From an optimization exercise on the open Yosys and OpenROAD flow, aimed at small area and a short achievable clock period; shortcuts taken in it are not production practice.
Function was checked by simulation only, so behaviour that the tests miss may differ from the original.
Not every run is shown, and edits may drop behaviour that the tests do not exercise.

--- flow/config.mk ---
export PLATFORM = sky130hd
export DESIGN_NAME = RISCV_2
export DESIGN_NICKNAME = RISCV_2
export VERILOG_FILES = /design/flow/design.v
export SDC_FILE = /design/flow/constraint.sdc
export NUM_CORES = 4
export LEC_CHECK = 0
export CAP_MARGIN = 20
export CORE_MARGIN = 2
export CORE_UTILIZATION = 40
export SLEW_MARGIN = 20
--- flow/design.v ---
module programcounter(
    input reset,
    input select,
    input [4:0] jumpingaddress,
    output [4:0] nextaddress,
    input stall,
    input clk,
    output reg [4:0] currentaddress
);
reg [4:0] counter;
always @(posedge clk) begin
    if (reset) begin
        counter <= 0;
    end else if (!stall) begin
        counter <= nextaddress;
    end
end
always@(*)
begin
if(select)
  currentaddress=jumpingaddress;
else
  currentaddress=counter;
end
assign nextaddress[4:0]= (currentaddress[4:0] + 1) ;
endmodule
module instructionreg(input [4:0] currentaddin,nxtaddin,input [31:0] datain,input stall,input clk,input reset,input rst,output reg [31:0] dataout,output reg [4:0] currentadd,nxtadd);
always@(posedge clk or posedge reset)
begin
 if(reset)
  begin
   dataout<=32'd0;
  end
 else if(rst)
  begin
   dataout<=32'd0;
   currentadd<=5'd0;
   nxtadd<=5'd0;
  end
 else if(!stall)
  begin
   dataout<=datain;
   currentadd<=currentaddin;
   nxtadd<=nxtaddin;
  end
end
endmodule
module instructionfetch(
    input stall,
    input reset,
    input clk,
    input [4:0] branching,jumping,
    output [31:0] dataout,
    input  branch,jump,
    input clr,
    output [4:0] nextaddressoutput,
    output  [4:0] addressoutput,
    input  [31:0] datain,
    output [4:0] address
);
    wire [4:0] nextaddress,addressskip;
    wire decidejump;
    assign decidejump=branch|| jump;
    assign addressskip = branch ?  branching:jumping ;
    programcounter    programcounter_inst(.reset(reset),
                                          .select(decidejump),
                                          .jumpingaddress(addressskip),
                                          .nextaddress(nextaddress),
                                          .stall(stall),
                                          .clk(clk),
                                          .currentaddress(address));
    instructionreg instructionreg_inst(
        .currentaddin(address),
        .nxtaddin(nextaddress),
        .datain(datain),
        .stall(stall),
        .clk(clk),
        .reset(clr),
        .rst(reset),
        .dataout(dataout),
        .currentadd(addressoutput),
        .nxtadd(nextaddressoutput)
    );
endmodule
module GPR(clk,reset,Radd1,Radd2,RaddD,wen,Dwrite,Rs1,Rs2);
input clk,reset,wen;   
input [4:0]Radd1,Radd2,RaddD;  
input [31:0]Dwrite;
output  [31:0] Rs1,Rs2;
reg [31:0]Register[31:0];  
integer i;
always@(negedge clk)
begin
if(reset)
  begin
  for(i=0;i<32;i=i+1)
  Register[i]<=0;
  end
 else if(wen) 
     begin
	  Register[RaddD] <= Dwrite;
	  end
end
assign Rs1 = Register[Radd1];
assign  Rs2 = Register[Radd2];
endmodule
module maindec(
    input [6:0] op,
    output [1:0] ResultSrc,
    output MemWrite,
    output Branch,
    output ALUSrc,
    output RegWrite,
    output Jump,
    output [1:0] ImmSrc,
    output [1:0] ALUOp
);
    reg [10:0] controls;
    assign {RegWrite, ImmSrc, ALUSrc, MemWrite, ResultSrc, Branch, ALUOp, Jump} = controls;
    always @*
        case(op)
            7'b0000011: controls = 11'b1_00_1_0_01_0_00_0;  
            7'b0100011: controls = 11'b0_01_1_1_01_0_00_0;  
            7'b0110011: controls = 11'b1_00_0_0_00_0_10_0;  
            7'b1100011: controls = 11'b0_00_0_0_00_1_01_0;  
            7'b0010011: controls = 11'b1_10_1_0_00_0_10_0;  
            7'b1101111: controls = 11'b1_00_0_0_10_0_00_1;  
				7'b0110111: controls = 11'b1_00_0_0_11_0_00_0;  
            default: controls = 11'b0_00_0_0_00_0_00_0;  
        endcase
endmodule
module aludec(
    input opb5,opb4,
    input [2:0] funct3,
    input funct7b5,
    input [1:0] ALUOp,
    output reg [3:0] ALUControl
);
    wire RtypeSub;
    assign RtypeSub = funct7b5 & (opb5||opb4);  
    always @(* )begin
        case(ALUOp)
            2'b00: ALUControl = 4'b0000;  
            2'b01: ALUControl = 4'b0001;  
            default: begin  
                case(funct3)
                    3'b000: if (RtypeSub)
                                ALUControl = 4'b0001;  
                            else
                                ALUControl = 4'b0000;  
						  3'b100: ALUControl = 4'b0100;  
					     3'b101: if (RtypeSub)
						          ALUControl = 4'b0110; 
						          else
							       ALUControl = 4'b0111;	 
                    3'b010: ALUControl = 4'b0101;  
                    3'b110: ALUControl = 4'b0011;  
                    3'b111: ALUControl = 4'b0010;  
                    default: ALUControl = 4'b0000;  
                endcase
            end
        endcase
    end
endmodule
module controller(
    input [6:0] op,
    input [2:0] funct3,
    input funct7b5,
    output [1:0] ResultSrc,
    output MemWrite,
    output ALUSrc,
    output RegWrite,
    output Jump,
    output [1:0] ImmSrc,
    output [3:0] ALUControl,
	 output Branch
);
    wire [1:0] ALUOp;
    maindec md(op, ResultSrc, MemWrite, Branch, ALUSrc, RegWrite, Jump, ImmSrc, ALUOp);
    aludec ad(op[5],op[4], funct3, funct7b5, ALUOp, ALUControl);
endmodule
module extend(
    input [31:7] instr,
    input [1:0] immsrc,
    output reg [31:0] immext
);
    always @* begin
        case(immsrc)
            2'b00: immext = {{20{instr[31]}}, instr[31:20]};
            2'b01: immext = {{20{instr[31]}}, instr[31:25], instr[11:7]};
           2'b10: immext ={{22{instr[31]}}, instr[29:20]};
            default: immext = 32'd0;  
        endcase
    end
endmodule
module instructiondecode(
input clk,clrebranch,
                        input reset,stall,
       input [31:0] ins,
          input [4:0] currentaddress,nxtadd,
			  input [4:0] regadd,
			  input wen,
	 input [31:0] Dwrite,
	 output [1:0] ResultSrc,  
    output MemWrite,
    output ALUSrc,
    output RegWrite,
    output Jump,
    output [1:0] ImmSrc,
    output [3:0] ALUControl,
	 output [31:0] RD1E, RD2E,  
	 output [31:0] immext,
	output branch ,
	output [4:0] currentaddressout,nxtaddout,RS1E,RS2E,RDE,
	output [2:0] fun3o
	 );
	 wire [1:0] ResultSrcinp;  
    wire MemWriteinp;
    wire ALUSrcinp;
    wire RegWriteinp;
    wire [3:0] ALUControlinp;
	 wire [4:0]  Rs1ainp,Rs2ainp,Rsadinp;
	 wire [31:0] RD1, RD2;  
	 wire [31:0] immextinp ;
	  wire branchinp;
	   controller inst_controller (
        .op(ins[6:0]),
        .funct3(ins[14:12]),
        .funct7b5(ins[30]), 
        .ResultSrc(ResultSrcinp),
        .MemWrite(MemWriteinp),
        .ALUSrc(ALUSrcinp),
        .RegWrite(RegWriteinp),
        .Jump(Jump),
        .ImmSrc(ImmSrc),
        .ALUControl(ALUControlinp),
		.Branch(branchinp)
    );
	GPR m1 (
        .clk(clk),
        .reset(reset),
        .Radd1(ins[19:15]),
        .Radd2(ins[24:20]),
        .RaddD(regadd),
        .wen(wen),
        .Dwrite(Dwrite),
        .Rs1(RD1),
        .Rs2(RD2)
    );
			extend inst_extend (
        .instr(ins[31:7]),
        .immsrc(ImmSrc),
        .immext(immextinp)
    );
 instructionreg2 inst (
        .reset(clrebranch),
        .rst(reset),
        .clk(clk),
		  .stall(stall),
        .Rd1(RD1),
        .Rd2(RD2),
        .RS1d(ins[19:15]),
        .RS2d(ins[24:20]),
        .RDd(ins[11:7]),
        .ResultSrc(ResultSrcinp),
        .MemWrite(MemWriteinp),
        .ALUSrc(ALUSrcinp),
        .RegWrite(RegWriteinp),
        .branch(branchinp),
        .ImmSrc(ImmSrc),
        .ALUControl(ALUControlinp),
        .immExt(immextinp),
        .currentadd(currentaddress),
        .nxtadd(nxtadd),
        .ResultSrcE(ResultSrc),
        .MemWriteE(MemWrite),
        .ALUSrcE(ALUSrc),
        .RegWriteE(RegWrite),
        .branchE(branch),
        .ALUControlE(ALUControl),
        .RD1E(RD1E),
        .RD2E(RD2E),
        .immExtE(immext),
        .RS1E(RS1E),
        .RS2E(RS2E),
        .RDE(RDE),
        .currentaddE(currentaddressout),
        .nxtaddE(nxtaddout),
		  .fun3i(ins[14:12]),  
		  .fun3o(fun3o)
		  );
endmodule
module instructionreg2(
    input reset,
    input rst,
	 input clk,
	 input stall,
    input [31:0] Rd1,Rd2,
	 input [4:0] RS1d, RS2d, RDd,
	 input [1:0] ResultSrc,  
    input MemWrite,
    input ALUSrc,
    input RegWrite,
	 input branch,
    input [1:0] ImmSrc,
    input [3:0] ALUControl,
	 input [31:0] immExt,     
	 input [4:0] currentadd,nxtadd,
	 output reg [1:0] ResultSrcE,  
    output reg MemWriteE,
    output reg ALUSrcE,
    output reg RegWriteE,
	 output reg branchE,
    output reg  [1:0] ImmSrcE,
    output  reg [3:0] ALUControlE,
	 output reg [31:0] RD1E, RD2E,  
	 output  reg [31:0] immExtE,     
	 output  reg [4:0]  RS1E, RS2E, RDE,
output reg [4:0] currentaddE,nxtaddE,
input [2:0] fun3i,
output reg [2:0] fun3o
);
always@(posedge clk or posedge reset)
begin
 if(reset)
  begin
   ResultSrcE<=0;  
    MemWriteE<=0;
    ALUSrcE<=0;
    RegWriteE<=0;
	 branchE<=0;
     ImmSrcE<=0;
     ALUControlE<=0;
	  RD1E<=0;
	  RD2E<=0;  
	 immExtE<=0;
	 RS1E<=0; 
	 RS2E<=0; 
	 RDE<=0;
	currentaddE<=0;
	nxtaddE<=0;
	fun3o<=0;
  end
 else if(rst)
  begin
   ResultSrcE<=0;
   MemWriteE<=0;
   ALUSrcE<=0;
   RegWriteE<=0;
   branchE<=0;
   ImmSrcE<=0;
   ALUControlE<=0;
   RD1E<=0;
   RD2E<=0;
   immExtE<=0;
   RS1E<=0;
   RS2E<=0;
   RDE<=0;
   currentaddE<=0;
   nxtaddE<=0;
   fun3o<=0;
  end
 else if(!stall)
  begin
  currentaddE<=currentadd;
  nxtaddE<=nxtadd;
  ResultSrcE<=ResultSrc;  
  MemWriteE<=MemWrite;
  ALUSrcE<=ALUSrc;
  RegWriteE<=RegWrite;
  branchE<=branch;
  ImmSrcE<=ImmSrc;
  ALUControlE<=ALUControl;
  RD1E<=Rd1;
  RD2E<=Rd2;  
  immExtE<=immExt;
  RS1E<=RS1d; 
  RS2E<=RS2d; 
  RDE<=RDd;
  fun3o<=fun3i;
  end
end
endmodule
module execute(
input RegWrite,
input [1:0] ResultSrc,  
input MemWrite,
input Jump,
input branch ,
input [3:0] ALUControl,
input ALUSrc,
input [31:0] RD1E, RD2E,  
input [31:0] immext,
input [4:0] currentaddress,nxtadd,Rde,
input clk,reset,
input rst,
output branchchoice,
output regwitem,
output memwritem,
output [1:0] resultsrcm,
output [31:0] solm,regdatam,
output [4:0] nxtaddoutm,Rdm,jumping,
output [31:0] regdata,
output zero_flag, Neg_flag,
input [1:0] ForwardAE, ForwardBE,
input [31:0] Memoeyregvalue,Writeregvalue,
output [31:0] Bout,Aout
);
 wire [31:0] Bin,sol,solfinal;
 wire optionsel;
assign optionsel=ResultSrc[0]&ResultSrc[1];
mux2to1 m3(RD2E,immext,ALUSrc,Bin);
mux3to1  m4(RD1E,Memoeyregvalue,Writeregvalue,ForwardAE,Aout);
mux3to1  m5(Bin,Memoeyregvalue,Writeregvalue,ForwardBE,Bout);
ALU m6(ALUControl,Aout,Bout,sol,zero_flag, Neg_flag);
mux2to1 m9(sol,immext,optionsel,solfinal);
assign branchchoice= branch;
instructionreg3 m8(clk,reset,rst,
immext,
 RegWrite,
   ResultSrc,  
 MemWrite,
 Rde,nxtadd,
solfinal,RD2E,	 
 nxtaddoutm,Rdm,
 solm,regdatam,	 
 regwitem,
 resultsrcm,  
 memwritem,
 regdata);
endmodule
module mux3to1(
    input [31:0] A,
    input [31:0] B,
    input [31:0] C,
    input [1:0] choice,
    output reg [31:0] data
);
always @(*)
begin
    case (choice)
        2'b00: data = A;
        2'b01: data = B;
        2'b10: data = C;
        default: data = A;
    endcase
end
endmodule
module mux2to1(
    input [31:0] A,
    input [31:0] B,
    input choice,
    output reg [31:0] data
);
always @(*)
begin
    if (!choice)
        data = A;
    else
        data = B;
end
endmodule
module instructionreg3(
input clk,reset,
input rst,
input [31:0] immext,
input RegWrite,
 input [1:0] ResultSrc,  
 input MemWrite,
input [4:0] Rde,nxtadd,
input [31:0] sol,regdata,	 
output reg[4:0] nxtaddout,Rdm,
output reg [31:0] solm,regdatam,	 
output reg RegWritem,
 output reg [1:0] ResultSrcm,  
 output reg MemWritem,
 output reg [31:0] regdatawrite
);
always@(posedge clk or posedge reset)
begin
if (reset)
begin
nxtaddout<=0;
Rdm<=0;
solm<=0;
regdatam <=  0;
RegWritem <= 0;
ResultSrcm <= 0;
MemWritem <= 0;
regdatawrite<=0;
end
else if (rst)
begin
nxtaddout<=0;
Rdm<=0;
solm<=0;
regdatam <=  0;
RegWritem <= 0;
ResultSrcm <= 0;
MemWritem <= 0;
regdatawrite<=0;
end
else
begin
nxtaddout<=nxtadd;
Rdm<=Rde;
solm<=sol;
regdatam <=  regdata;
RegWritem <= RegWrite;
ResultSrcm <= ResultSrc;
MemWritem <= MemWrite;
regdatawrite<=immext;
end
end
endmodule
module ALU(
input [3:0] ALUcontrol,
input [31:0] A,B,
output reg [31:0] sol,
output reg zero_flag,Neg_flag
);
always@(*)
begin
case(ALUcontrol)
4'b0000:sol=A+B;
4'b0001:sol=A-B;
4'b0010:sol=A&B;
4'b0011:sol=A|B;
4'b0100:sol=A^B;
4'b0101:sol=A<B;
4'b0110:sol=A>>>B;
4'b0111:sol=A>>B;
default:sol=0;
endcase
zero_flag = (sol == 32'b00000000_00000000_00000000_00000000)?1:0;
Neg_flag = (sol[31]==1)?1:0;
end
endmodule
module ALUREG(
input [31:0] data,
input clk,
output reg [31:0] dataout
);
always@(posedge clk)
begin
dataout<=data;
end
endmodule
module programaddr(input [4:0] PC,input [31:0] exc,output [4:0] jumping);
wire [4:0] w;
assign w= exc[4:0];
assign jumping=w+PC;
endmodule
module storeStage(
input clk,
input reset,
input RegWrite,
input [1:0] ResultSrc,  
input MemWrite,
input [4:0] Rdm,nxtadd,
input [31:0] ALUResultm,regdata,	 
input [31:0] immext,
output  [4:0]nxtaddout,Rdw,
output  RegWritew,
output  [1:0] ResultSrcw,  
output [31:0] ResultW
);
wire [31:0]  readDataw;
wire MemWritew;
wire [31:0] ALUResultw;
wire [31:0] readData;
wire [31:0] immextw;
 DataMemory data_memory_inst (
        .clk(clk),                 
        .reset(reset),             
        .addr(ALUResultm),               
        .writeData(regdata),     
        .memWrite(MemWrite),       
        .readData(readData)        
    );
	 storeStagePipelineReg store_stage_pipeline_reg_inst (
        .clk(clk),                   
        .reset(reset),
        .RegWrite(RegWrite),         
        .ResultSrc(ResultSrc),       
        .MemWrite(MemWrite),         
        .Rdm(Rdm),                   
        .nxtadd(nxtadd),             
        .ALUResultm(ALUResultm),     
		  .readData(readData),
		  .immextm(immext), 
        .nxtaddout(nxtaddout),       
        .Rdw(Rdw),                   
        .ALUResultw(ALUResultw),     
        .RegWritew(RegWritew),       
        .ResultSrcw(ResultSrcw),     
        .MemWritew(MemWritew),
		  .readDataw(readDataw),
		  .immextw(immextw) 
    );
	 mux3choito1 mux1(.A(ALUResultw),
	                  .B (readDataw),
	                 .C(nxtaddout),
						  .D(immextw),
	                  .choice(ResultSrcw),
	                  .data(ResultW));
endmodule
module mux3choito1(
    input [31:0] A,
    input [31:0] B,
   input [4:0] C,
	input [31:0] D,
    input [1:0] choice,
    output reg [31:0] data
);
always @(*)
begin
    case (choice)
        2'b00: data = A;
        2'b01: data = B;
        2'b10:data = {27'd0, C};
		  default:data=D;
    endcase
end
endmodule
module DataMemory(
    input clk,             
    input reset,           
    input [31:0] addr,     
    input [31:0] writeData,  
    input memWrite,        
    output [31:0] readData  
);
parameter MEM_DEPTH = 32;  
parameter MEM_WIDTH = 32;  
integer i;
reg [31:0] memory [31:0];
wire inrange = (addr[31:5] == 27'd0);
always @(posedge clk) begin
    if (reset) begin
        for ( i = 0; i < 32; i = i + 1) begin
            memory[i] <= 0;
        end
    end
    else if (memWrite == 1 && inrange)
        begin
            memory[addr[4:0]] <= writeData;
        end
end
assign readData = inrange ? memory[addr[4:0]] : 32'd0;
endmodule
module storeStagePipelineReg(
input clk,
input reset,
input RegWrite,
input [1:0] ResultSrc,  
input MemWrite,
input [4:0] Rdm,nxtadd,
input [31:0] ALUResultm,regdata,	 
input [31:0]readData,
input [31:0] immextm,
output reg [31:0]nxtaddout,Rdw,
output reg [31:0] ALUResultw,	 
output reg RegWritew,
output reg [1:0] ResultSrcw,  
output reg MemWritew,
output reg [31:0]readDataw,
 output reg [31:0] immextw
);
always@(posedge clk)
begin
 if (reset)
 begin
	nxtaddout<=0;
	Rdw<=0;
	ALUResultw<=0;
	RegWritew<=0;
	ResultSrcw<=0;
	MemWritew<=0;
	readDataw<=0;
	immextw<=0;
 end
 else
 begin
	nxtaddout<=nxtadd;
	Rdw<=Rdm;
	ALUResultw<=ALUResultm;
	RegWritew<= RegWrite;
	ResultSrcw <= ResultSrc;
	MemWritew <= MemWrite;
	readDataw <= readData;
	immextw<=immextm;
 end
end
endmodule
module hazardunit( 
    input [4:0] Rs1E, Rs2E,
    input [4:0] RdE, RdM, RdW,
    input branch, RegWriteW,
    output reg [1:0] ForwardAE, ForwardBE
);
reg condition;
always @(*) 
begin
    ForwardAE = 2'b00;
    ForwardBE = 2'b00;
	 condition=RegWriteW|| branch;
    if ((Rs1E == RdM) & (condition) & (Rs1E != 0))  
        ForwardAE = 2'b01; 
    else if ((Rs1E == RdW) & (condition) & (Rs1E != 0))
        ForwardAE = 2'b10;  
    if ((Rs2E == RdM) & (condition) & (Rs2E != 0))
        ForwardBE = 2'b01;  
    else if ((Rs2E == RdW) & condition & (Rs2E != 0))
        ForwardBE = 2'b10;  
end
endmodule
module sevensegment (
input [3:0] a,
output reg [6:0] s
);
always @(*) 
case(a)
4'h0:s= 7'b1000000;
4'h1:s= 7'b1111001;
4'h2:s= 7'b0100100;
4'h3:s= 7'b0110000;
4'h4:s= 7'b0011001;
4'h5:s= 7'b0010010;
4'h6:s= 7'b0000010;
4'h7:s= 7'b1111000;
4'h8:s= 7'b0000000;
4'h9:s= 7'b0011000;
4'hA:s= 7'b0001000;
4'hB:s= 7'b0000011;
4'hC:s= 7'b1000110;
4'hD:s= 7'b0100001;
4'hE:s= 7'b0000110;
4'hF:s= 7'b0001110;
default:s=7'b0000000; 
endcase
endmodule
module or3gate(input a,b,c,output reg d);
always@(*)
begin
if((a==1) || (b==1) || (c==1))
begin
d=1;
end
else
begin
d=0;
end
end
endmodule
module branchpredictor(input [6:0] ins,
input clk,
input rst,
input [4:0]currentadd,
additionadd,
input branch,
input flag,
output reg reset,
output reg branchop,
output  [4:0] add,
output reg  [2:0] count,
output reg  [ 4:0] currentreg,addreg);
reg [6:0] instemp;
reg [7:0] branching;    
always@(negedge clk)
begin
if (rst)
begin
instemp<=0;
branchop<=0;
count<=0;
currentreg<=0;
addreg<=0;
end
else if(ins[6:0]!=7'b1100011)
begin
instemp<=ins;
branchop<=0;
end
else
begin
currentreg<=currentadd+additionadd;
addreg<=currentadd+1;
case(instemp)
7'b0000011:  begin 
branchop<=branching[0];
count<=0;
end
7'b0010011 :  begin 
branchop<=branching[1];
count<=1;
end
7'b0100011:  begin 
branchop<=branching[2];
count<=1;
end
7'b0110011:  begin 
branchop<=branching[3];
count<=2;
end
7'b0110111 :  begin 
branchop<=branching[4];
count<=3;
end
7'b1101111:  begin  
branchop<=branching[5];
count<=4;
end
default:
begin
branchop<=0;
count<=6;
end
endcase
end
end
always@(negedge clk)
begin
if (rst)
begin
branching<=8'hff;
reset<=0;
end
else if(branch)
begin
if(flag!=branching[count])
begin
branching[count]<=~branching[count];
reset<=1;
end
else
begin
reset<=0;
end
end
else
begin
reset<=0;
end
end
assign add=(branching[count])?(currentreg):(addreg);
endmodule
module RISCV_2(
input clk,
input reset,
input [31:0] instr,           
output [4:0] imem_addr,       
output [3:0] data4bitpart1,data4bitpart2,
output [6:0]sout_1,sout_2,
output wb_en,                 
output [4:0] wb_rd,
output [31:0] wb_data
);
    wire [4:0] addressoutput;
    wire [4:0] addressTowhichToBranch;
    wire [31:0] instuctionfetchdata32;
    wire [4:0] addressinsfetchcurrent;
    wire [2:0] count;
    wire branchoperand;
    wire [4:0] currentregbranch, addregbranch;
    wire flag, branchOrOut;
    wire [1:0] ForwardAE, ForwardBE;
    wire [31:0] Aout, Bout;
    wire [31:0] solm;
    wire [31:0] regdatam;
wire [31:0] dataout;
wire [3:0] ALUControl;
reg [31:0]ResultW;
wire  [31:0] RD1E,RD2E;
wire ALUSrc;
wire [4:0]nextaddressoutput;
wire [1:0]ResultSrc;
wire MemWrite;
wire RegWrite;
wire Jump;
wire [1:0]ImmSrc;
wire [31:0] immext;
wire branchout;
wire [4:0] currentaddressout,nxtaddout,RS1E,RS2E,RDE;
wire [31:0] Dwrite;
wire wen;
wire branchchoice;
wire regwitem;
wire memwritem;
wire [1:0] resultsrcm;
wire [4:0] nxtaddoutm,Rdm,jumpingout;
wire [4:0] Rdw;
wire [4:0] nxtaddoutw;
wire [31:0]regdata;
wire [2:0] fun3o;
wire zero_flag, Neg_flag;
wire branchReset;
assign instuctionfetchdata32 = instr;
assign imem_addr = addressinsfetchcurrent;
mux2to1Forbranch m1(zero_flag, Neg_flag, fun3o, flag);
 instructionfetch instructionfetch_inst (
        .stall(1'b0),
        .reset(reset),
        .clk(clk),
        .branching(addressTowhichToBranch),
        .jumping(dataout[24:20]),
        .dataout(dataout),
        .branch(branchOrOut),
        .jump(1'b0),
        .clr(branchReset),
        .nextaddressoutput(nextaddressoutput),
        .addressoutput(addressoutput),
        .datain(instuctionfetchdata32),
        .address(addressinsfetchcurrent)
    );
 instructiondecode instructiondecode_inst (  
        .clk(clk),
        .clrebranch(branchReset),
        .reset(reset),
        .stall(1'b0),
        .ins(dataout),
        .currentaddress(addressoutput),
        .nxtadd(nextaddressoutput),
        .regadd(Rdw),
        .wen(wen),
        .Dwrite(Dwrite),
        .ResultSrc(ResultSrc),
        .MemWrite(MemWrite),
        .ALUSrc(ALUSrc),
        .RegWrite(RegWrite),
        .Jump(Jump),
        .ImmSrc(ImmSrc),
        .ALUControl(ALUControl),
        .RD1E(RD1E),
        .RD2E(RD2E),
        .immext(immext),
        .branch(branchout),
        .currentaddressout(currentaddressout),
        .nxtaddout(nxtaddout),
        .RS1E(RS1E),
        .RS2E(RS2E),
        .RDE(RDE),
        .fun3o(fun3o)
    );
 execute execute_inst (  
        .RegWrite(RegWrite),
        .ResultSrc(ResultSrc),
        .MemWrite(MemWrite),
        .Jump(Jump),
        .branch(branchout),
        .ALUControl(ALUControl),
        .ALUSrc(ALUSrc),
        .RD1E(RD1E),
        .RD2E(RD2E),
        .immext(immext),
        .currentaddress(currentaddressout),
        .nxtadd(nxtaddout),
        .Rde(RDE),
        .clk(clk), .reset(branchReset), .rst(reset),
        .branchchoice(branchchoice),
        .regwitem(regwitem),
        .memwritem(memwritem),
        .resultsrcm(resultsrcm),
        .solm(solm),
        .regdatam(regdatam),
        .nxtaddoutm(nxtaddoutm),
        .Rdm(Rdm),
        .jumping(jumpingout),
        .regdata(regdata),
        .zero_flag(zero_flag),
        .Neg_flag(Neg_flag),
        .ForwardAE(ForwardAE),
        .ForwardBE(ForwardBE),
        .Memoeyregvalue(solm),
        .Writeregvalue(Dwrite),
        .Bout(Bout),
        .Aout(Aout)
    );
 storeStage storeStage_inst (  
        .clk(clk),
        .reset(reset),
        .RegWrite(regwitem),
        .ResultSrc(resultsrcm),
        .MemWrite(memwritem),
        .Rdm(Rdm),
        .nxtadd(nxtaddoutm),
        .ALUResultm(solm),
        .regdata(regdatam),
        .immext(regdata),
        .nxtaddout(nxtaddoutw),
        .Rdw(Rdw),
        .RegWritew(wen),
        .ResultW(Dwrite)
    );
 branchpredictor b1(.ins(dataout[6:0]),
        .clk(clk),
        .rst(reset),
        .currentadd(addressoutput),
        .additionadd(dataout[11:7]),
        .branch(branchchoice),
        .flag(flag),
        .reset(branchReset),
        .branchop(branchoperand),
        .add(addressTowhichToBranch),
        .count(count),
        .currentreg(currentregbranch),
        .addreg(addregbranch)
        );
 hazardunit uut (
        .Rs1E(RS1E),
        .Rs2E(RS2E),
        .RdE(RDE),
        .RdM(Rdm),
        .RdW(Rdw),
        .branch(branchout),
        .RegWriteW(RegWrite),
        .ForwardAE(ForwardAE),
        .ForwardBE(ForwardBE)
    );
 or3gate   grs(branchReset, Jump,branchoperand,branchOrOut);
 always@(posedge clk)
 begin
  if (reset)
   ResultW<=0;
  else
   ResultW<=Dwrite;
 end
assign data4bitpart1=RD1E[3:0];
assign data4bitpart2=RD2E[3:0];
assign wb_en=wen;
assign wb_rd=Rdw;
assign wb_data=Dwrite;
sevensegment sg(ResultW[3:0], sout_1[6:0]);
sevensegment sg_2(ResultW[7:4], sout_2[6:0]);
endmodule
module mux2to1Forbranch(
input A,  
input B,  
input [2:0]choice,
output reg data
);
always @(*)
begin
    if ((choice==3'b000))
        data = A;
    else if((choice==3'b001))
        data = ~A;
    else if((choice==3'b010))
        data = B;
    else if((choice==3'b011))
        data = ~B;
    else
        data = 1'b0;
end
endmodule
--- flow/run.sh ---
#!/bin/bash
# synth_recipe.tcl (not shown) runs the flow's synth.tcl, then flattens the netlist and writes it again
# the make line also repeats each setting of config.mk as NAME=value (left out here)
make -C /OpenROAD-flow-scripts/flow DESIGN_CONFIG=/design/flow/config.mk WORK_HOME=/design/flow/orfs CLKGATE_MAP_FILE= SYNTH_SCRIPT=/design/flow/synth_recipe.tcl finish
--- flow/constraint.sdc ---
create_clock -name core_clock -period 16.0 [get_ports {clk}]
set_input_delay 3.2000 -clock core_clock [delete_from_list [all_inputs] [get_ports {clk}]]
set_output_delay 3.2000 -clock core_clock [all_outputs]
set_load 0.01 [all_outputs]
run_1/met3.png
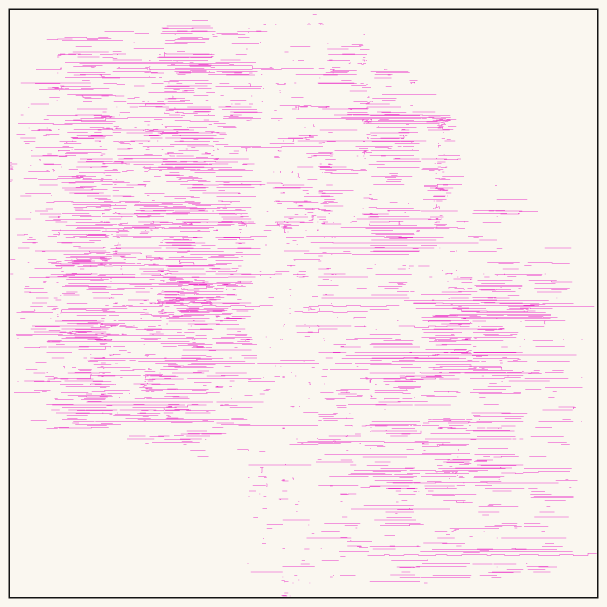
longest straight run: 152 µm
wire length on this layer: 41.2 mm
main direction: horizontal
nets with wire on the layer: 978
share of all routed wire: 9.5%

run_1/pdn.png
Bar = 200 µm. Pins as bars on the die edge.
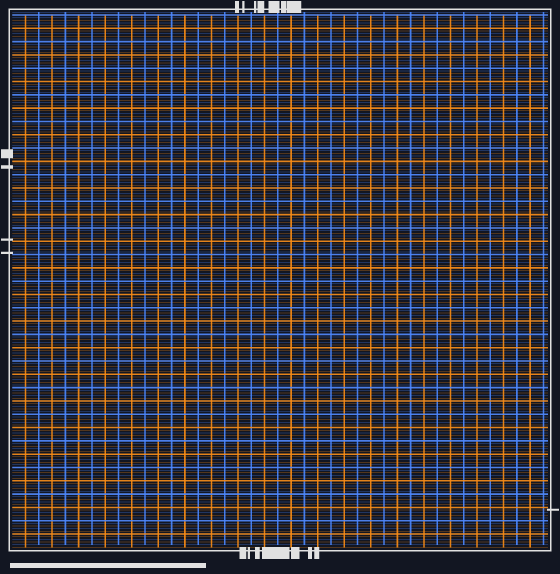
[blue] VDD
[orange] VSS
met4 straps: 40
signal pins: 99
rows: 201
met5 straps: 40

==> results_dict.tcl, run 1 <==
set metrics [dict create \
    outcome "finished clean" \
    path_clk_slew_ns 0.06 \
    number_of_buffers_inserted_during_clock_tree_synthesis 280 \
    grt_usage_pct 28.42 \
    crit_path_top_delay_cell "sky130_fd_sc_hd__or4_4" \
    slew_viol_final 0 \
    core_area_um2 299300 \
    mostFrequentLayoutCells "sky130_fd_sc_hd__edfxtp_1, sky130_fd_sc_hd__nor2_1, sky130_fd_sc_hd__inv_1" \
    report.final.setup_viol 0 \
    critPathLaunchType "register" \
    finalHoldWorstSlack_ns 0.4475 \
    fin_tns_setup_ns 0 \
    largest_net_degree_at_the_start_of_global_routing 143 \
    synth_cells 8692 \
    reg2reg_setup_slack_ns 0.45 \
    main_combinational_cell_family_by_area_after_synthesis "multiplexers" \
    ant_nets 0 \
    critical_path_buf_inv_count 5 \
    drv.max_cap_violation_count 0 \
    portBuffers 98 \
    cp_class "reg2reg" \
    syn_area_um2 120000 \
    antenna_found_initial 20 \
    initialDrtViolationCount 10672 \
    initial_utilization_pct 40.11 \
    num_rows 201 \
    cts_sinks 2426 \
    crit-reg2reg-capture "b1.branching[0]" \
    number_of_h_tree_levels 5 \
    timing.reg2reg.worst_path_depth 27 \
    number_of_synthesized_register_bits 2426 \
    synthArstFlopShare_pct 9.481 \
    clock_skew_ns 0.05879 \
    post-place-ws_ns 0.2900 \
    vias_per_cell 5.988 \
    synth_compound_gate_area_share_pct 4.728 \
    worstReg2RegStart "instructiondecode_inst.inst.RS2E[1]" \
    most_common_flop_cell_mapped_by_yosys "sky130_fd_sc_hd__edfxtp_1" \
    gpl.final_weighted_congestion 0.9479 \
]
run_1/met2.png
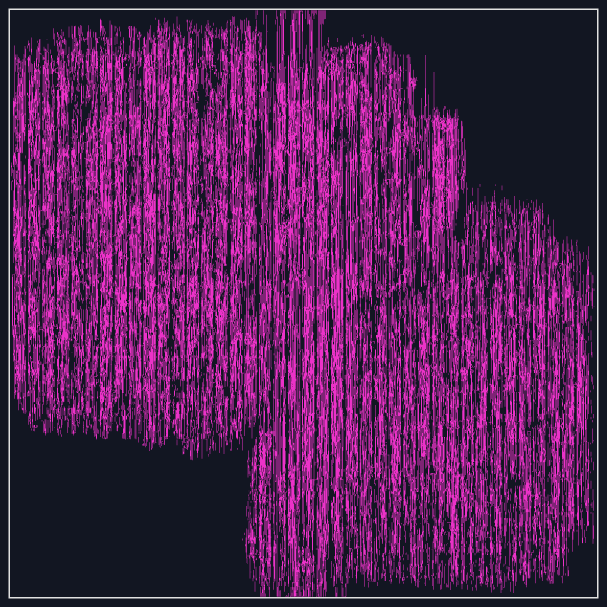
wire length on this layer: 211 mm
longest straight run: 255 µm
main direction: vertical
nets with wire on the layer: 8464
share of all routed wire: 48%

run_1/layout.png
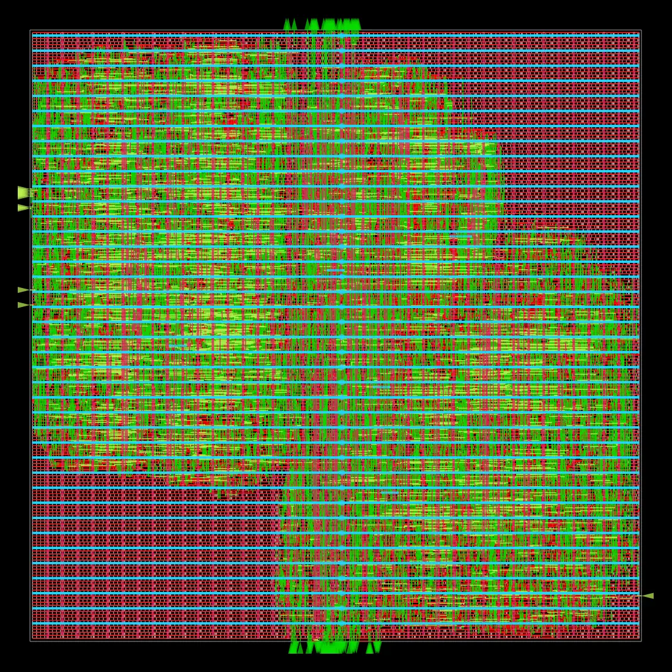
die area: 304500 µm²
Routed WL: 436000 µm

## run 1: layer usage
metal	global-route usage (%)	vias to the layer above	share of wire, %
li1	-	34271	-
met1	35.55	42795	37
met2	46.53	4747	48
met3	6.245	939	9.4
met4	14.46	10	5.3
met5	0	-	0.017
## run 1: worst max-delay path by stage
stage,cells after the start,endpoint,start
floorplan,1,execute_inst.m8.MemWritem,b1.reset
global placement,27,b1.branching[7],instructiondecode_inst.inst.RS1E[1]
detailed placement,26,b1.branching[0],instructiondecode_inst.inst.RS1E[1]
CTS,26,b1.branching[0],instructiondecode_inst.inst.RS1E[1]
global route,26,b1.branching[7],instructiondecode_inst.inst.RS2E[1]
finish,27,b1.branching[0],instructiondecode_inst.inst.RS2E[1]
## run 1: sequential cells by signal, summed over array words and instances, names as in the netlist, 7 cells and up
register	count
storeStage_inst.store_stage_pipeline_reg_inst.ALUResultw	32
execute_inst.m8.solm	32
sout_1	7
execute_inst.m8.regdatam	32
b1.instemp	7
storeStage_inst.store_stage_pipeline_reg_inst.immextw	12
execute_inst.m8.regdatawrite	12
instructiondecode_inst.inst.RD2E	32
instructiondecode_inst.inst.RD1E	32
storeStage_inst.store_stage_pipeline_reg_inst.readDataw	32
b1.branching	8
sout_2	7
storeStage_inst.data_memory_inst.memory	1024
instructiondecode_inst.m1.Register	1024
instructionfetch_inst.instructionreg_inst.dataout	32
instructiondecode_inst.inst.immExtE	12
## run 1: worst reg2reg max path: cells and delay by family (launching register included)
| family | cells | cell delay [ns] |
|---|---|---|
| AO/OA/AOI/OAI | 12 | 3.46 |
| AND/OR/NAND/NOR | 7 | 1.77 |
| buffers and inverters | 5 | 0.72 |
| adder cells (fa/ha/maj) | 2 | 0.67 |
| flip-flops | 1 | 0.41 |
| multiplexers | 1 | 0.38 |
## run 1: layout make-up
cell class                 instances  area (µm²)
antenna                            7       17.52
clock buffer                     339        7521
clock inverter                  1209        5553
fill                           26574      160000
inverter                         161       611.8
multi-input combinational       5261       46360
sequential                      2426       70370
tap                             3958        4952
timing repair buffer             460        3894
## Run 2: files that changed since run 1, shown whole
==> flow/design.v <==
module RISCV_2(
input clk,
input reset,
input [31:0] instr,           
output [4:0] imem_addr,       
output [3:0] data4bitpart1,data4bitpart2,
output [6:0]sout_1,sout_2,
output wb_en,                 
output [4:0] wb_rd,
output [31:0] wb_data
);
    reg  [4:0]  pc;                      
    reg  [31:0] d_ins;                   
    reg  [4:0]  d_ca, d_na;
    reg         e_rw, e_mw, e_br, e_asrc, e_sub, e_ldu;    
    reg  [1:0]  e_rsrc;
    reg  [2:0]  e_op;                    
    reg  [31:0] e_rd1, e_rd2;
    reg  [11:0] e_imm;
    reg  [4:0]  e_rd, e_na;
    reg  [2:0]  e_f3;
    reg  [1:0]  e_fa, e_fb;              
    reg         m_rw, m_mw;              
    reg  [1:0]  m_rsrc;
    reg  [4:0]  m_rd, m_na;
    reg  [31:0] m_sol, m_sd;
    reg         w_en;                    
    reg  [4:0]  w_rd;
    reg  [31:0] w_data;
    reg  [7:0]  res_w;                   
    reg  [2:0]  bp_cls;                  
    reg  [2:0]  bp_cnt;                  
    reg  [4:0]  bp_cr, bp_ar;            
    reg  [4:0]  bp_b;                    
    reg         bp_b6;                   
    reg  [31:0] rf [0:31];
    reg  [31:0] rf_v;
    reg  [31:0] dm [0:31];
    reg  [31:0] dm_v;
    wire [6:0] op = d_ins[6:0];
    wire is_lw  = (op == 7'b0000011);
    wire is_sw  = (op == 7'b0100011);
    wire is_r   = (op == 7'b0110011);
    wire is_br  = (op == 7'b1100011);
    wire is_i   = (op == 7'b0010011);
    wire is_jal = (op == 7'b1101111);
    wire is_ldu = (op == 7'b0110111);
    wire [2:0] f3 = d_ins[14:12];
    wire [4:0] rs1 = d_ins[19:15];
    wire [4:0] rs2 = d_ins[24:20];
    wire dc_rw   = is_lw | is_r | is_i | is_jal | is_ldu;
    wire dc_asrc = is_lw | is_sw | is_i;
    wire [1:0] dc_rsrc = {is_jal | is_ldu, is_lw | is_sw | is_ldu};
    wire alu_f  = is_r | is_i;
    wire dc_sub = is_br | (alu_f & (f3 == 3'b000) & d_ins[30]);
    reg  [2:0] dc_op;
    always @(*) begin
        dc_op = 3'd0;
        if (alu_f)
            case (f3)
                3'b100: dc_op = 3'd3;
                3'b101: dc_op = 3'd5;
                3'b010: dc_op = 3'd4;
                3'b110: dc_op = 3'd2;
                3'b111: dc_op = 3'd1;
                default: dc_op = 3'd0;
            endcase
    end
    wire [11:0] dc_imm = is_sw ? {d_ins[31:25], d_ins[11:7]} :
                         is_i  ? {d_ins[31], d_ins[31], d_ins[29:20]} :
                                 d_ins[31:20];
    wire [31:0] rd1 = (w_en && w_rd == rs1) ? w_data : (rf_v[rs1] ? rf[rs1] : 32'd0);
    wire [31:0] rd2 = (w_en && w_rd == rs2) ? w_data : (rf_v[rs2] ? rf[rs2] : 32'd0);
    wire fwd_c = dc_rw | is_br;
    wire [1:0] dc_fa = (fwd_c && rs1 != 5'd0) ?
                       ((rs1 == e_rd) ? 2'b01 : (rs1 == m_rd) ? 2'b10 : 2'b00) : 2'b00;
    wire [1:0] dc_fb = (fwd_c && rs2 != 5'd0) ?
                       ((rs2 == e_rd) ? 2'b01 : (rs2 == m_rd) ? 2'b10 : 2'b00) : 2'b00;
    wire [31:0] immx = {{20{e_imm[11]}}, e_imm};
    wire [31:0] bin  = e_asrc ? immx : e_rd2;
    wire [31:0] A = e_fa[0] ? m_sol : e_fa[1] ? w_data : e_rd1;
    wire [31:0] B = e_fb[0] ? m_sol : e_fb[1] ? w_data : bin;
    wire [32:0] sum = {1'b0, A} + {1'b0, e_sub ? ~B : B} + {32'd0, e_sub};
    wire [31:0] diff = A - B;
    wire [31:0] srl = (|B[31:5]) ? 32'd0 : (A >> B[4:0]);
    reg  [31:0] sol;
    always @(*) begin
        case (e_op)
            3'd0: sol = sum[31:0];
            3'd1: sol = A & B;
            3'd2: sol = A | B;
            3'd3: sol = A ^ B;
            3'd4: sol = {31'd0, A < B};
            default: sol = srl;
        endcase
    end
    wire [31:0] solf = e_ldu ? immx : sol;
    wire eq = (A == B);
    reg  flag;
    always @(*) begin
        case (e_f3)
            3'b000: flag = eq;
            3'b001: flag = ~eq;
            3'b010: flag = diff[31];
            3'b011: flag = ~diff[31];
            default: flag = 1'b0;
        endcase
    end
    wire [7:0] bits = {1'b1, bp_b6, 1'b1, bp_b};
    wire pbit = bits[bp_cnt];
    wire mis  = ~reset & e_br & (flag ^ pbit);
    wire inr = (m_sol[31:5] == 27'd0);
    wire [4:0] ma = m_sol[4:0];
    wire [31:0] rdata = (inr & dm_v[ma]) ? dm[ma] : 32'd0;
    reg  [31:0] wb_next;
    always @(*) begin
        case (m_rsrc)
            2'b01: wb_next = rdata;
            2'b10: wb_next = {27'd0, m_na};
            default: wb_next = m_sol;
        endcase
    end
    reg [2:0] cls_of;        
    always @(*) begin
        case (op)
            7'b0000011: cls_of = 3'd0;
            7'b0010011: cls_of = 3'd1;
            7'b0100011: cls_of = 3'd2;
            7'b0110011: cls_of = 3'd3;
            7'b0110111: cls_of = 3'd4;
            7'b1101111: cls_of = 3'd5;
            default:    cls_of = 3'd6;
        endcase
    end
    reg [2:0] cnt_of;        
    reg       pred;          
    always @(*) begin
        case (bp_cls)
            3'd0: begin cnt_of = 3'd0; pred = bp_b[0]; end
            3'd1: begin cnt_of = 3'd1; pred = bp_b[1]; end
            3'd2: begin cnt_of = 3'd1; pred = bp_b[2]; end
            3'd3: begin cnt_of = 3'd2; pred = bp_b[3]; end
            3'd4: begin cnt_of = 3'd3; pred = bp_b[4]; end
            3'd5: begin cnt_of = 3'd4; pred = 1'b1;    end
            default: begin cnt_of = 3'd6; pred = 1'b0; end
        endcase
    end
    wire [2:0] cnt_n = reset ? 3'd0 : is_br ? cnt_of : bp_cnt;
    wire [4:0] cr_n  = reset ? 5'd0 : is_br ? d_ca + d_ins[11:7] : bp_cr;
    wire [4:0] ar_n  = reset ? 5'd0 : is_br ? d_ca + 5'd1 : bp_ar;
    wire [2:0] cls_n = reset ? 3'd6 : is_br ? bp_cls : cls_of;
    wire [7:0] bits_m = bits ^ (8'd1 << bp_cnt);
    wire sel_n = is_jal | (~reset & is_br & pred);
    wire [4:0] add_n = bits[cnt_n]   ? cr_n : ar_n;
    wire [4:0] add_m = bits_m[cnt_n] ? cr_n : ar_n;
    assign imem_addr = mis ? add_m : sel_n ? add_n : pc;
    integer i;
    always @(posedge clk) begin
        pc <= reset ? 5'd0 : imem_addr + 5'd1;
        if (mis) begin
            d_ins <= 32'd0;
        end else if (reset) begin
            d_ins <= 32'd0; d_ca <= 5'd0; d_na <= 5'd0;
        end else begin
            d_ins <= instr; d_ca <= imem_addr; d_na <= imem_addr + 5'd1;
        end
        if (reset | mis) begin
            e_rw <= 1'b0; e_mw <= 1'b0; e_br <= 1'b0; e_asrc <= 1'b0; e_sub <= 1'b0;
            e_ldu <= 1'b0; e_rsrc <= 2'd0; e_op <= 3'd0; e_rd1 <= 32'd0; e_rd2 <= 32'd0;
            e_imm <= 12'd0; e_rd <= 5'd0; e_na <= 5'd0; e_f3 <= 3'd0;
            e_fa <= 2'd0; e_fb <= 2'd0;
        end else begin
            e_rw <= dc_rw; e_mw <= is_sw; e_br <= is_br; e_asrc <= dc_asrc; e_sub <= dc_sub;
            e_ldu <= is_ldu; e_rsrc <= dc_rsrc; e_op <= dc_op; e_rd1 <= rd1; e_rd2 <= rd2;
            e_imm <= dc_imm; e_rd <= d_ins[11:7]; e_na <= d_na; e_f3 <= f3;
            e_fa <= dc_fa; e_fb <= dc_fb;
        end
        if (reset | mis) begin
            m_rw <= 1'b0; m_mw <= 1'b0; m_rsrc <= 2'd0; m_rd <= 5'd0; m_na <= 5'd0;
            m_sol <= 32'd0; m_sd <= 32'd0;
        end else begin
            m_rw <= e_rw; m_mw <= e_mw; m_rsrc <= e_rsrc; m_rd <= e_rd; m_na <= e_na;
            m_sol <= solf; m_sd <= e_rd2;
        end
        if (reset | mis) begin
            w_en <= 1'b0; w_rd <= 5'd0; w_data <= 32'd0;
        end else begin
            w_en <= m_rw; w_rd <= m_rd; w_data <= wb_next;
        end
        res_w <= reset ? 8'd0 : w_data[7:0];
        bp_cnt <= cnt_n;
        bp_cr  <= cr_n;
        bp_ar  <= ar_n;
        bp_cls <= cls_n;
        if (reset) begin
            bp_b <= 5'h1f; bp_b6 <= 1'b1;
        end else if (mis) begin
            bp_b <= bits_m[4:0]; bp_b6 <= bits_m[6];
        end
        if (reset)
            rf_v <= 32'd0;
        else if (w_en)
            rf_v[w_rd] <= 1'b1;
        if (reset)
            dm_v <= 32'd0;
        else if (m_mw & ~mis & inr)
            dm_v[ma] <= 1'b1;
    end
    always @(posedge clk) begin
        if (~reset & w_en)
            rf[w_rd] <= w_data;
        if (~reset & m_mw & ~mis & inr)
            dm[ma] <= m_sd;
    end
    assign data4bitpart1 = mis ? 4'd0 : e_rd1[3:0];
    assign data4bitpart2 = mis ? 4'd0 : e_rd2[3:0];
    assign wb_en   = w_en;
    assign wb_rd   = w_rd;
    assign wb_data = w_data;
    sevensegment sg  (res_w[3:0], sout_1);
    sevensegment sg_2(res_w[7:4], sout_2);
endmodule
module sevensegment (
input [3:0] a,
output reg [6:0] s
);
always @(*)
case(a)
4'h0:s= 7'b1000000;
4'h1:s= 7'b1111001;
4'h2:s= 7'b0100100;
4'h3:s= 7'b0110000;
4'h4:s= 7'b0011001;
4'h5:s= 7'b0010010;
4'h6:s= 7'b0000010;
4'h7:s= 7'b1111000;
4'h8:s= 7'b0000000;
4'h9:s= 7'b0011000;
4'hA:s= 7'b0001000;
4'hB:s= 7'b0000011;
4'hC:s= 7'b1000110;
4'hD:s= 7'b0100001;
4'hE:s= 7'b0000110;
4'hF:s= 7'b0001110;
default:s=7'b0000000;
endcase
endmodule
run_2/met3.png
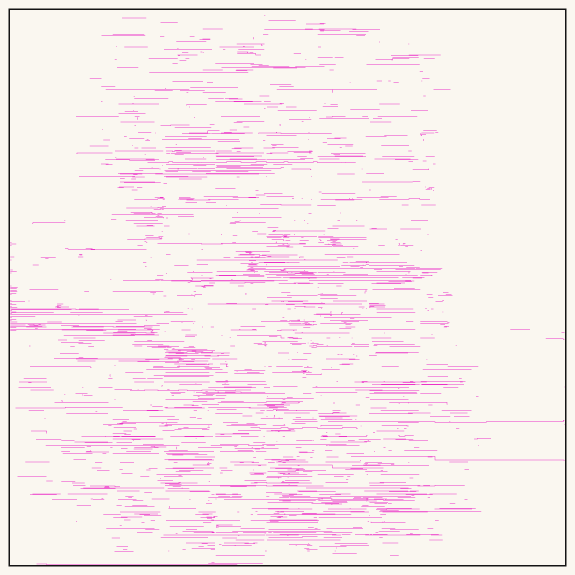
share of all routed wire: 8.2%
wire length on this layer: 27.6 mm
longest straight run: 179 µm

run_2/met2.png
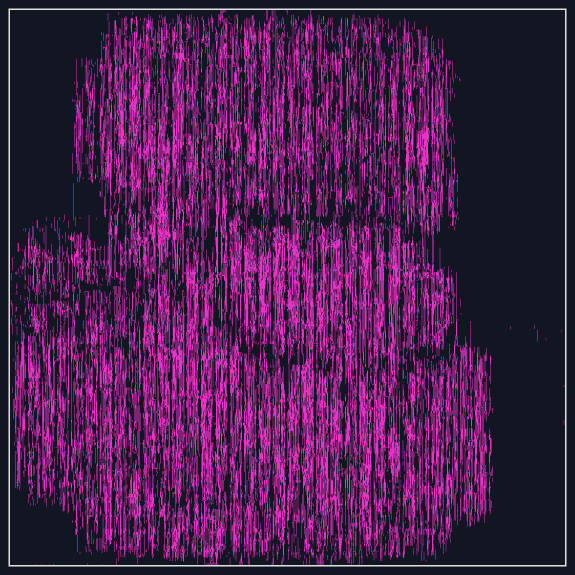
share of all routed wire: 47%
wire length on this layer: 157 mm
main direction: vertical
longest straight run: 169 µm
nets with wire on the layer: 5776

==> results_dict.tcl, run 2 <==
set metrics [dict create \
    die-area_um2 273200 \
    largest_net_degree_at_the_start_of_global_routing 125 \
    number_of_buffers_inserted_during_clock_tree_synthesis 248 \
    cp_class "reg2out" \
    number_of_synthesized_register_bits 2415 \
    outcome "finished clean" \
    initial_utilization_pct 40.17 \
    reg.largest.list "dm x1024, rf x1024" \
    antenna_found_initial 16 \
    worstPathRequired_ns 12.80 \
    fin_tns_setup_ns 0 \
    mostFrequentLayoutCells "sky130_fd_sc_hd__edfxtp_1, sky130_fd_sc_hd__mux4_2, sky130_fd_sc_hd__nor2_1" \
    report.final.setup_viol 0 \
    slew_viol_final 0 \
    synthArstFlopShare_pct 0 \
    initialDrtViolationCount 7887 \
    ant_nets 0 \
    core_area_um2 267900 \
    gpl.final_weighted_congestion 0.9298 \
    clock_skew_ns 0.06111 \
    syn_area_um2 107600 \
    number_of_h_tree_levels 4 \
    finish.cell_count_without_fillers 10107 \
    drv.max_cap_violation_count 0 \
    critical_path_buf_inv_count 3 \
    portBuffers 98 \
    num_rows 190 \
    most_common_flop_cell_mapped_by_yosys "sky130_fd_sc_hd__edfxtp_1" \
    path_clk_slew_ns 0.06 \
]
run 2: cell count changes after synthesis, moves of 70 or more:
cell and delta:
sky130_fd_sc_hd__a21oi_1 +121, sky130_fd_sc_hd__and2_1 -918, sky130_fd_sc_hd__clkbuf_1 -416, sky130_fd_sc_hd__dfrtp_1 -230, sky130_fd_sc_hd__dfxtp_1 +219, sky130_fd_sc_hd__nand2_1 -70
sky130_fd_sc_hd__nor2_1 -875, sky130_fd_sc_hd__nor2b_1 -159
run 2: per-layer routing:
| layer | vias to the layer above | global-route usage (%) | routed length, µm | part of all wire (%) |
|---|---|---|---|---|
| met5 | - | 0 | 88 | 0.026 |
| met4 | 12 | 8.391 | 12330 | 3.7 |
| met3 | 529 | 4.075 | 27550 | 8.2 |
| met2 | 3010 | 38.01 | 157300 | 47 |
| met1 | 33651 | 34.89 | 140200 | 42 |
| li1 | 25462 | - | - | - |
run 2: logic make-up after synthesis:
group                    synth area share, %
AND/OR/NAND/NOR                        4.570
XOR/XNOR                              0.8625
buffers and inverters                  1.969
multiplexers                           22.34
adder cells (fa/ha/maj)                1.816
flip-flops                             64.06
AO/OA/AOI/OAI                          4.389
run 2: per-stage QoR:
stage / util (%) / setup slack, ns / hold WS, ns / instance area (µm²)
2_1_floorplan: - / 7.340 / 0.4057 / 107600
3_3_place_gp: 42.34 / 5.659 / 0.4100 / 113400
3_5_place_dp: 42.35 / 5.654 / 0.4097 / 113500
4_1_cts: 45.42 / 5.299 / 0.4238 / 121700
5_1_grt: 45.43 / 4.896 / 0.4430 / 121700
6_report: 45.44 / 5.192 / 0.4227 / 121700
run 2: cell type report:
class | count | area [µm²]
multi-input cells | 3279 | 37140
clock buffers | 329 | 6895
inverters | 113 | 424.2
fillers | 22794 | 146200
repair buffers | 286 | 2440
flip-flops and latches | 2415 | 69030
well taps | 3552 | 4444
clock inverters | 124 | 1344
diodes | 9 | 22.52
run 2: path summary, 6_finish.rpt:
check	startpoint	depth (start not counted)	endpoint	slack (ns)
worst max-delay path	e_asrc	17	data4bitpart2[0]	5.19
worst min-delay path	d_ins[29]	1	e_imm[9]	0.42
worst max register to register	e_asrc	19	dm[29][30]	7.65
worst min register to register	d_ins[29]	1	e_imm[9]	0.42
run_2/layout.png
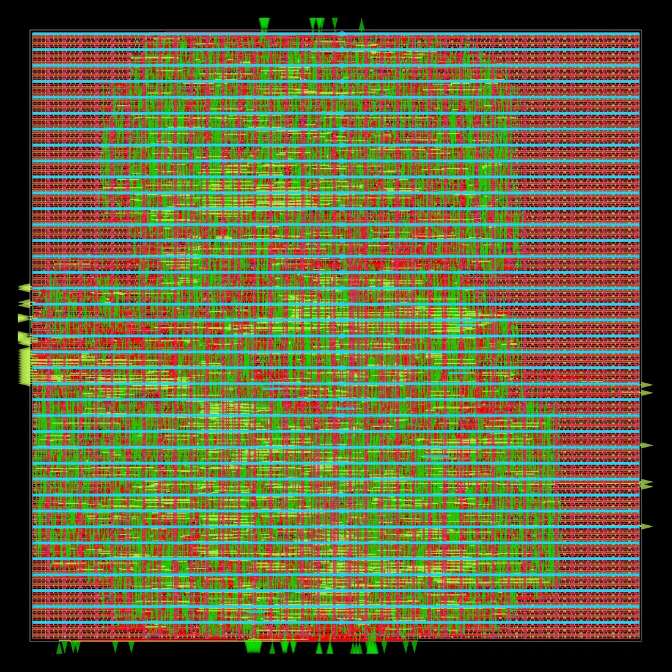

==> run 3: a larger rewrite; changed files in full <==
removed: flow/run.sh
==> flow/design.v <==
module RISCV_2(
input clk,
input reset,
input [31:0] instr,           
output [4:0] imem_addr,       
output [3:0] data4bitpart1,data4bitpart2,
output [6:0]sout_1,sout_2,
output wb_en,                 
output [4:0] wb_rd,
output [31:0] wb_data
);
    reg  [4:0]  pc;                      
    reg  [31:0] d_ins;                   
    reg  [4:0]  d_ca;
    reg         d_br, d_jal;             
    reg  [4:0]  d_cr;                    
    reg         e_rw, e_mw, e_sub, e_ldu;          
    reg  [1:0]  e_rsrc;
    reg  [2:0]  e_op;                    
    reg  [31:0] e_a, e_b;                
    reg  [4:0]  e_sh;                    
    reg         e_shz;                   
    reg  [3:0]  e_d1;                    
    reg  [31:0] e_rd2;                   
    reg  [4:0]  e_rd, e_na;
    reg         e_fl;                    
    reg         e_mis;                   
    reg         m_rw, m_mw;              
    reg  [1:0]  m_rsrc;
    reg  [4:0]  m_rd, m_na;
    reg  [31:0] m_sol, m_sd;
    reg  [31:0] m_sel;
    reg         w_en;                    
    reg  [4:0]  w_rd;
    reg  [31:0] w_data;
    reg  [7:0]  res_w;                   
    reg  [2:0]  bp_cls;                  
    reg  [2:0]  bp_cnt;                  
    reg  [4:0]  bp_cr, bp_ar;            
    reg  [4:0]  bp_b;                    
    reg         bp_b6;                   
    reg         q_of, q_ct, q_eq, q_pr;
    reg  [31:0] rf [0:31];
    reg  [31:0] rf_v;
    reg  [31:0] dm [0:31];
    reg  [31:0] dm_v;
    reg         rq;
    wire        mis;                     
    wire        flush = rq | e_mis;
    wire [6:0] op = d_ins[6:0];
    wire is_lw  = (op == 7'b0000011);
    wire is_sw  = (op == 7'b0100011);
    wire is_r   = (op == 7'b0110011);
    wire is_br  = (op == 7'b1100011);
    wire is_i   = (op == 7'b0010011);
    wire is_jal = (op == 7'b1101111);
    wire is_ldu = (op == 7'b0110111);
    wire [2:0] f3 = d_ins[14:12];
    wire [4:0] rs1 = d_ins[19:15];
    wire [4:0] rs2 = d_ins[24:20];
    wire dc_rw   = is_lw | is_r | is_i | is_jal | is_ldu;
    wire dc_asrc = is_lw | is_sw | is_i;
    wire [1:0] dc_rsrc = {is_jal | is_ldu, is_lw | is_sw | is_ldu};
    wire alu_f  = is_r | is_i;
    wire dc_sub = is_br | (alu_f & (f3 == 3'b010)) | (alu_f & (f3 == 3'b000) & d_ins[30]);
    reg  [2:0] dc_op;
    always @(*) begin
        dc_op = 3'd0;
        if (alu_f)
            case (f3)
                3'b100: dc_op = 3'd3;
                3'b101: dc_op = 3'd5;
                3'b010: dc_op = 3'd4;
                3'b110: dc_op = 3'd2;
                3'b111: dc_op = 3'd1;
                default: dc_op = 3'd0;
            endcase
    end
    wire [11:0] dc_imm = is_sw ? {d_ins[31:25], d_ins[11:7]} :
                         is_i  ? {d_ins[31], d_ins[31], d_ins[29:20]} :
                                 d_ins[31:20];
    wire [31:0] immx = {{20{dc_imm[11]}}, dc_imm};
    wire [31:0] sel1 = rf_v & (32'd1 << rs1);
    wire [31:0] sel2 = rf_v & (32'd1 << rs2);
    reg  [31:0] rd1, rd2;
    integer j;
    always @(*) begin
        rd1 = 32'd0;
        rd2 = 32'd0;
        for (j = 0; j < 32; j = j + 1) begin
            rd1 = rd1 | (rf[j] & {32{sel1[j]}});
            rd2 = rd2 | (rf[j] & {32{sel2[j]}});
        end
    end
    wire fwd_c = dc_rw | is_br;
    wire fa_m = fwd_c && rs1 != 5'd0 && rs1 == e_rd;
    wire fa_w = fwd_c && rs1 != 5'd0 && rs1 != e_rd && rs1 == m_rd;
    wire fb_m = fwd_c && rs2 != 5'd0 && rs2 == e_rd;
    wire fb_w = fwd_c && rs2 != 5'd0 && rs2 != e_rd && rs2 == m_rd;
    wire [32:0] sum = {1'b0, e_a} + {1'b0, e_b} + {32'd0, e_sub};
    wire [31:0] srl = e_shz ? 32'd0 : (e_a >> e_sh);
    reg  [31:0] sol;
    always @(*) begin
        case (e_op)
            3'd0: sol = sum[31:0];
            3'd1: sol = e_a & e_b;
            3'd2: sol = e_a | e_b;
            3'd3: sol = e_a ^ e_b;
            3'd4: sol = {31'd0, ~sum[32]};
            default: sol = srl;
        endcase
    end
    wire [31:0] solf = e_ldu ? e_b : sol;    
    wire [7:0] bits = {1'b1, bp_b6, 1'b1, bp_b};
    assign mis = ~reset & e_mis;
    wire [31:0] seld = dm_v & m_sel;
    reg  [31:0] rdata;
    integer k;
    always @(*) begin
        rdata = 32'd0;
        for (k = 0; k < 32; k = k + 1)
            rdata = rdata | (dm[k] & {32{seld[k]}});
    end
    reg  [31:0] wb_next;
    always @(*) begin
        case (m_rsrc)
            2'b01: wb_next = rdata;
            2'b10: wb_next = {27'd0, m_na};
            default: wb_next = m_sol;
        endcase
    end
    wire [31:0] a_next = fa_m ? solf : fa_w ? wb_next : rd1;
    wire [31:0] b_next = is_ldu ? immx : fb_m ? solf : fb_w ? wb_next :
                         dc_asrc ? immx : rd2;
    wire blt30, beq30;
    cmp31 bcmp(.a(a_next[30:0]), .b(b_next[30:0]), .lt(blt30), .eq(beq30));
    wire beq  = beq30 & ~(a_next[31] ^ b_next[31]);
    wire bneg = a_next[31] ^ b_next[31] ^ blt30;
    reg  bflag;
    always @(*) begin
        case (f3)
            3'b000: bflag = beq;
            3'b001: bflag = ~beq;
            3'b010: bflag = bneg;
            3'b011: bflag = ~bneg;
            default: bflag = 1'b0;
        endcase
    end
    reg [2:0] cls_of;        
    always @(*) begin
        case (op)
            7'b0000011: cls_of = 3'd0;
            7'b0010011: cls_of = 3'd1;
            7'b0100011: cls_of = 3'd2;
            7'b0110011: cls_of = 3'd3;
            7'b0110111: cls_of = 3'd4;
            7'b1101111: cls_of = 3'd5;
            default:    cls_of = 3'd6;
        endcase
    end
    function [3:0] cnt_pred(input [2:0] c, input [7:0] b);
        case (c)
            3'd0: cnt_pred = {3'd0, b[0]};
            3'd1: cnt_pred = {3'd1, b[1]};
            3'd2: cnt_pred = {3'd1, b[2]};
            3'd3: cnt_pred = {3'd2, b[3]};
            3'd4: cnt_pred = {3'd3, b[4]};
            3'd5: cnt_pred = {3'd4, 1'b1};
            default: cnt_pred = {3'd6, 1'b0};
        endcase
    endfunction
    wire [3:0] cp = cnt_pred(bp_cls, bits);
    wire [2:0] cnt_of = cp[3:1];
    wire [4:0] d_na  = pc;               
    wire [2:0] cnt_r = d_br ? cnt_of : bp_cnt;
    wire [4:0] cr_r  = d_br ? d_cr : bp_cr;
    wire [4:0] ar_r  = d_br ? d_na : bp_ar;
    wire [2:0] cls_r = is_br ? bp_cls : cls_of;
    wire [7:0] bits_m = bits ^ (8'd1 << bp_cnt);
    wire pn = d_br ? q_of : q_ct;                    
    wire pm = d_br ? q_of ^ q_eq : ~q_ct;            
    wire sel_r = d_jal | (d_br & q_pr);
    wire pb = e_mis ? pm : pn;                       
    wire take = e_mis | sel_r;
    wire [2:0] cls_x  = rq ? 3'd6 : cls_r;
    wire [2:0] cnt_x  = rq ? 3'd0 : cnt_r;
    wire [7:0] bits_x = rq ? 8'hff : e_mis ? bits_m : bits;
    wire [3:0] cp_x   = cnt_pred(cls_x, bits_x);
    wire [4:0] ia_r = take ? (pb ? cr_r : ar_r) : pc;
    wire pbit_nx = pb;
    imem_out io(.reset(reset), .rq(rq), .d_br(d_br), .d_jal(d_jal), .e_mis(e_mis),
                .q_of(q_of), .q_ct(q_ct), .q_eq(q_eq), .q_pr(q_pr),
                .d_cr(d_cr), .bp_cr(bp_cr), .pc(pc), .bp_ar(bp_ar), .imem_addr(imem_addr));
    always @(posedge clk) begin
        rq <= reset;
        pc <= rq ? 5'd1 : ia_r + 5'd1;
        d_ins <= (e_mis & ~rq) ? 32'd0 : instr;
        d_ca  <= rq ? 5'd0 : ia_r;
        d_cr  <= (rq ? 5'd0 : ia_r) + instr[11:7];
        d_br  <= ~(e_mis & ~rq) & (instr[6:0] == 7'b1100011);
        d_jal <= ~(e_mis & ~rq) & (instr[6:0] == 7'b1101111);
        if (flush) begin
            e_rw <= 1'b0; e_mw <= 1'b0; e_rsrc <= 2'd0;
            e_d1 <= 4'd0; e_rd2[3:0] <= 4'd0; e_rd <= 5'd0; e_fl <= 1'b1; e_mis <= 1'b0;
        end else begin
            e_rw <= dc_rw; e_mw <= is_sw; e_rsrc <= dc_rsrc;
            e_d1 <= rd1[3:0]; e_rd2[3:0] <= rd2[3:0]; e_rd <= d_ins[11:7]; e_fl <= 1'b0;
            e_mis <= is_br & (bflag ^ pbit_nx);
        end
        e_sub <= dc_sub; e_ldu <= is_ldu; e_op <= dc_op;
        e_a <= a_next; e_b <= b_next ^ {32{dc_sub}}; e_rd2[31:4] <= rd2[31:4];
        e_sh <= b_next[4:0]; e_shz <= |b_next[31:5];
        e_na <= d_na;
        if (flush | e_fl) begin
            m_rw <= 1'b0; m_mw <= 1'b0; m_rsrc <= 2'd0; m_rd <= 5'd0; m_sol <= 32'd0;
        end else begin
            m_rw <= e_rw; m_mw <= e_mw; m_rsrc <= e_rsrc; m_rd <= e_rd; m_sol <= solf;
        end
        m_na <= e_na;
        m_sd <= e_rd2;
        m_sel <= (solf[31:5] == 27'd0) ? (32'd1 << solf[4:0]) : 32'd0;
        if (flush) begin
            w_en <= 1'b0; w_rd <= 5'd0; w_data <= 32'd0;
        end else begin
            w_en <= m_rw; w_rd <= m_rd; w_data <= wb_next;
        end
        res_w <= rq ? 8'd0 : w_data[7:0];
        q_of <= bits_x[cp_x[3:1]];
        q_ct <= bits_x[cnt_x];
        q_eq <= (cp_x[3:1] == cnt_x);
        q_pr <= cp_x[0];
        if (rq) begin
            bp_cnt <= 3'd0; bp_cr <= 5'd0; bp_ar <= 5'd0; bp_cls <= 3'd6;
            bp_b <= 5'h1f; bp_b6 <= 1'b1;
        end else begin
            bp_cnt <= cnt_r; bp_cr <= cr_r; bp_ar <= ar_r; bp_cls <= cls_r;
            if (e_mis) begin
                bp_b <= bits_m[4:0]; bp_b6 <= bits_m[6];
            end
        end
        if (rq)
            rf_v <= 32'd0;
        else if (m_rw & ~e_mis)
            rf_v[m_rd] <= 1'b1;
        if (rq)
            dm_v <= 32'd0;
        else if (m_mw & ~e_mis)
            dm_v <= dm_v | m_sel;
    end
    integer i;
    always @(posedge clk) begin
        if (~e_mis & m_rw)
            rf[m_rd] <= wb_next;
        for (i = 0; i < 32; i = i + 1)
            if (~e_mis & m_mw & m_sel[i])
                dm[i] <= m_sd;
    end
    d4_out d4a(.reset(reset), .rq(rq), .mis(e_mis), .v(e_d1), .y(data4bitpart1));
    d4_out d4b(.reset(reset), .rq(rq), .mis(e_mis), .v(e_rd2[3:0]), .y(data4bitpart2));
    assign wb_en   = w_en & ~rq;
    assign wb_rd   = w_rd & {5{~rq}};
    assign wb_data = w_data & {32{~rq}};
    wire [7:0] res_o = res_w & {8{~rq}};
    sevensegment sg  (res_o[3:0], sout_1);
    sevensegment sg_2(res_o[7:4], sout_2);
endmodule
module sevensegment (
input [3:0] a,
output reg [6:0] s
);
always @(*)
case(a)
4'h0:s= 7'b1000000;
4'h1:s= 7'b1111001;
4'h2:s= 7'b0100100;
4'h3:s= 7'b0110000;
4'h4:s= 7'b0011001;
4'h5:s= 7'b0010010;
4'h6:s= 7'b0000010;
4'h7:s= 7'b1111000;
4'h8:s= 7'b0000000;
4'h9:s= 7'b0011000;
4'hA:s= 7'b0001000;
4'hB:s= 7'b0000011;
4'hC:s= 7'b1000110;
4'hD:s= 7'b0100001;
4'hE:s= 7'b0000110;
4'hF:s= 7'b0001110;
default:s=7'b0000000;
endcase
endmodule
module cmp31(
input [30:0] a, b,
output lt, eq
);
    wire [31:0] l0 = {1'b0, ~a & b};
    wire [31:0] e0 = {1'b1, ~(a ^ b)};
    wire [15:0] l1, e1;
    wire [7:0]  l2, e2;
    wire [3:0]  l3, e3;
    wire [1:0]  l4, e4;
    genvar i;
    generate
        for (i = 0; i < 16; i = i + 1) begin : g1
            assign l1[i] = l0[2*i+1] | (e0[2*i+1] & l0[2*i]);
            assign e1[i] = e0[2*i+1] & e0[2*i];
        end
        for (i = 0; i < 8; i = i + 1) begin : g2
            assign l2[i] = l1[2*i+1] | (e1[2*i+1] & l1[2*i]);
            assign e2[i] = e1[2*i+1] & e1[2*i];
        end
        for (i = 0; i < 4; i = i + 1) begin : g3
            assign l3[i] = l2[2*i+1] | (e2[2*i+1] & l2[2*i]);
            assign e3[i] = e2[2*i+1] & e2[2*i];
        end
        for (i = 0; i < 2; i = i + 1) begin : g4
            assign l4[i] = l3[2*i+1] | (e3[2*i+1] & l3[2*i]);
            assign e4[i] = e3[2*i+1] & e3[2*i];
        end
    endgenerate
    assign lt = l4[1] | (e4[1] & l4[0]);
    assign eq = e4[1] & e4[0];
endmodule
module imem_out(
input reset, rq, d_br, d_jal, e_mis,
input q_of, q_ct, q_eq, q_pr,
input [4:0] d_cr, bp_cr, pc, bp_ar,
output [4:0] imem_addr
);
    wire pn = d_br ? q_of : q_ct;
    wire pm = d_br ? q_of ^ q_eq : ~q_ct;
    wire pb = e_mis ? pm : pn;
    wire take = e_mis | d_jal | (d_br & q_pr);
    wire [4:0] cr = d_br ? d_cr : bp_cr;
    wire [4:0] ar = d_br ? pc : bp_ar;
    wire [4:0] ia = take ? (pb ? cr : ar) : pc;
    wire [4:0] ia_rst = (rq | d_jal) ? 5'd0 : pc;
    wire [4:0] ia_nr  = rq ? 5'd0 : ia;
    assign imem_addr = reset ? ia_rst : ia_nr;
endmodule
module d4_out(
input reset, rq, mis,
input [3:0] v,
output [3:0] y
);
    genvar i;
    generate
        for (i = 0; i < 4; i = i + 1) begin : b
            d4_bit u(.reset(reset), .a(v[i] & ~rq), .nmis(~mis), .y(y[i]));
        end
    endgenerate
endmodule
module d4_bit(
input reset, a, nmis,
output y
);
    assign y = a & (reset | nmis);
endmodule
==> flow/flow/run.sh <==
#!/bin/bash
# The standard layout (standard.sh), with two changes to how it is made:
#  * the port buffers are buf_4 cells (buffer_ports otherwise picks the
#    slow clkdlybuf4s50_1 delay cell);
#  * clock tree: clkbuf_16 buffers over clusters of up to 30 sinks, and no
#    dummy loads.
set -o pipefail
export BUFFER_PORTS_ARGS="-buffer_cell sky130_fd_sc_hd__buf_4"
export CTS_ARGS="-sink_clustering_enable -repair_clock_nets -dont_use_dummy_load -buf_list sky130_fd_sc_hd__clkbuf_16 -sink_clustering_size 30 -sink_clustering_max_diameter 80"
bash standard.sh > standard.log 2>&1
==> flow/standard.sh <==
#!/bin/bash
# synth_recipe.tcl (not shown) runs the flow's synth.tcl, then flattens the netlist and writes it again
# the make line also repeats each setting of config.mk as NAME=value (left out here)
make -C /OpenROAD-flow-scripts/flow DESIGN_CONFIG=/design/flow/config.mk WORK_HOME=/design/flow/orfs CLKGATE_MAP_FILE= SYNTH_SCRIPT=/design/flow/synth_recipe.tcl "${@:-finish}"
==> flow/config.mk <==
export PLATFORM = sky130hd
export DESIGN_NAME = RISCV_2
export DESIGN_NICKNAME = RISCV_2
export VERILOG_FILES = /design/flow/design.v
export SDC_FILE = /design/flow/constraint.sdc
export NUM_CORES = 4
export LEC_CHECK = 0
export CAP_MARGIN = 30
export CORE_MARGIN = 2
export CORE_UTILIZATION = 50
export SLEW_MARGIN = 30
export SYNTH_HIERARCHICAL = 1
export SYNTH_MINIMUM_KEEP_SIZE = 0
run_3/layout.png
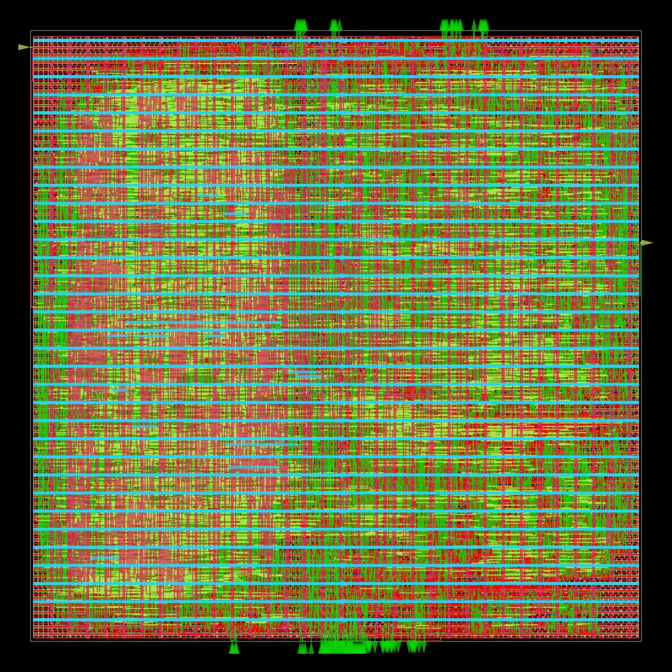
die area: 210600 µm²
die span in y: 458.9 µm
overall die width: 458.9 µm

run_3/met3.png
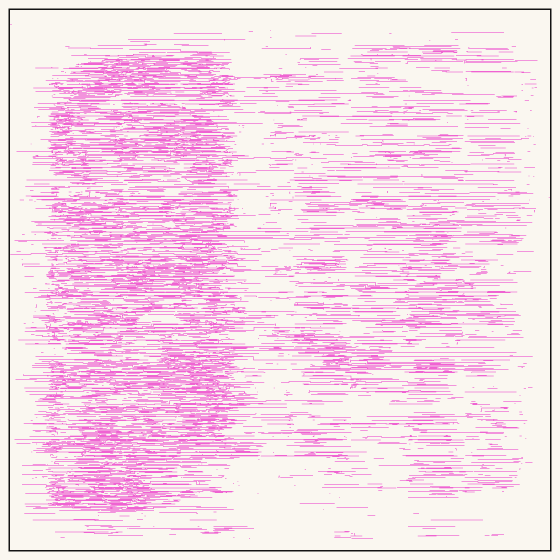
nets with wire on the layer: 1510
main direction: horizontal
share of all routed wire: 15%
wire length on this layer: 72.4 mm

==> results_dict.tcl, run 3 <==
set metrics [dict create \
    clock_skew_ns 0.1158 \
    drt_wl_total_um 489800 \
    cp_class "reg2reg" \
    drv.max_cap_violation_count 0 \
    vias_per_cell 7.839 \
    largest_net_degree_at_the_start_of_global_routing 138 \
    fin_tns_setup_ns 0 \
    crit-reg2reg-capture "e_mis" \
    worstReg2RegStart "m_sel[30]" \
    hold-path-cell-count 0 \
    worst_slack_ns 8.037 \
    reg.largest.list "dm x1024, rf x1024" \
    hold_path_end "m_na[1]" \
    most_common_flop_cell_mapped_by_yosys "sky130_fd_sc_hd__edfxtp_1" \
    reg2reg_setup_slack_ns 8.04 \
    slew_viol_final 0 \
    outcome "finished clean" \
    report.final.setup_viol 0 \
    num_rows 166 \
    critPathLaunchType "register" \
    path_clk_slew_ns 0.11 \
    timing.reg2reg.worst_path_depth 20 \
    number_of_buffers_inserted_during_clock_tree_synthesis 119 \
    critical_path_buf_inv_count 3 \
    core_area_um2 205200 \
    number_of_synthesized_register_bits 2466 \
    finalHoldWorstSlack_ns 0.2831 \
    syn_area_um2 103500 \
    synth_cells 7745 \
    initialDrtViolationCount 18114 \
    mostFrequentLayoutCells "sky130_fd_sc_hd__edfxtp_1, sky130_fd_sc_hd__a22oi_1, sky130_fd_sc_hd__buf_4" \
    final.fill_count 16946 \
    synthArstFlopShare_pct 0 \
    grt_usage_pct 45.33 \
    post-place-ws_ns 8.302 \
    gpl.final_weighted_congestion 1.023 \
]
[run 3: changes by cell type after synthesis, sizes merged, moves of 178 or more]
cell / delta
a22oi: +832
and3: +268
mux2i: -178
mux4: -903
nand2: +230
nand3: +317
nand4: +249
[run 3: per-layer routing]
layer  routed length, µm  GRT usage, %  vias up  part of all wire [%]
li1                    -             -    30746                     -
met1              169700         58.21    40713                    35
met2              204800         65.50     8503                    42
met3               72410         15.40     2432                    15
met4               42570         29.44       26                   8.7
met5                 365        0.3674        -                 0.075
[run 3: stage by stage]
step	area, µm²	std cells	util [%]
floorplan	103500	7745	-
global placement	108400	10312	52.85
detailed placement	108600	10318	52.94
CTS	111600	10437	54.39
global route	111800	10455	54.46
finish	111900	10514	54.54
[run 3: Yosys stat by module, one instance, submodules excluded]
module / times used / flip-flops and latches / area, µm²
RISCV_2: 1 / 2466 / 101700
d4_out: 2 / 0 / 28.78
sevensegment: 2 / 0 / 259.0
imem_out: 1 / 0 / 370.4
d4_bit: 8 / 0 / 7.507
cmp31: 1 / 0 / 780.7
[run 3: worst max-delay path by stage]
stage          depth (start not counted)       from      endpoint
2_1_floorplan                          3      reset  imem_addr[3]
6_report                              20  m_sel[30]         e_mis
3_3_place_gp                          23  m_sel[10]         e_mis
5_1_grt                               22  d_ins[20]         e_mis
4_1_cts                               20  m_sel[30]         e_mis
3_5_place_dp                          20  m_sel[30]         e_mis
[run 3: cells by family (layout without fill, tap and decap cells)]
family | count (synthesis) | in the layout | synth area share, %
adders and majority gates | 121 | 121 | 1.485
xor gates and xnor gates | 79 | 79 | 0.6759
AOI/OAI and AO/OA | 2005 | 2005 | 14.59
and+or+nand+nor | 2240 | 2240 | 11.53
muxes | 117 | 117 | 1.461
other | 0 | 72 | 0
DFF | 2466 | 2466 | 67.51
buffers and inverters | 717 | 726 | 2.742
[run 3: area by class of cell]
cell class / instances / area, µm² / share of cell area (%)
Antenna cell: 72 / 180.2 / 0.1610
Clock buffer: 119 / 2978 / 2.661
Inverter: 178 / 668.1 / 0.5970
Multi-Input combinational cell: 4562 / 31440 / 28.09
Sequential cell: 2466 / 69910 / 62.47
Tap cell: 2688 / 3363 / 3.005
Timing Repair Buffer: 429 / 3374 / 3.015
run_3/pdn.png
Bar = 100 µm. Pins as bars on the die edge.
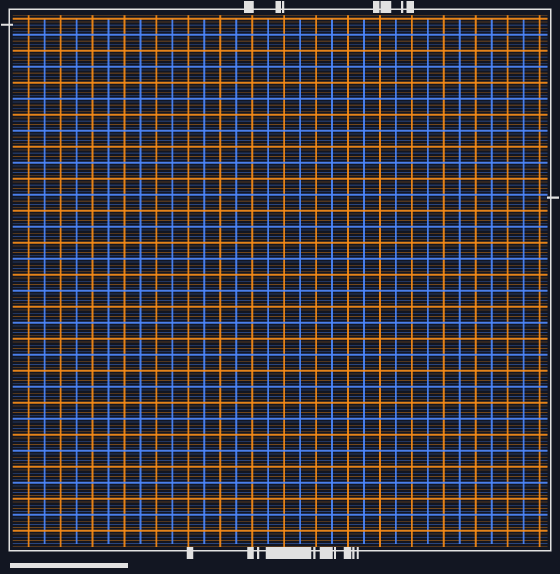

==> run 4: changes to the inputs <==
--- a/flow/design.v
+++ b/flow/design.v
@@ -14,6 +14,8 @@
     reg  [4:0]  d_ca;
     reg         d_br, d_jal;             
     reg  [4:0]  d_cr;                    
+    reg  [3:0]  d_r1h, d_r2h;            
+    reg  [7:0]  d_r1l, d_r2l;            
     reg         e_rw, e_mw, e_sub, e_ldu;          
     reg  [1:0]  e_rsrc;
     reg  [2:0]  e_op;                    
@@ -80,8 +82,14 @@
                          is_i  ? {d_ins[31], d_ins[31], d_ins[29:20]} :
                                  d_ins[31:20];
     wire [31:0] immx = {{20{dc_imm[11]}}, dc_imm};
-    wire [31:0] sel1 = rf_v & (32'd1 << rs1);
-    wire [31:0] sel2 = rf_v & (32'd1 << rs2);
+    wire [31:0] sel1, sel2;
+    genvar gi;
+    generate
+        for (gi = 0; gi < 32; gi = gi + 1) begin : rsel
+            assign sel1[gi] = rf_v[gi] & d_r1h[gi >> 3] & d_r1l[gi & 7];
+            assign sel2[gi] = rf_v[gi] & d_r2h[gi >> 3] & d_r2l[gi & 7];
+        end
+    endgenerate
     reg  [31:0] rd1, rd2;
     integer j;
     always @(*) begin
@@ -97,7 +105,8 @@
     wire fa_w = fwd_c && rs1 != 5'd0 && rs1 != e_rd && rs1 == m_rd;
     wire fb_m = fwd_c && rs2 != 5'd0 && rs2 == e_rd;
     wire fb_w = fwd_c && rs2 != 5'd0 && rs2 != e_rd && rs2 == m_rd;
-    wire [32:0] sum = {1'b0, e_a} + {1'b0, e_b} + {32'd0, e_sub};
+    wire [32:0] sum;
+    add33 alu_add(.a(e_a), .b(e_b), .cin(e_sub), .s(sum));
     wire [31:0] srl = e_shz ? 32'd0 : (e_a >> e_sh);
     reg  [31:0] sol;
     always @(*) begin
@@ -195,6 +204,10 @@
         rq <= reset;
         pc <= rq ? 5'd1 : ia_r + 5'd1;
         d_ins <= (e_mis & ~rq) ? 32'd0 : instr;
+        d_r1h <= (e_mis & ~rq) ? 4'd1 : (4'd1 << instr[19:18]);
+        d_r1l <= (e_mis & ~rq) ? 8'd1 : (8'd1 << instr[17:15]);
+        d_r2h <= (e_mis & ~rq) ? 4'd1 : (4'd1 << instr[24:23]);
+        d_r2l <= (e_mis & ~rq) ? 8'd1 : (8'd1 << instr[22:20]);
         d_ca  <= rq ? 5'd0 : ia_r;
         d_cr  <= (rq ? 5'd0 : ia_r) + instr[11:7];
         d_br  <= ~(e_mis & ~rq) & (instr[6:0] == 7'b1100011);
@@ -336,7 +349,18 @@
     wire [4:0] ia = take ? (pb ? cr : ar) : pc;
     wire [4:0] ia_rst = (rq | d_jal) ? 5'd0 : pc;
     wire [4:0] ia_nr  = rq ? 5'd0 : ia;
-    assign imem_addr = reset ? ia_rst : ia_nr;
+    genvar i;
+    generate
+        for (i = 0; i < 5; i = i + 1) begin : b
+            omux m(.s(reset), .a(ia_rst[i]), .b(ia_nr[i]), .y(imem_addr[i]));
+        end
+    endgenerate
+endmodule
+module omux(
+input s, a, b,
+output y
+);
+    assign y = s ? a : b;
 endmodule
 module d4_out(
 input reset, rq, mis,
@@ -356,3 +380,31 @@
 );
     assign y = a & (reset | nmis);
 endmodule
+module add33(
+input [31:0] a, b,
+input cin,
+output [32:0] s
+);
+    wire [31:0] p = a ^ b;
+    wire [31:0] g0 = a & b;
+    wire [31:0] g[0:5];
+    wire [31:0] q[0:5];
+    assign g[0] = {g0[31:1], g0[0] | (p[0] & cin)};
+    assign q[0] = p;
+    genvar l, i;
+    generate
+        for (l = 0; l < 5; l = l + 1) begin : lv
+            for (i = 0; i < 32; i = i + 1) begin : bt
+                if ((i >> l) & 1) begin : c
+                    assign g[l+1][i] = g[l][i] | (q[l][i] & g[l][((i >> l) << l) - 1]);
+                    assign q[l+1][i] = q[l][i] & q[l][((i >> l) << l) - 1];
+                end else begin : k
+                    assign g[l+1][i] = g[l][i];
+                    assign q[l+1][i] = q[l][i];
+                end
+            end
+        end
+    endgenerate
+    wire [32:0] c = {g[5], cin};       
+    assign s = {c[32], p ^ c[31:0]};
+endmodule
run_4/pdn.png
Bar = 100 µm. Pins as bars on the die edge.
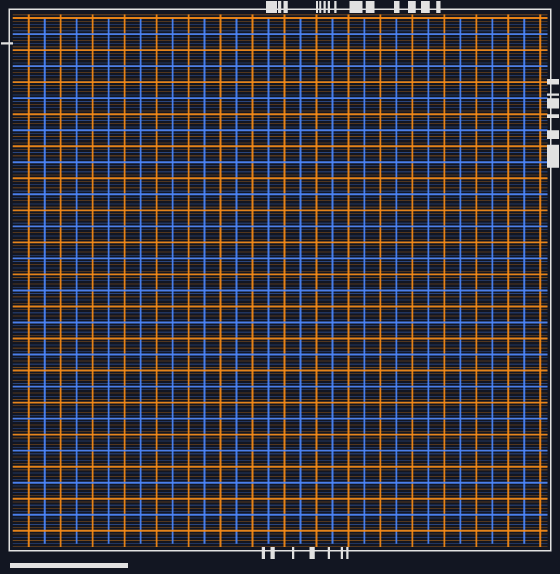
[blue] VDD
[orange] VSS
met1 rails: 167
rows: 166
met4 straps: 33
signal pins: 99
met5 straps: 33

run_4/met2.png
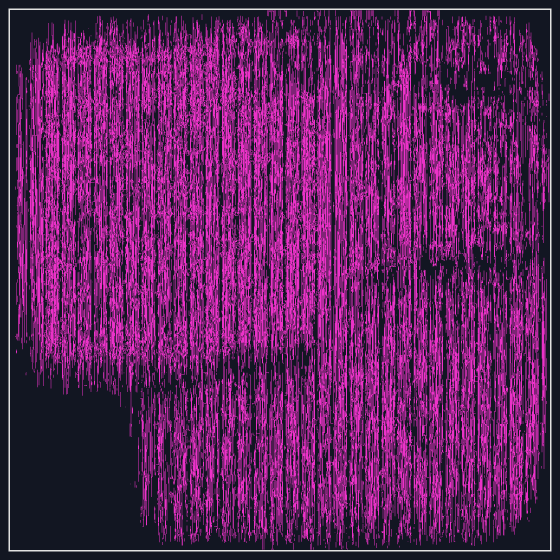
share of all routed wire: 41%
main direction: vertical

==> results_dict.tcl, run 4 <==
set metrics [dict create \
    mostFrequentLayoutCells "sky130_fd_sc_hd__edfxtp_1, sky130_fd_sc_hd__a22oi_1, sky130_fd_sc_hd__nand4_1" \
    crit-reg2reg-capture "e_mis" \
    final.fill_count 16749 \
    most_common_flop_cell_mapped_by_yosys "sky130_fd_sc_hd__edfxtp_1" \
    number_of_h_tree_levels 3 \
    reg2reg_setup_slack_ns 8.83 \
    antenna_found_initial 30 \
    hold_path_end "m_sd[20]" \
    initial_utilization_pct 50.35 \
    worst_slack_ns 8.834 \
    gpl.final_weighted_congestion 0.9986 \
    report.final.setup_viol 0 \
    outcome "finished clean" \
    core_area_um2 205000 \
    timing.reg2reg.worst_path_depth 29 \
    crit_path_top_delay_cell "sky130_fd_sc_hd__mux2i_1" \
    slew_viol_final 0 \
    initialDrtViolationCount 17227 \
    syn_area_um2 103200 \
    portBuffers 98 \
    fin_tns_setup_ns 0 \
    min_from "e_rd2[20]" \
    chipWidth_um 458.4 \
    clock_skew_ns 0.1792 \
    finalHoldWorstSlack_ns 0.2590 \
    hold-path-cell-count 0 \
    drt_wl_total_um 460400 \
    worstReg2RegStart "e_a[0]" \
    die-area_um2 210100 \
    layout.core_utilization_pct 54.29 \
]
-- run 4: layout make-up --
type	count	area share, %
Multi-Input combinational cell	4177	27.57
Inverter	199	0.6734
Timing Repair Buffer	375	2.694
Clock buffer	121	2.721
Antenna cell	33	0.07420
Sequential cell	2490	63.25
Tap cell	2688	3.022
-- run 4: how the worst max path moves through the flow --
stage | slack (ns) | to | depth (start not counted) | start
final | 8.83 | e_mis | 29 | e_a[0]
after global routing | 8.48 | e_mis | 29 | e_a[0]
after CTS | 8.88 | imem_addr[0] | 3 | reset
after detailed placement | 8.88 | imem_addr[0] | 3 | reset
after global placement | 8.90 | imem_addr[4] | 3 | reset
after floorplan | 9.31 | imem_addr[0] | 1 | reset
-- run 4: per-stage QoR --
| stage | cells |
|---|---|
| finish | 10083 |
| detailed placement | 9929 |
| CTS | 10050 |
| global route | 10059 |
| floorplan | 7380 |
| global placement | 9915 |
-- run 4: logic make-up (layout without fill, tap and decap cells) --
logic type | Yosys count | in the layout | synth area share, %
buffers and inverters | 713 | 695 | 2.736
XOR/XNOR | 94 | 94 | 0.7976
AO/OA/AOI/OAI | 1953 | 1953 | 14.46
adder cells (fa/ha/maj) | 155 | 155 | 1.930
multiplexers | 141 | 141 | 2.099
other | 0 | 33 | 0
AND/OR/NAND/NOR | 1834 | 1834 | 9.825
flip-flops | 2490 | 2490 | 68.15
-- run 4: layer usage --
| metal | wire length (µm) | part of all wire (%) | vias up | track usage, % |
|---|---|---|---|---|
| met5 | 879 | 0.19 | - | 3.100 |
| met1 | 158800 | 34 | 39002 | 54.65 |
| met4 | 38420 | 8.3 | 26 | 26.40 |
| met2 | 187600 | 41 | 7996 | 59.50 |
| li1 | - | - | 29475 | - |
| met3 | 74670 | 16 | 1999 | 17.59 |
-- run 4: modules after synthesis (local to each module, per instance) --
module	times used	cells	flip-flops and latches
imem_out	1	36	0
sevensegment	2	35	0
add33	1	171	0
omux	5	1	0
RISCV_2	1	6972	2490
d4_out	2	5	0
cmp31	1	108	0
d4_bit	8	1	0
run_4/layout.png
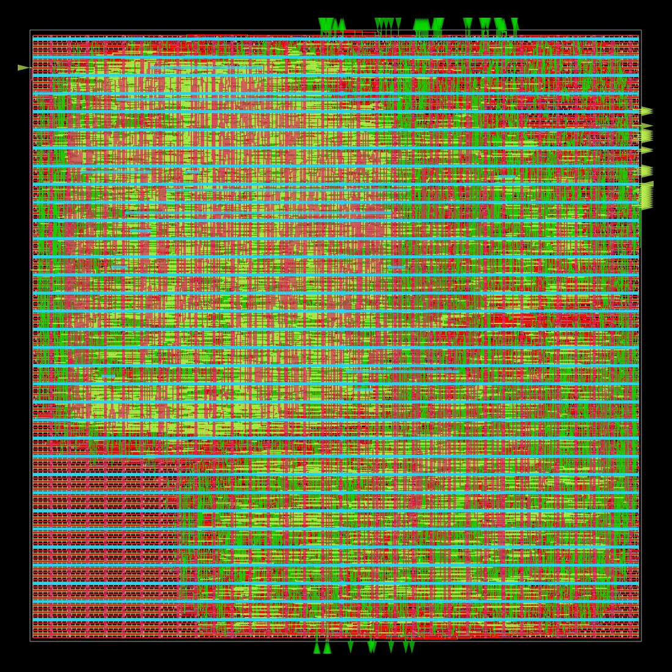

==> run 5: changes to the inputs <==
==> flow/flow/run.sh (replaced) <==
#!/bin/bash
# The standard layout (standard.sh), with two changes to how it is made:
#  * the port buffers are buf_4 cells (buffer_ports otherwise picks the
#    slow clkdlybuf4s50_1 delay cell);
#  * clock tree: clkbuf_16 buffers over clusters of up to 25 sinks, and no
#    dummy loads.
set -o pipefail
export BUFFER_PORTS_ARGS="-buffer_cell sky130_fd_sc_hd__buf_4"
export CTS_ARGS="-sink_clustering_enable -repair_clock_nets -dont_use_dummy_load -buf_list sky130_fd_sc_hd__clkbuf_16 -sink_clustering_size 25 -sink_clustering_max_diameter 70"
bash standard.sh > standard.log 2>&1
--- a/flow/config.mk
+++ b/flow/config.mk
@@ -7,7 +7,7 @@
 export LEC_CHECK = 0
 export CAP_MARGIN = 30
 export CORE_MARGIN = 2
-export CORE_UTILIZATION = 50
+export CORE_UTILIZATION = 60
 export SLEW_MARGIN = 30
 export SYNTH_HIERARCHICAL = 1
 export SYNTH_MINIMUM_KEEP_SIZE = 0
run_5/layout.png
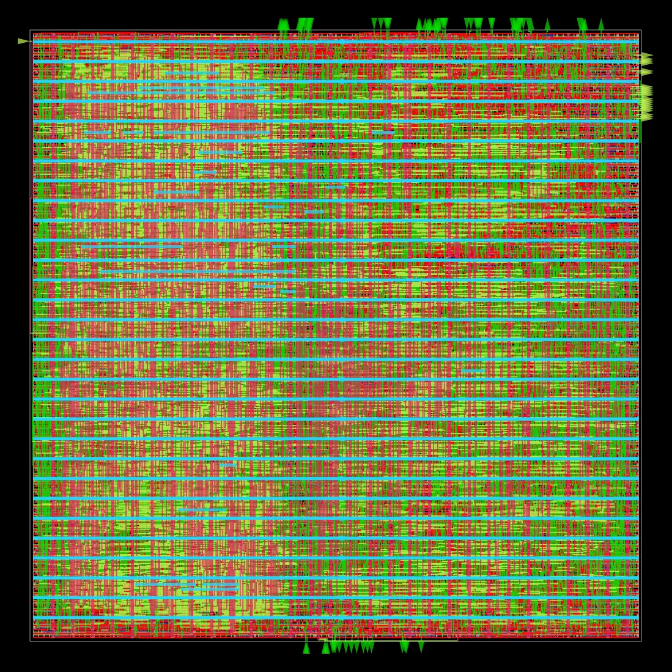
Routed WL: 453600 µm
post-layout util: 64.94%
Post-Layout Cell Count: 9736
die area: 175400 µm²

run_5/met2.png
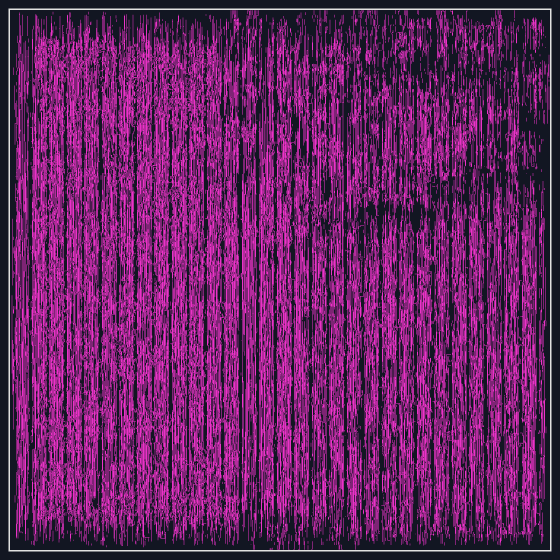
share of all routed wire: 40%
longest straight run: 192 µm

==> results_dict.tcl, run 5 <==
set metrics [dict create \
    slew_viol_final 0 \
    gpl.final_weighted_congestion 1.032 \
    timing.reg2reg.worst_path_depth 26 \
    reg2reg_setup_slack_ns 8.95 \
    critPathLaunchType "input pin" \
    crit-reg2reg-capture "e_mis" \
    number_of_h_tree_levels 4 \
    most_common_flop_cell_mapped_by_yosys "sky130_fd_sc_hd__edfxtp_1" \
    worstPathRequired_ns 12.80 \
    vias_per_cell 8.220 \
    worstReg2RegStart "e_a[0]" \
    portBuffers 98 \
    finalHoldWorstSlack_ns 0.2928 \
    antenna_found_initial 40 \
    hold-path-cell-count 0 \
    clock_skew_ns 0.1073 \
    cts_sinks 2490 \
    fin_tns_setup_ns 0 \
    path_clk_slew_ns 0.09 \
    ant_nets 0 \
    die_h_um 418.8 \
    crit_path_top_delay_cell "sky130_fd_sc_hd__mux2_4" \
    finish.instance_area_um2 111300 \
    core_area_um2 171400 \
    report.final.setup_viol 0 \
    cp_class "in2out" \
    number_of_synthesized_register_bits 2490 \
    largest_net_degree_at_the_start_of_global_routing 90 \
    reg.largest.list "dm x1024, rf x1024" \
    min_from "e_rd2[17]" \
    outcome "finished clean" \
    initial_utilization_pct 60.24 \
]
## run 5: cell counts after synthesis
No cell type changed its count.
## run 5: logic make-up after synthesis
kind of cell	count (synthesis)	share of synthesized area, %
fa+ha+maj	155	1.930
flops	2490	68.15
simple gates	1834	9.825
mux	141	2.099
xor+xnor	94	0.7976
buf+inv	713	2.736
compound gates	1953	14.46
## run 5: cell type report
cell class                      count  area (µm²)
Sequential cell                  2490       70400
Fill cell                       12410       60080
Multi-Input combinational cell   4177       30730
Clock buffer                      142        3553
Tap cell                         2310        2890
Timing Repair Buffer              368        2828
Inverter                          199       747.0
Antenna cell                       50       125.1
## run 5: metrics by stage
stage / instances / setup slack [ns] / util, %
3_5_place_dp: 9542 / 8.884 / 62.73
2_1_floorplan: 7380 / 9.307 / -
4_1_cts: 9684 / 8.884 / 64.81
3_3_place_gp: 9538 / 8.901 / 62.63
5_1_grt: 9698 / 8.731 / 64.88
6_report: 9736 / 8.875 / 64.94
## run 5: how the worst max path moves through the flow
stage,startpoint,end,slack (ns)
global placement,reset,imem_addr[0],8.90
global route,e_a[0],e_mis,8.73
CTS,reset,imem_addr[3],8.88
detailed placement,reset,imem_addr[3],8.88
finish,reset,imem_addr[1],8.88
floorplan,reset,imem_addr[0],9.31
## run 5: metal layers
layer	global-route usage, %	vias up	share of wire (%)
met3	23.37	2651	17
met1	62.93	38822	32
met2	70.39	8961	40
met5	2.362	-	0.19
li1	-	29545	-
met4	37.09	48	10
## run 5: critical path, delay by kind of cell
family	cells	cell delay [ns]
buffers and inverters	2	0.39
muxes	1	0.33
## run 5: per-module statistics from Yosys, one instance, submodules excluded
module        flip-flops and latches  times used  cells  cell area, µm²
RISCV_2                         2490           1   6972          100000
d4_bit                             0           8      1           7.507
cmp31                              0           1    108           780.7
d4_out                             0           2      5           28.78
imem_out                           0           1     36           324.1
add33                              0           1    171            1374
omux                               0           5      1           15.01
sevensegment                       0           2     35           262.8
run_5/met3.png
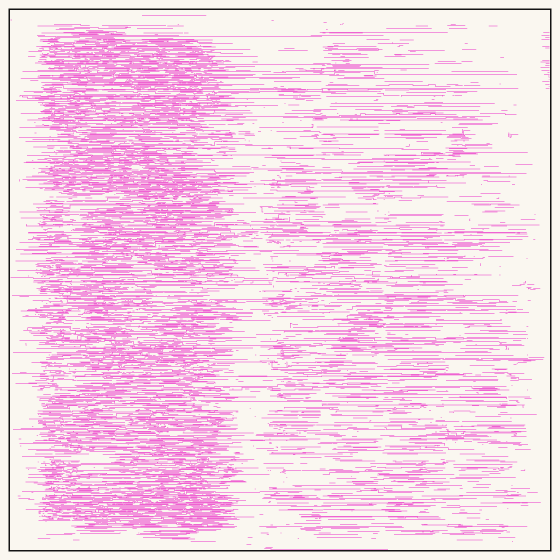

==> run 6: changes to the inputs <==
--- a/flow/design.v
+++ b/flow/design.v
@@ -16,9 +16,9 @@
     reg  [4:0]  d_cr;                    
     reg  [3:0]  d_r1h, d_r2h;            
     reg  [7:0]  d_r1l, d_r2l;            
-    reg         e_rw, e_mw, e_sub, e_ldu;          
+    reg         e_rw, e_mw, e_sub;                 
     reg  [1:0]  e_rsrc;
-    reg  [2:0]  e_op;                    
+    reg  [6:0]  e_op;                    
     reg  [31:0] e_a, e_b;                
     reg  [4:0]  e_sh;                    
     reg         e_shz;                   
@@ -65,17 +65,19 @@
     wire [1:0] dc_rsrc = {is_jal | is_ldu, is_lw | is_sw | is_ldu};
     wire alu_f  = is_r | is_i;
     wire dc_sub = is_br | (alu_f & (f3 == 3'b010)) | (alu_f & (f3 == 3'b000) & d_ins[30]);
-    reg  [2:0] dc_op;
+    reg  [6:0] dc_op;
     always @(*) begin
-        dc_op = 3'd0;
-        if (alu_f)
+        dc_op = 7'b0000001;
+        if (is_ldu)
+            dc_op = 7'b1000000;
+        else if (alu_f)
             case (f3)
-                3'b100: dc_op = 3'd3;
-                3'b101: dc_op = 3'd5;
-                3'b010: dc_op = 3'd4;
-                3'b110: dc_op = 3'd2;
-                3'b111: dc_op = 3'd1;
-                default: dc_op = 3'd0;
+                3'b100: dc_op = 7'b0001000;
+                3'b101: dc_op = 7'b0100000;
+                3'b010: dc_op = 7'b0010000;
+                3'b110: dc_op = 7'b0000100;
+                3'b111: dc_op = 7'b0000010;
+                default: dc_op = 7'b0000001;
             endcase
     end
     wire [11:0] dc_imm = is_sw ? {d_ins[31:25], d_ins[11:7]} :
@@ -108,18 +110,13 @@
     wire [32:0] sum;
     add33 alu_add(.a(e_a), .b(e_b), .cin(e_sub), .s(sum));
     wire [31:0] srl = e_shz ? 32'd0 : (e_a >> e_sh);
-    reg  [31:0] sol;
-    always @(*) begin
-        case (e_op)
-            3'd0: sol = sum[31:0];
-            3'd1: sol = e_a & e_b;
-            3'd2: sol = e_a | e_b;
-            3'd3: sol = e_a ^ e_b;
-            3'd4: sol = {31'd0, ~sum[32]};
-            default: sol = srl;
-        endcase
-    end
-    wire [31:0] solf = e_ldu ? e_b : sol;    
+    wire [31:0] solf = ({32{e_op[0]}} & sum[31:0]) |
+                       ({32{e_op[1]}} & (e_a & e_b)) |
+                       ({32{e_op[2]}} & (e_a | e_b)) |
+                       ({32{e_op[3]}} & (e_a ^ e_b)) |
+                       {31'd0, e_op[4] & ~sum[32]} |
+                       ({32{e_op[5]}} & srl) |
+                       ({32{e_op[6]}} & e_b);
     wire [7:0] bits = {1'b1, bp_b6, 1'b1, bp_b};
     assign mis = ~reset & e_mis;
     wire [31:0] seld = dm_v & m_sel;
@@ -145,16 +142,8 @@
     cmp31 bcmp(.a(a_next[30:0]), .b(b_next[30:0]), .lt(blt30), .eq(beq30));
     wire beq  = beq30 & ~(a_next[31] ^ b_next[31]);
     wire bneg = a_next[31] ^ b_next[31] ^ blt30;
-    reg  bflag;
-    always @(*) begin
-        case (f3)
-            3'b000: bflag = beq;
-            3'b001: bflag = ~beq;
-            3'b010: bflag = bneg;
-            3'b011: bflag = ~bneg;
-            default: bflag = 1'b0;
-        endcase
-    end
+    wire bx = pbit_nx ^ f3[0];
+    wire bmis = f3[2] ? pbit_nx : f3[1] ? (bneg ^ bx) : (beq ^ bx);
     reg [2:0] cls_of;        
     always @(*) begin
         case (op)
@@ -218,9 +207,9 @@
         end else begin
             e_rw <= dc_rw; e_mw <= is_sw; e_rsrc <= dc_rsrc;
             e_d1 <= rd1[3:0]; e_rd2[3:0] <= rd2[3:0]; e_rd <= d_ins[11:7]; e_fl <= 1'b0;
-            e_mis <= is_br & (bflag ^ pbit_nx);
+            e_mis <= is_br & bmis;
         end
-        e_sub <= dc_sub; e_ldu <= is_ldu; e_op <= dc_op;
+        e_sub <= dc_sub; e_op <= dc_op;
         e_a <= a_next; e_b <= b_next ^ {32{dc_sub}}; e_rd2[31:4] <= rd2[31:4];
         e_sh <= b_next[4:0]; e_shz <= |b_next[31:5];
         e_na <= d_na;
==> flow/flow/run.sh (replaced) <==
#!/bin/bash
# The standard layout (standard.sh), with these changes to how it is made:
#  * the port buffers are buf_4 cells (buffer_ports otherwise picks the
#    slow clkdlybuf4s50_1 delay cell);
#  * clock tree: clkbuf_16 buffers over clusters of up to 25 sinks, and no
#    dummy loads;
#  * the timing repair steps aim for 9.2 ns of setup slack (the design's
#    constraints and clock period are unchanged).
set -o pipefail
export BUFFER_PORTS_ARGS="-buffer_cell sky130_fd_sc_hd__buf_4"
export CTS_ARGS="-sink_clustering_enable -repair_clock_nets -dont_use_dummy_load -buf_list sky130_fd_sc_hd__clkbuf_16 -sink_clustering_size 25 -sink_clustering_max_diameter 70"
export SETUP_SLACK_MARGIN=9.2
bash standard.sh > standard.log 2>&1
run_6/met3.png
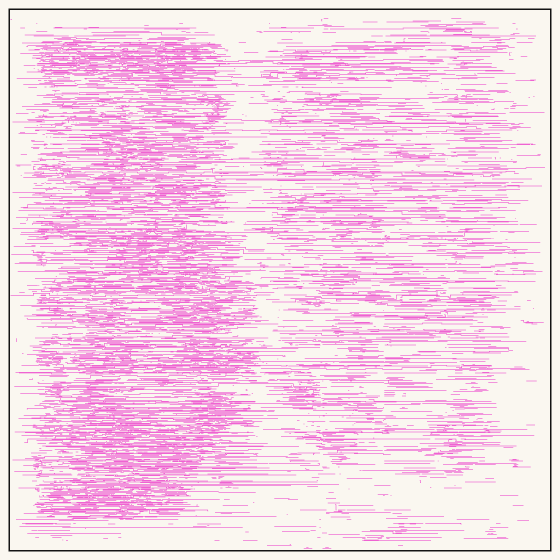
longest straight run: 202 µm
main direction: horizontal
share of all routed wire: 17%
wire length on this layer: 78.9 mm
nets with wire on the layer: 1422

run_6/pdn.png
Bar = 100 µm. Pins as bars on the die edge.
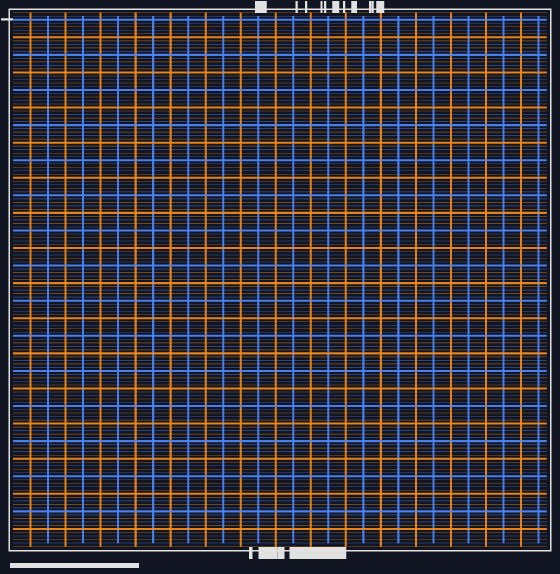
[blue] VDD
[orange] VSS
met4 straps: 30
met5 straps: 30
rows: 152
signal pins: 99

==> results_dict.tcl, run 6 <==
set metrics [dict create \
    outcome "finished clean" \
    initialDrtViolationCount 18102 \
    synth_cells 7447 \
    top_usage_layer "met2" \
    dpl.cell_count 9537 \
    route.top_layer_used "met5" \
    portBuffers 98 \
    finish.cell_count_without_fillers 9758 \
    finish.instance_area_um2 111500 \
    wl_met2_um 184700 \
    path_clk_slew_ns 0.10 \
    largest_net_degree_at_the_start_of_global_routing 73 \
    initial_utilization_pct 60.23 \
    dpl-instance-area_um2 107200 \
    worstSetupPathDepth 20 \
    gr_util_met3_pct 22.61 \
    number_of_h_tree_levels 4 \
    reg2reg_setup_slack_ns 8.89 \
    reg.largest.list "dm x1024, rf x1024" \
    detail_route.wirelength.met1_um 148300 \
    die-area_um2 175000 \
    number_of_buffers_inserted_during_clock_tree_synthesis 143 \
    drt_wl_total_um 456900 \
    syn_area_um2 103000 \
    cts_sinks 2493 \
    vias_per_cell 8.206 \
    fin_tns_setup_ns 0 \
    antenna_found_initial 48 \
    synthArstFlopShare_pct 0 \
    timing.reg2reg.worst_path_depth 20 \
    grt_usage_pct 51.34 \
    use_met2_pct 70.94 \
    cp_top_family "simple AND/OR/NAND/NOR gates" \
    ant_nets 0 \
    core_area_um2 171000 \
    die_h_um 418.3 \
    critPathLaunchType "register" \
    critical_path_buf_inv_count 2 \
    worstPathRequired_ns 16.72 \
    cp_class "reg2reg" \
    final.fill_count 12553 \
    met3RoutedLength_um 78880 \
    slew_viol_final 0 \
]
==> run 6: cell types whose count changed after synthesis, sizes merged, moves of 19 or more <==
cell,delta
buf,-28
a222oi,+25
nand4,+76
xor2,+30
a221oi,-43
mux4,-22
clkbuf,+33
xnor2,-28
and3,+37
nor3,+19
==> run 6: path summary, 6_finish.rpt <==
kind	from	end
hold / removal	e_rd2[23]	m_sd[23]
setup reg to reg	rf_v[2]	e_mis
hold reg to reg	e_rd2[23]	m_sd[23]
setup / recovery	rf_v[2]	e_mis
==> run 6: through the flow <==
step	utilization (%)	worst slack (ns)	hold slack [ns]
2_1_floorplan	-	9.307	0.3096
3_5_place_dp	62.70	8.862	0.3121
5_1_grt	65.16	9.010	0.2828
6_report	65.19	8.891	0.2658
4_1_cts	64.89	9.056	0.2776
3_3_place_gp	62.63	7.996	0.3112
==> run 6: final cells by class <==
cell class                 instances  area, µm²  area share [%]
sequential                      2493      70450           63.21
multi-input combinational       4240      30570           27.43
clock buffer                     143       3578           3.211
timing repair buffer             396       3181           2.854
tap                             2233       2794           2.507
inverter                         195      732.0          0.6567
antenna                           58      145.1          0.1302
==> run 6: cell families (layout without fill, tap and decap cells) <==
kind of cell / count (synthesis) / after routing / synth area share (%)
buffers and inverters: 714 / 734 / 2.693
adders and majority gates: 155 / 155 / 1.934
AOI/OAI and AO/OA: 1892 / 1892 / 13.95
and+or+nand+nor: 1976 / 1976 / 10.63
other: 0 / 58 / 0
muxes: 121 / 121 / 1.606
DFF: 2493 / 2493 / 68.37
xor gates and xnor gates: 96 / 96 / 0.8165
==> run 6: timing repair <==
item | CTS | global route
buffers inserted | 0 | 13
gates resized for setup | 31 | 26
cloned | 1 | 0
pin swaps | 2 | 12
endpoints found under the setup margin | 14 | 19
==> run 6: Yosys stat by module (local to each module, per instance), a selection <==
module    cells inside  times used  cell area (µm²)
d4_out               5           2            28.78
RISCV_2           7039           1            99780
cmp31              108           1            780.7
imem_out            36           1            324.1
add33              171           1             1374
omux                 1           5            15.01
d4_bit               1           8            7.507
run_6/layout.png
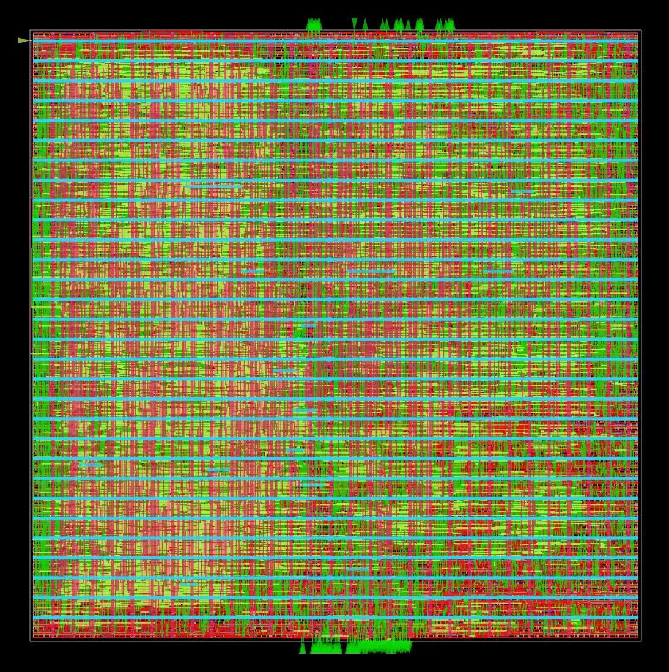

==> run 7: changes to the inputs <==
--- a/flow/config.mk
+++ b/flow/config.mk
@@ -7,7 +7,7 @@
 export LEC_CHECK = 0
 export CAP_MARGIN = 30
 export CORE_MARGIN = 2
-export CORE_UTILIZATION = 60
+export CORE_UTILIZATION = 65
 export SLEW_MARGIN = 30
 export SYNTH_HIERARCHICAL = 1
 export SYNTH_MINIMUM_KEEP_SIZE = 0
run_7/layout.png
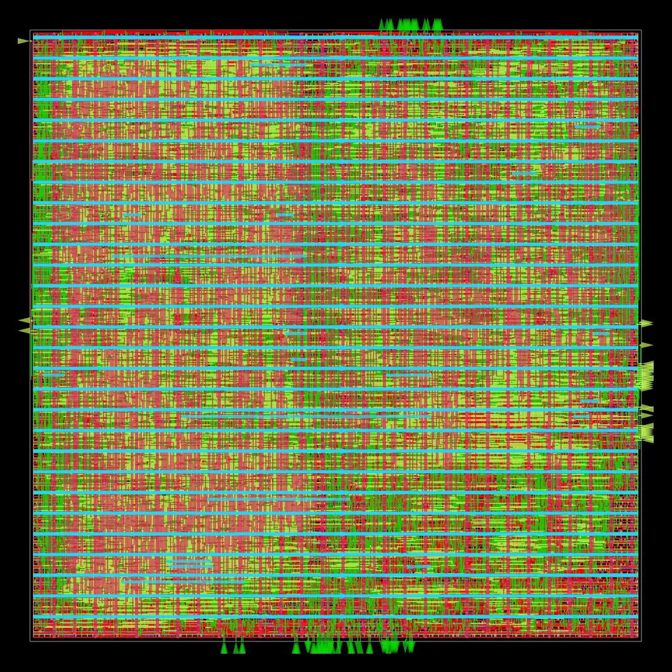
die span in y: 402.0 µm
post-route design area: 111300 µm²
overall die width: 402.0 µm
Routed WL: 451600 µm

==> results_dict.tcl, run 7 <==
set metrics [dict create \
    worstPathRequired_ns 16.67 \
    clock_skew_ns 0.1294 \
    mostFrequentLayoutCells "sky130_fd_sc_hd__edfxtp_1, sky130_fd_sc_hd__a22oi_1, sky130_fd_sc_hd__nand4_1" \
    outcome "finished clean" \
    num_rows 146 \
    number_of_h_tree_levels 4 \
    setup.worst_path.start "d_r2h[1]" \
    hold-path-cell-count 0 \
    worstSetupPathDepth 25 \
    antenna_found_initial 45 \
    vias_per_cell 8.490 \
    fin_tns_setup_ns 0 \
    most_common_flop_cell_mapped_by_yosys "sky130_fd_sc_hd__edfxtp_1" \
    portBuffers 98 \
    finalHoldWorstSlack_ns 0.3180 \
    gpl.final_weighted_congestion 1.045 \
    cp_top_family "simple AND/OR/NAND/NOR gates" \
    crit_path_top_delay_cell "sky130_fd_sc_hd__and3_2" \
    critPathLaunchType "register" \
    timing.reg2reg.worst_path_depth 25 \
    synthArstFlopShare_pct 0 \
    final.fill_count 10476 \
    synth_cells 7447 \
    core_area_um2 157800 \
    multi_input_comb_area_um2 30590 \
    critical_path_buf_inv_count 5 \
    critPathCapture "e_mis" \
    ant_nets 0 \
    syn_area_um2 103000 \
    worstReg2RegStart "d_r2h[1]" \
    min_from "e_rd2[17]" \
]
run_7/met3.png
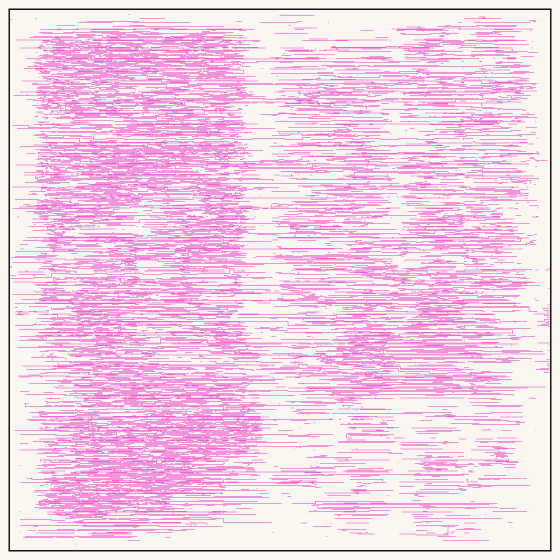
share of all routed wire: 19%
main direction: horizontal
wire length on this layer: 86.5 mm
nets with wire on the layer: 1545

[run 7: Yosys stat by module (local to each module, per instance), excerpt]
module        area [µm²]  flip-flops and latches  cells
RISCV_2            99780                    2493   7039
add33               1374                       0    171
cmp31              780.7                       0    108
sevensegment       262.8                       0     35
d4_out             28.78                       0      5
omux               15.01                       0      1
d4_bit             7.507                       0      1
[run 7: stage by stage]
stage,instance area [µm²],cells
after global routing,111200,9562
after global placement,107000,9389
final,111300,9592
after detailed placement,107200,9398
after CTS,110800,9540
after floorplan,103000,7447
[run 7: kinds of logic after synthesis]
kind of cell	after synthesis	synth area share, %
AND/OR/NAND/NOR	1976	10.63
adder cells (fa/ha/maj)	155	1.934
XOR/XNOR	96	0.8165
AO/OA/AOI/OAI	1892	13.95
flip-flops	2493	68.37
multiplexers	121	1.606
buffers and inverters	714	2.693
[run 7: how the worst min path moves through the flow]
stage | endpoint | slack (ns)
2_1_floorplan | m_na[0] | 0.31
3_3_place_gp | m_sd[8] | 0.31
3_5_place_dp | m_sd[19] | 0.31
4_1_cts | m_sd[17] | 0.32
5_1_grt | m_sd[17] | 0.31
6_report | m_sd[17] | 0.32
[run 7: layer usage]
layer  vias to the layer above  routed length, µm  global-route usage (%)
met5                         -                696                   2.617
met1                     38589             135800                   65.98
li1                      29822                  -                       -
met4                        38              50530                   44.03
met2                      9864             178100                   74.67
met3                      3122              86510                   26.91
[run 7: what timing repair did]
| action | 4_1_cts | 5_1_grt |
|---|---|---|
| buffers inserted | 0 | 6 |
| pin swaps | 3 | 11 |
| gates cloned | 1 | 0 |
| endpoints found under the setup margin | 14 | 14 |
| resized for setup | 18 | 39 |
[run 7: cell type report]
cell class	count	share of cell area (%)
timing repair buffer	410	2.968
multi-input combinational	4240	27.49
antenna	41	0.09218
sequential	2493	63.30
inverter	195	0.6577
tap	2072	2.329
clock buffer	141	3.170

-- separate check: timing with driven ports --
Ports are ideal in the flow. The routed layouts listed here were re-timed in OpenROAD.
Step 1, drivers: a clkbuf_16 drives clk and a buf_2 each remaining input, both assumed.
Step 2 also shifts input and output timing later by t, the mid clock arrival at the registers, as if the neighbouring blocks saw the same clock.
Slacks: ideal / step 1 / step 2; pairs: ideal / step 1.
run	t, ns	setup slack, ns	worst slew at a driven data input, ns
run 2	0.992	5.192 / 5.091 / 5.577	0.12
run 3	0.909	8.037 / 8.037 / 8.037	0.05
run 4	0.895	8.834 / 8.834 / 8.834	0.39
run 5	0.928	8.875 / 8.851 / 8.851	0.44
run 6	0.911	8.891 / 8.891 / 8.891	0.14
run 7	0.887	8.929 / 8.929 / 8.929	0.13
After both steps setup and hold are still met in every run listed. For run 5, which loses most, drivers alone change the setup slack by -0.024 ns; drivers and shift together by -0.024 ns.
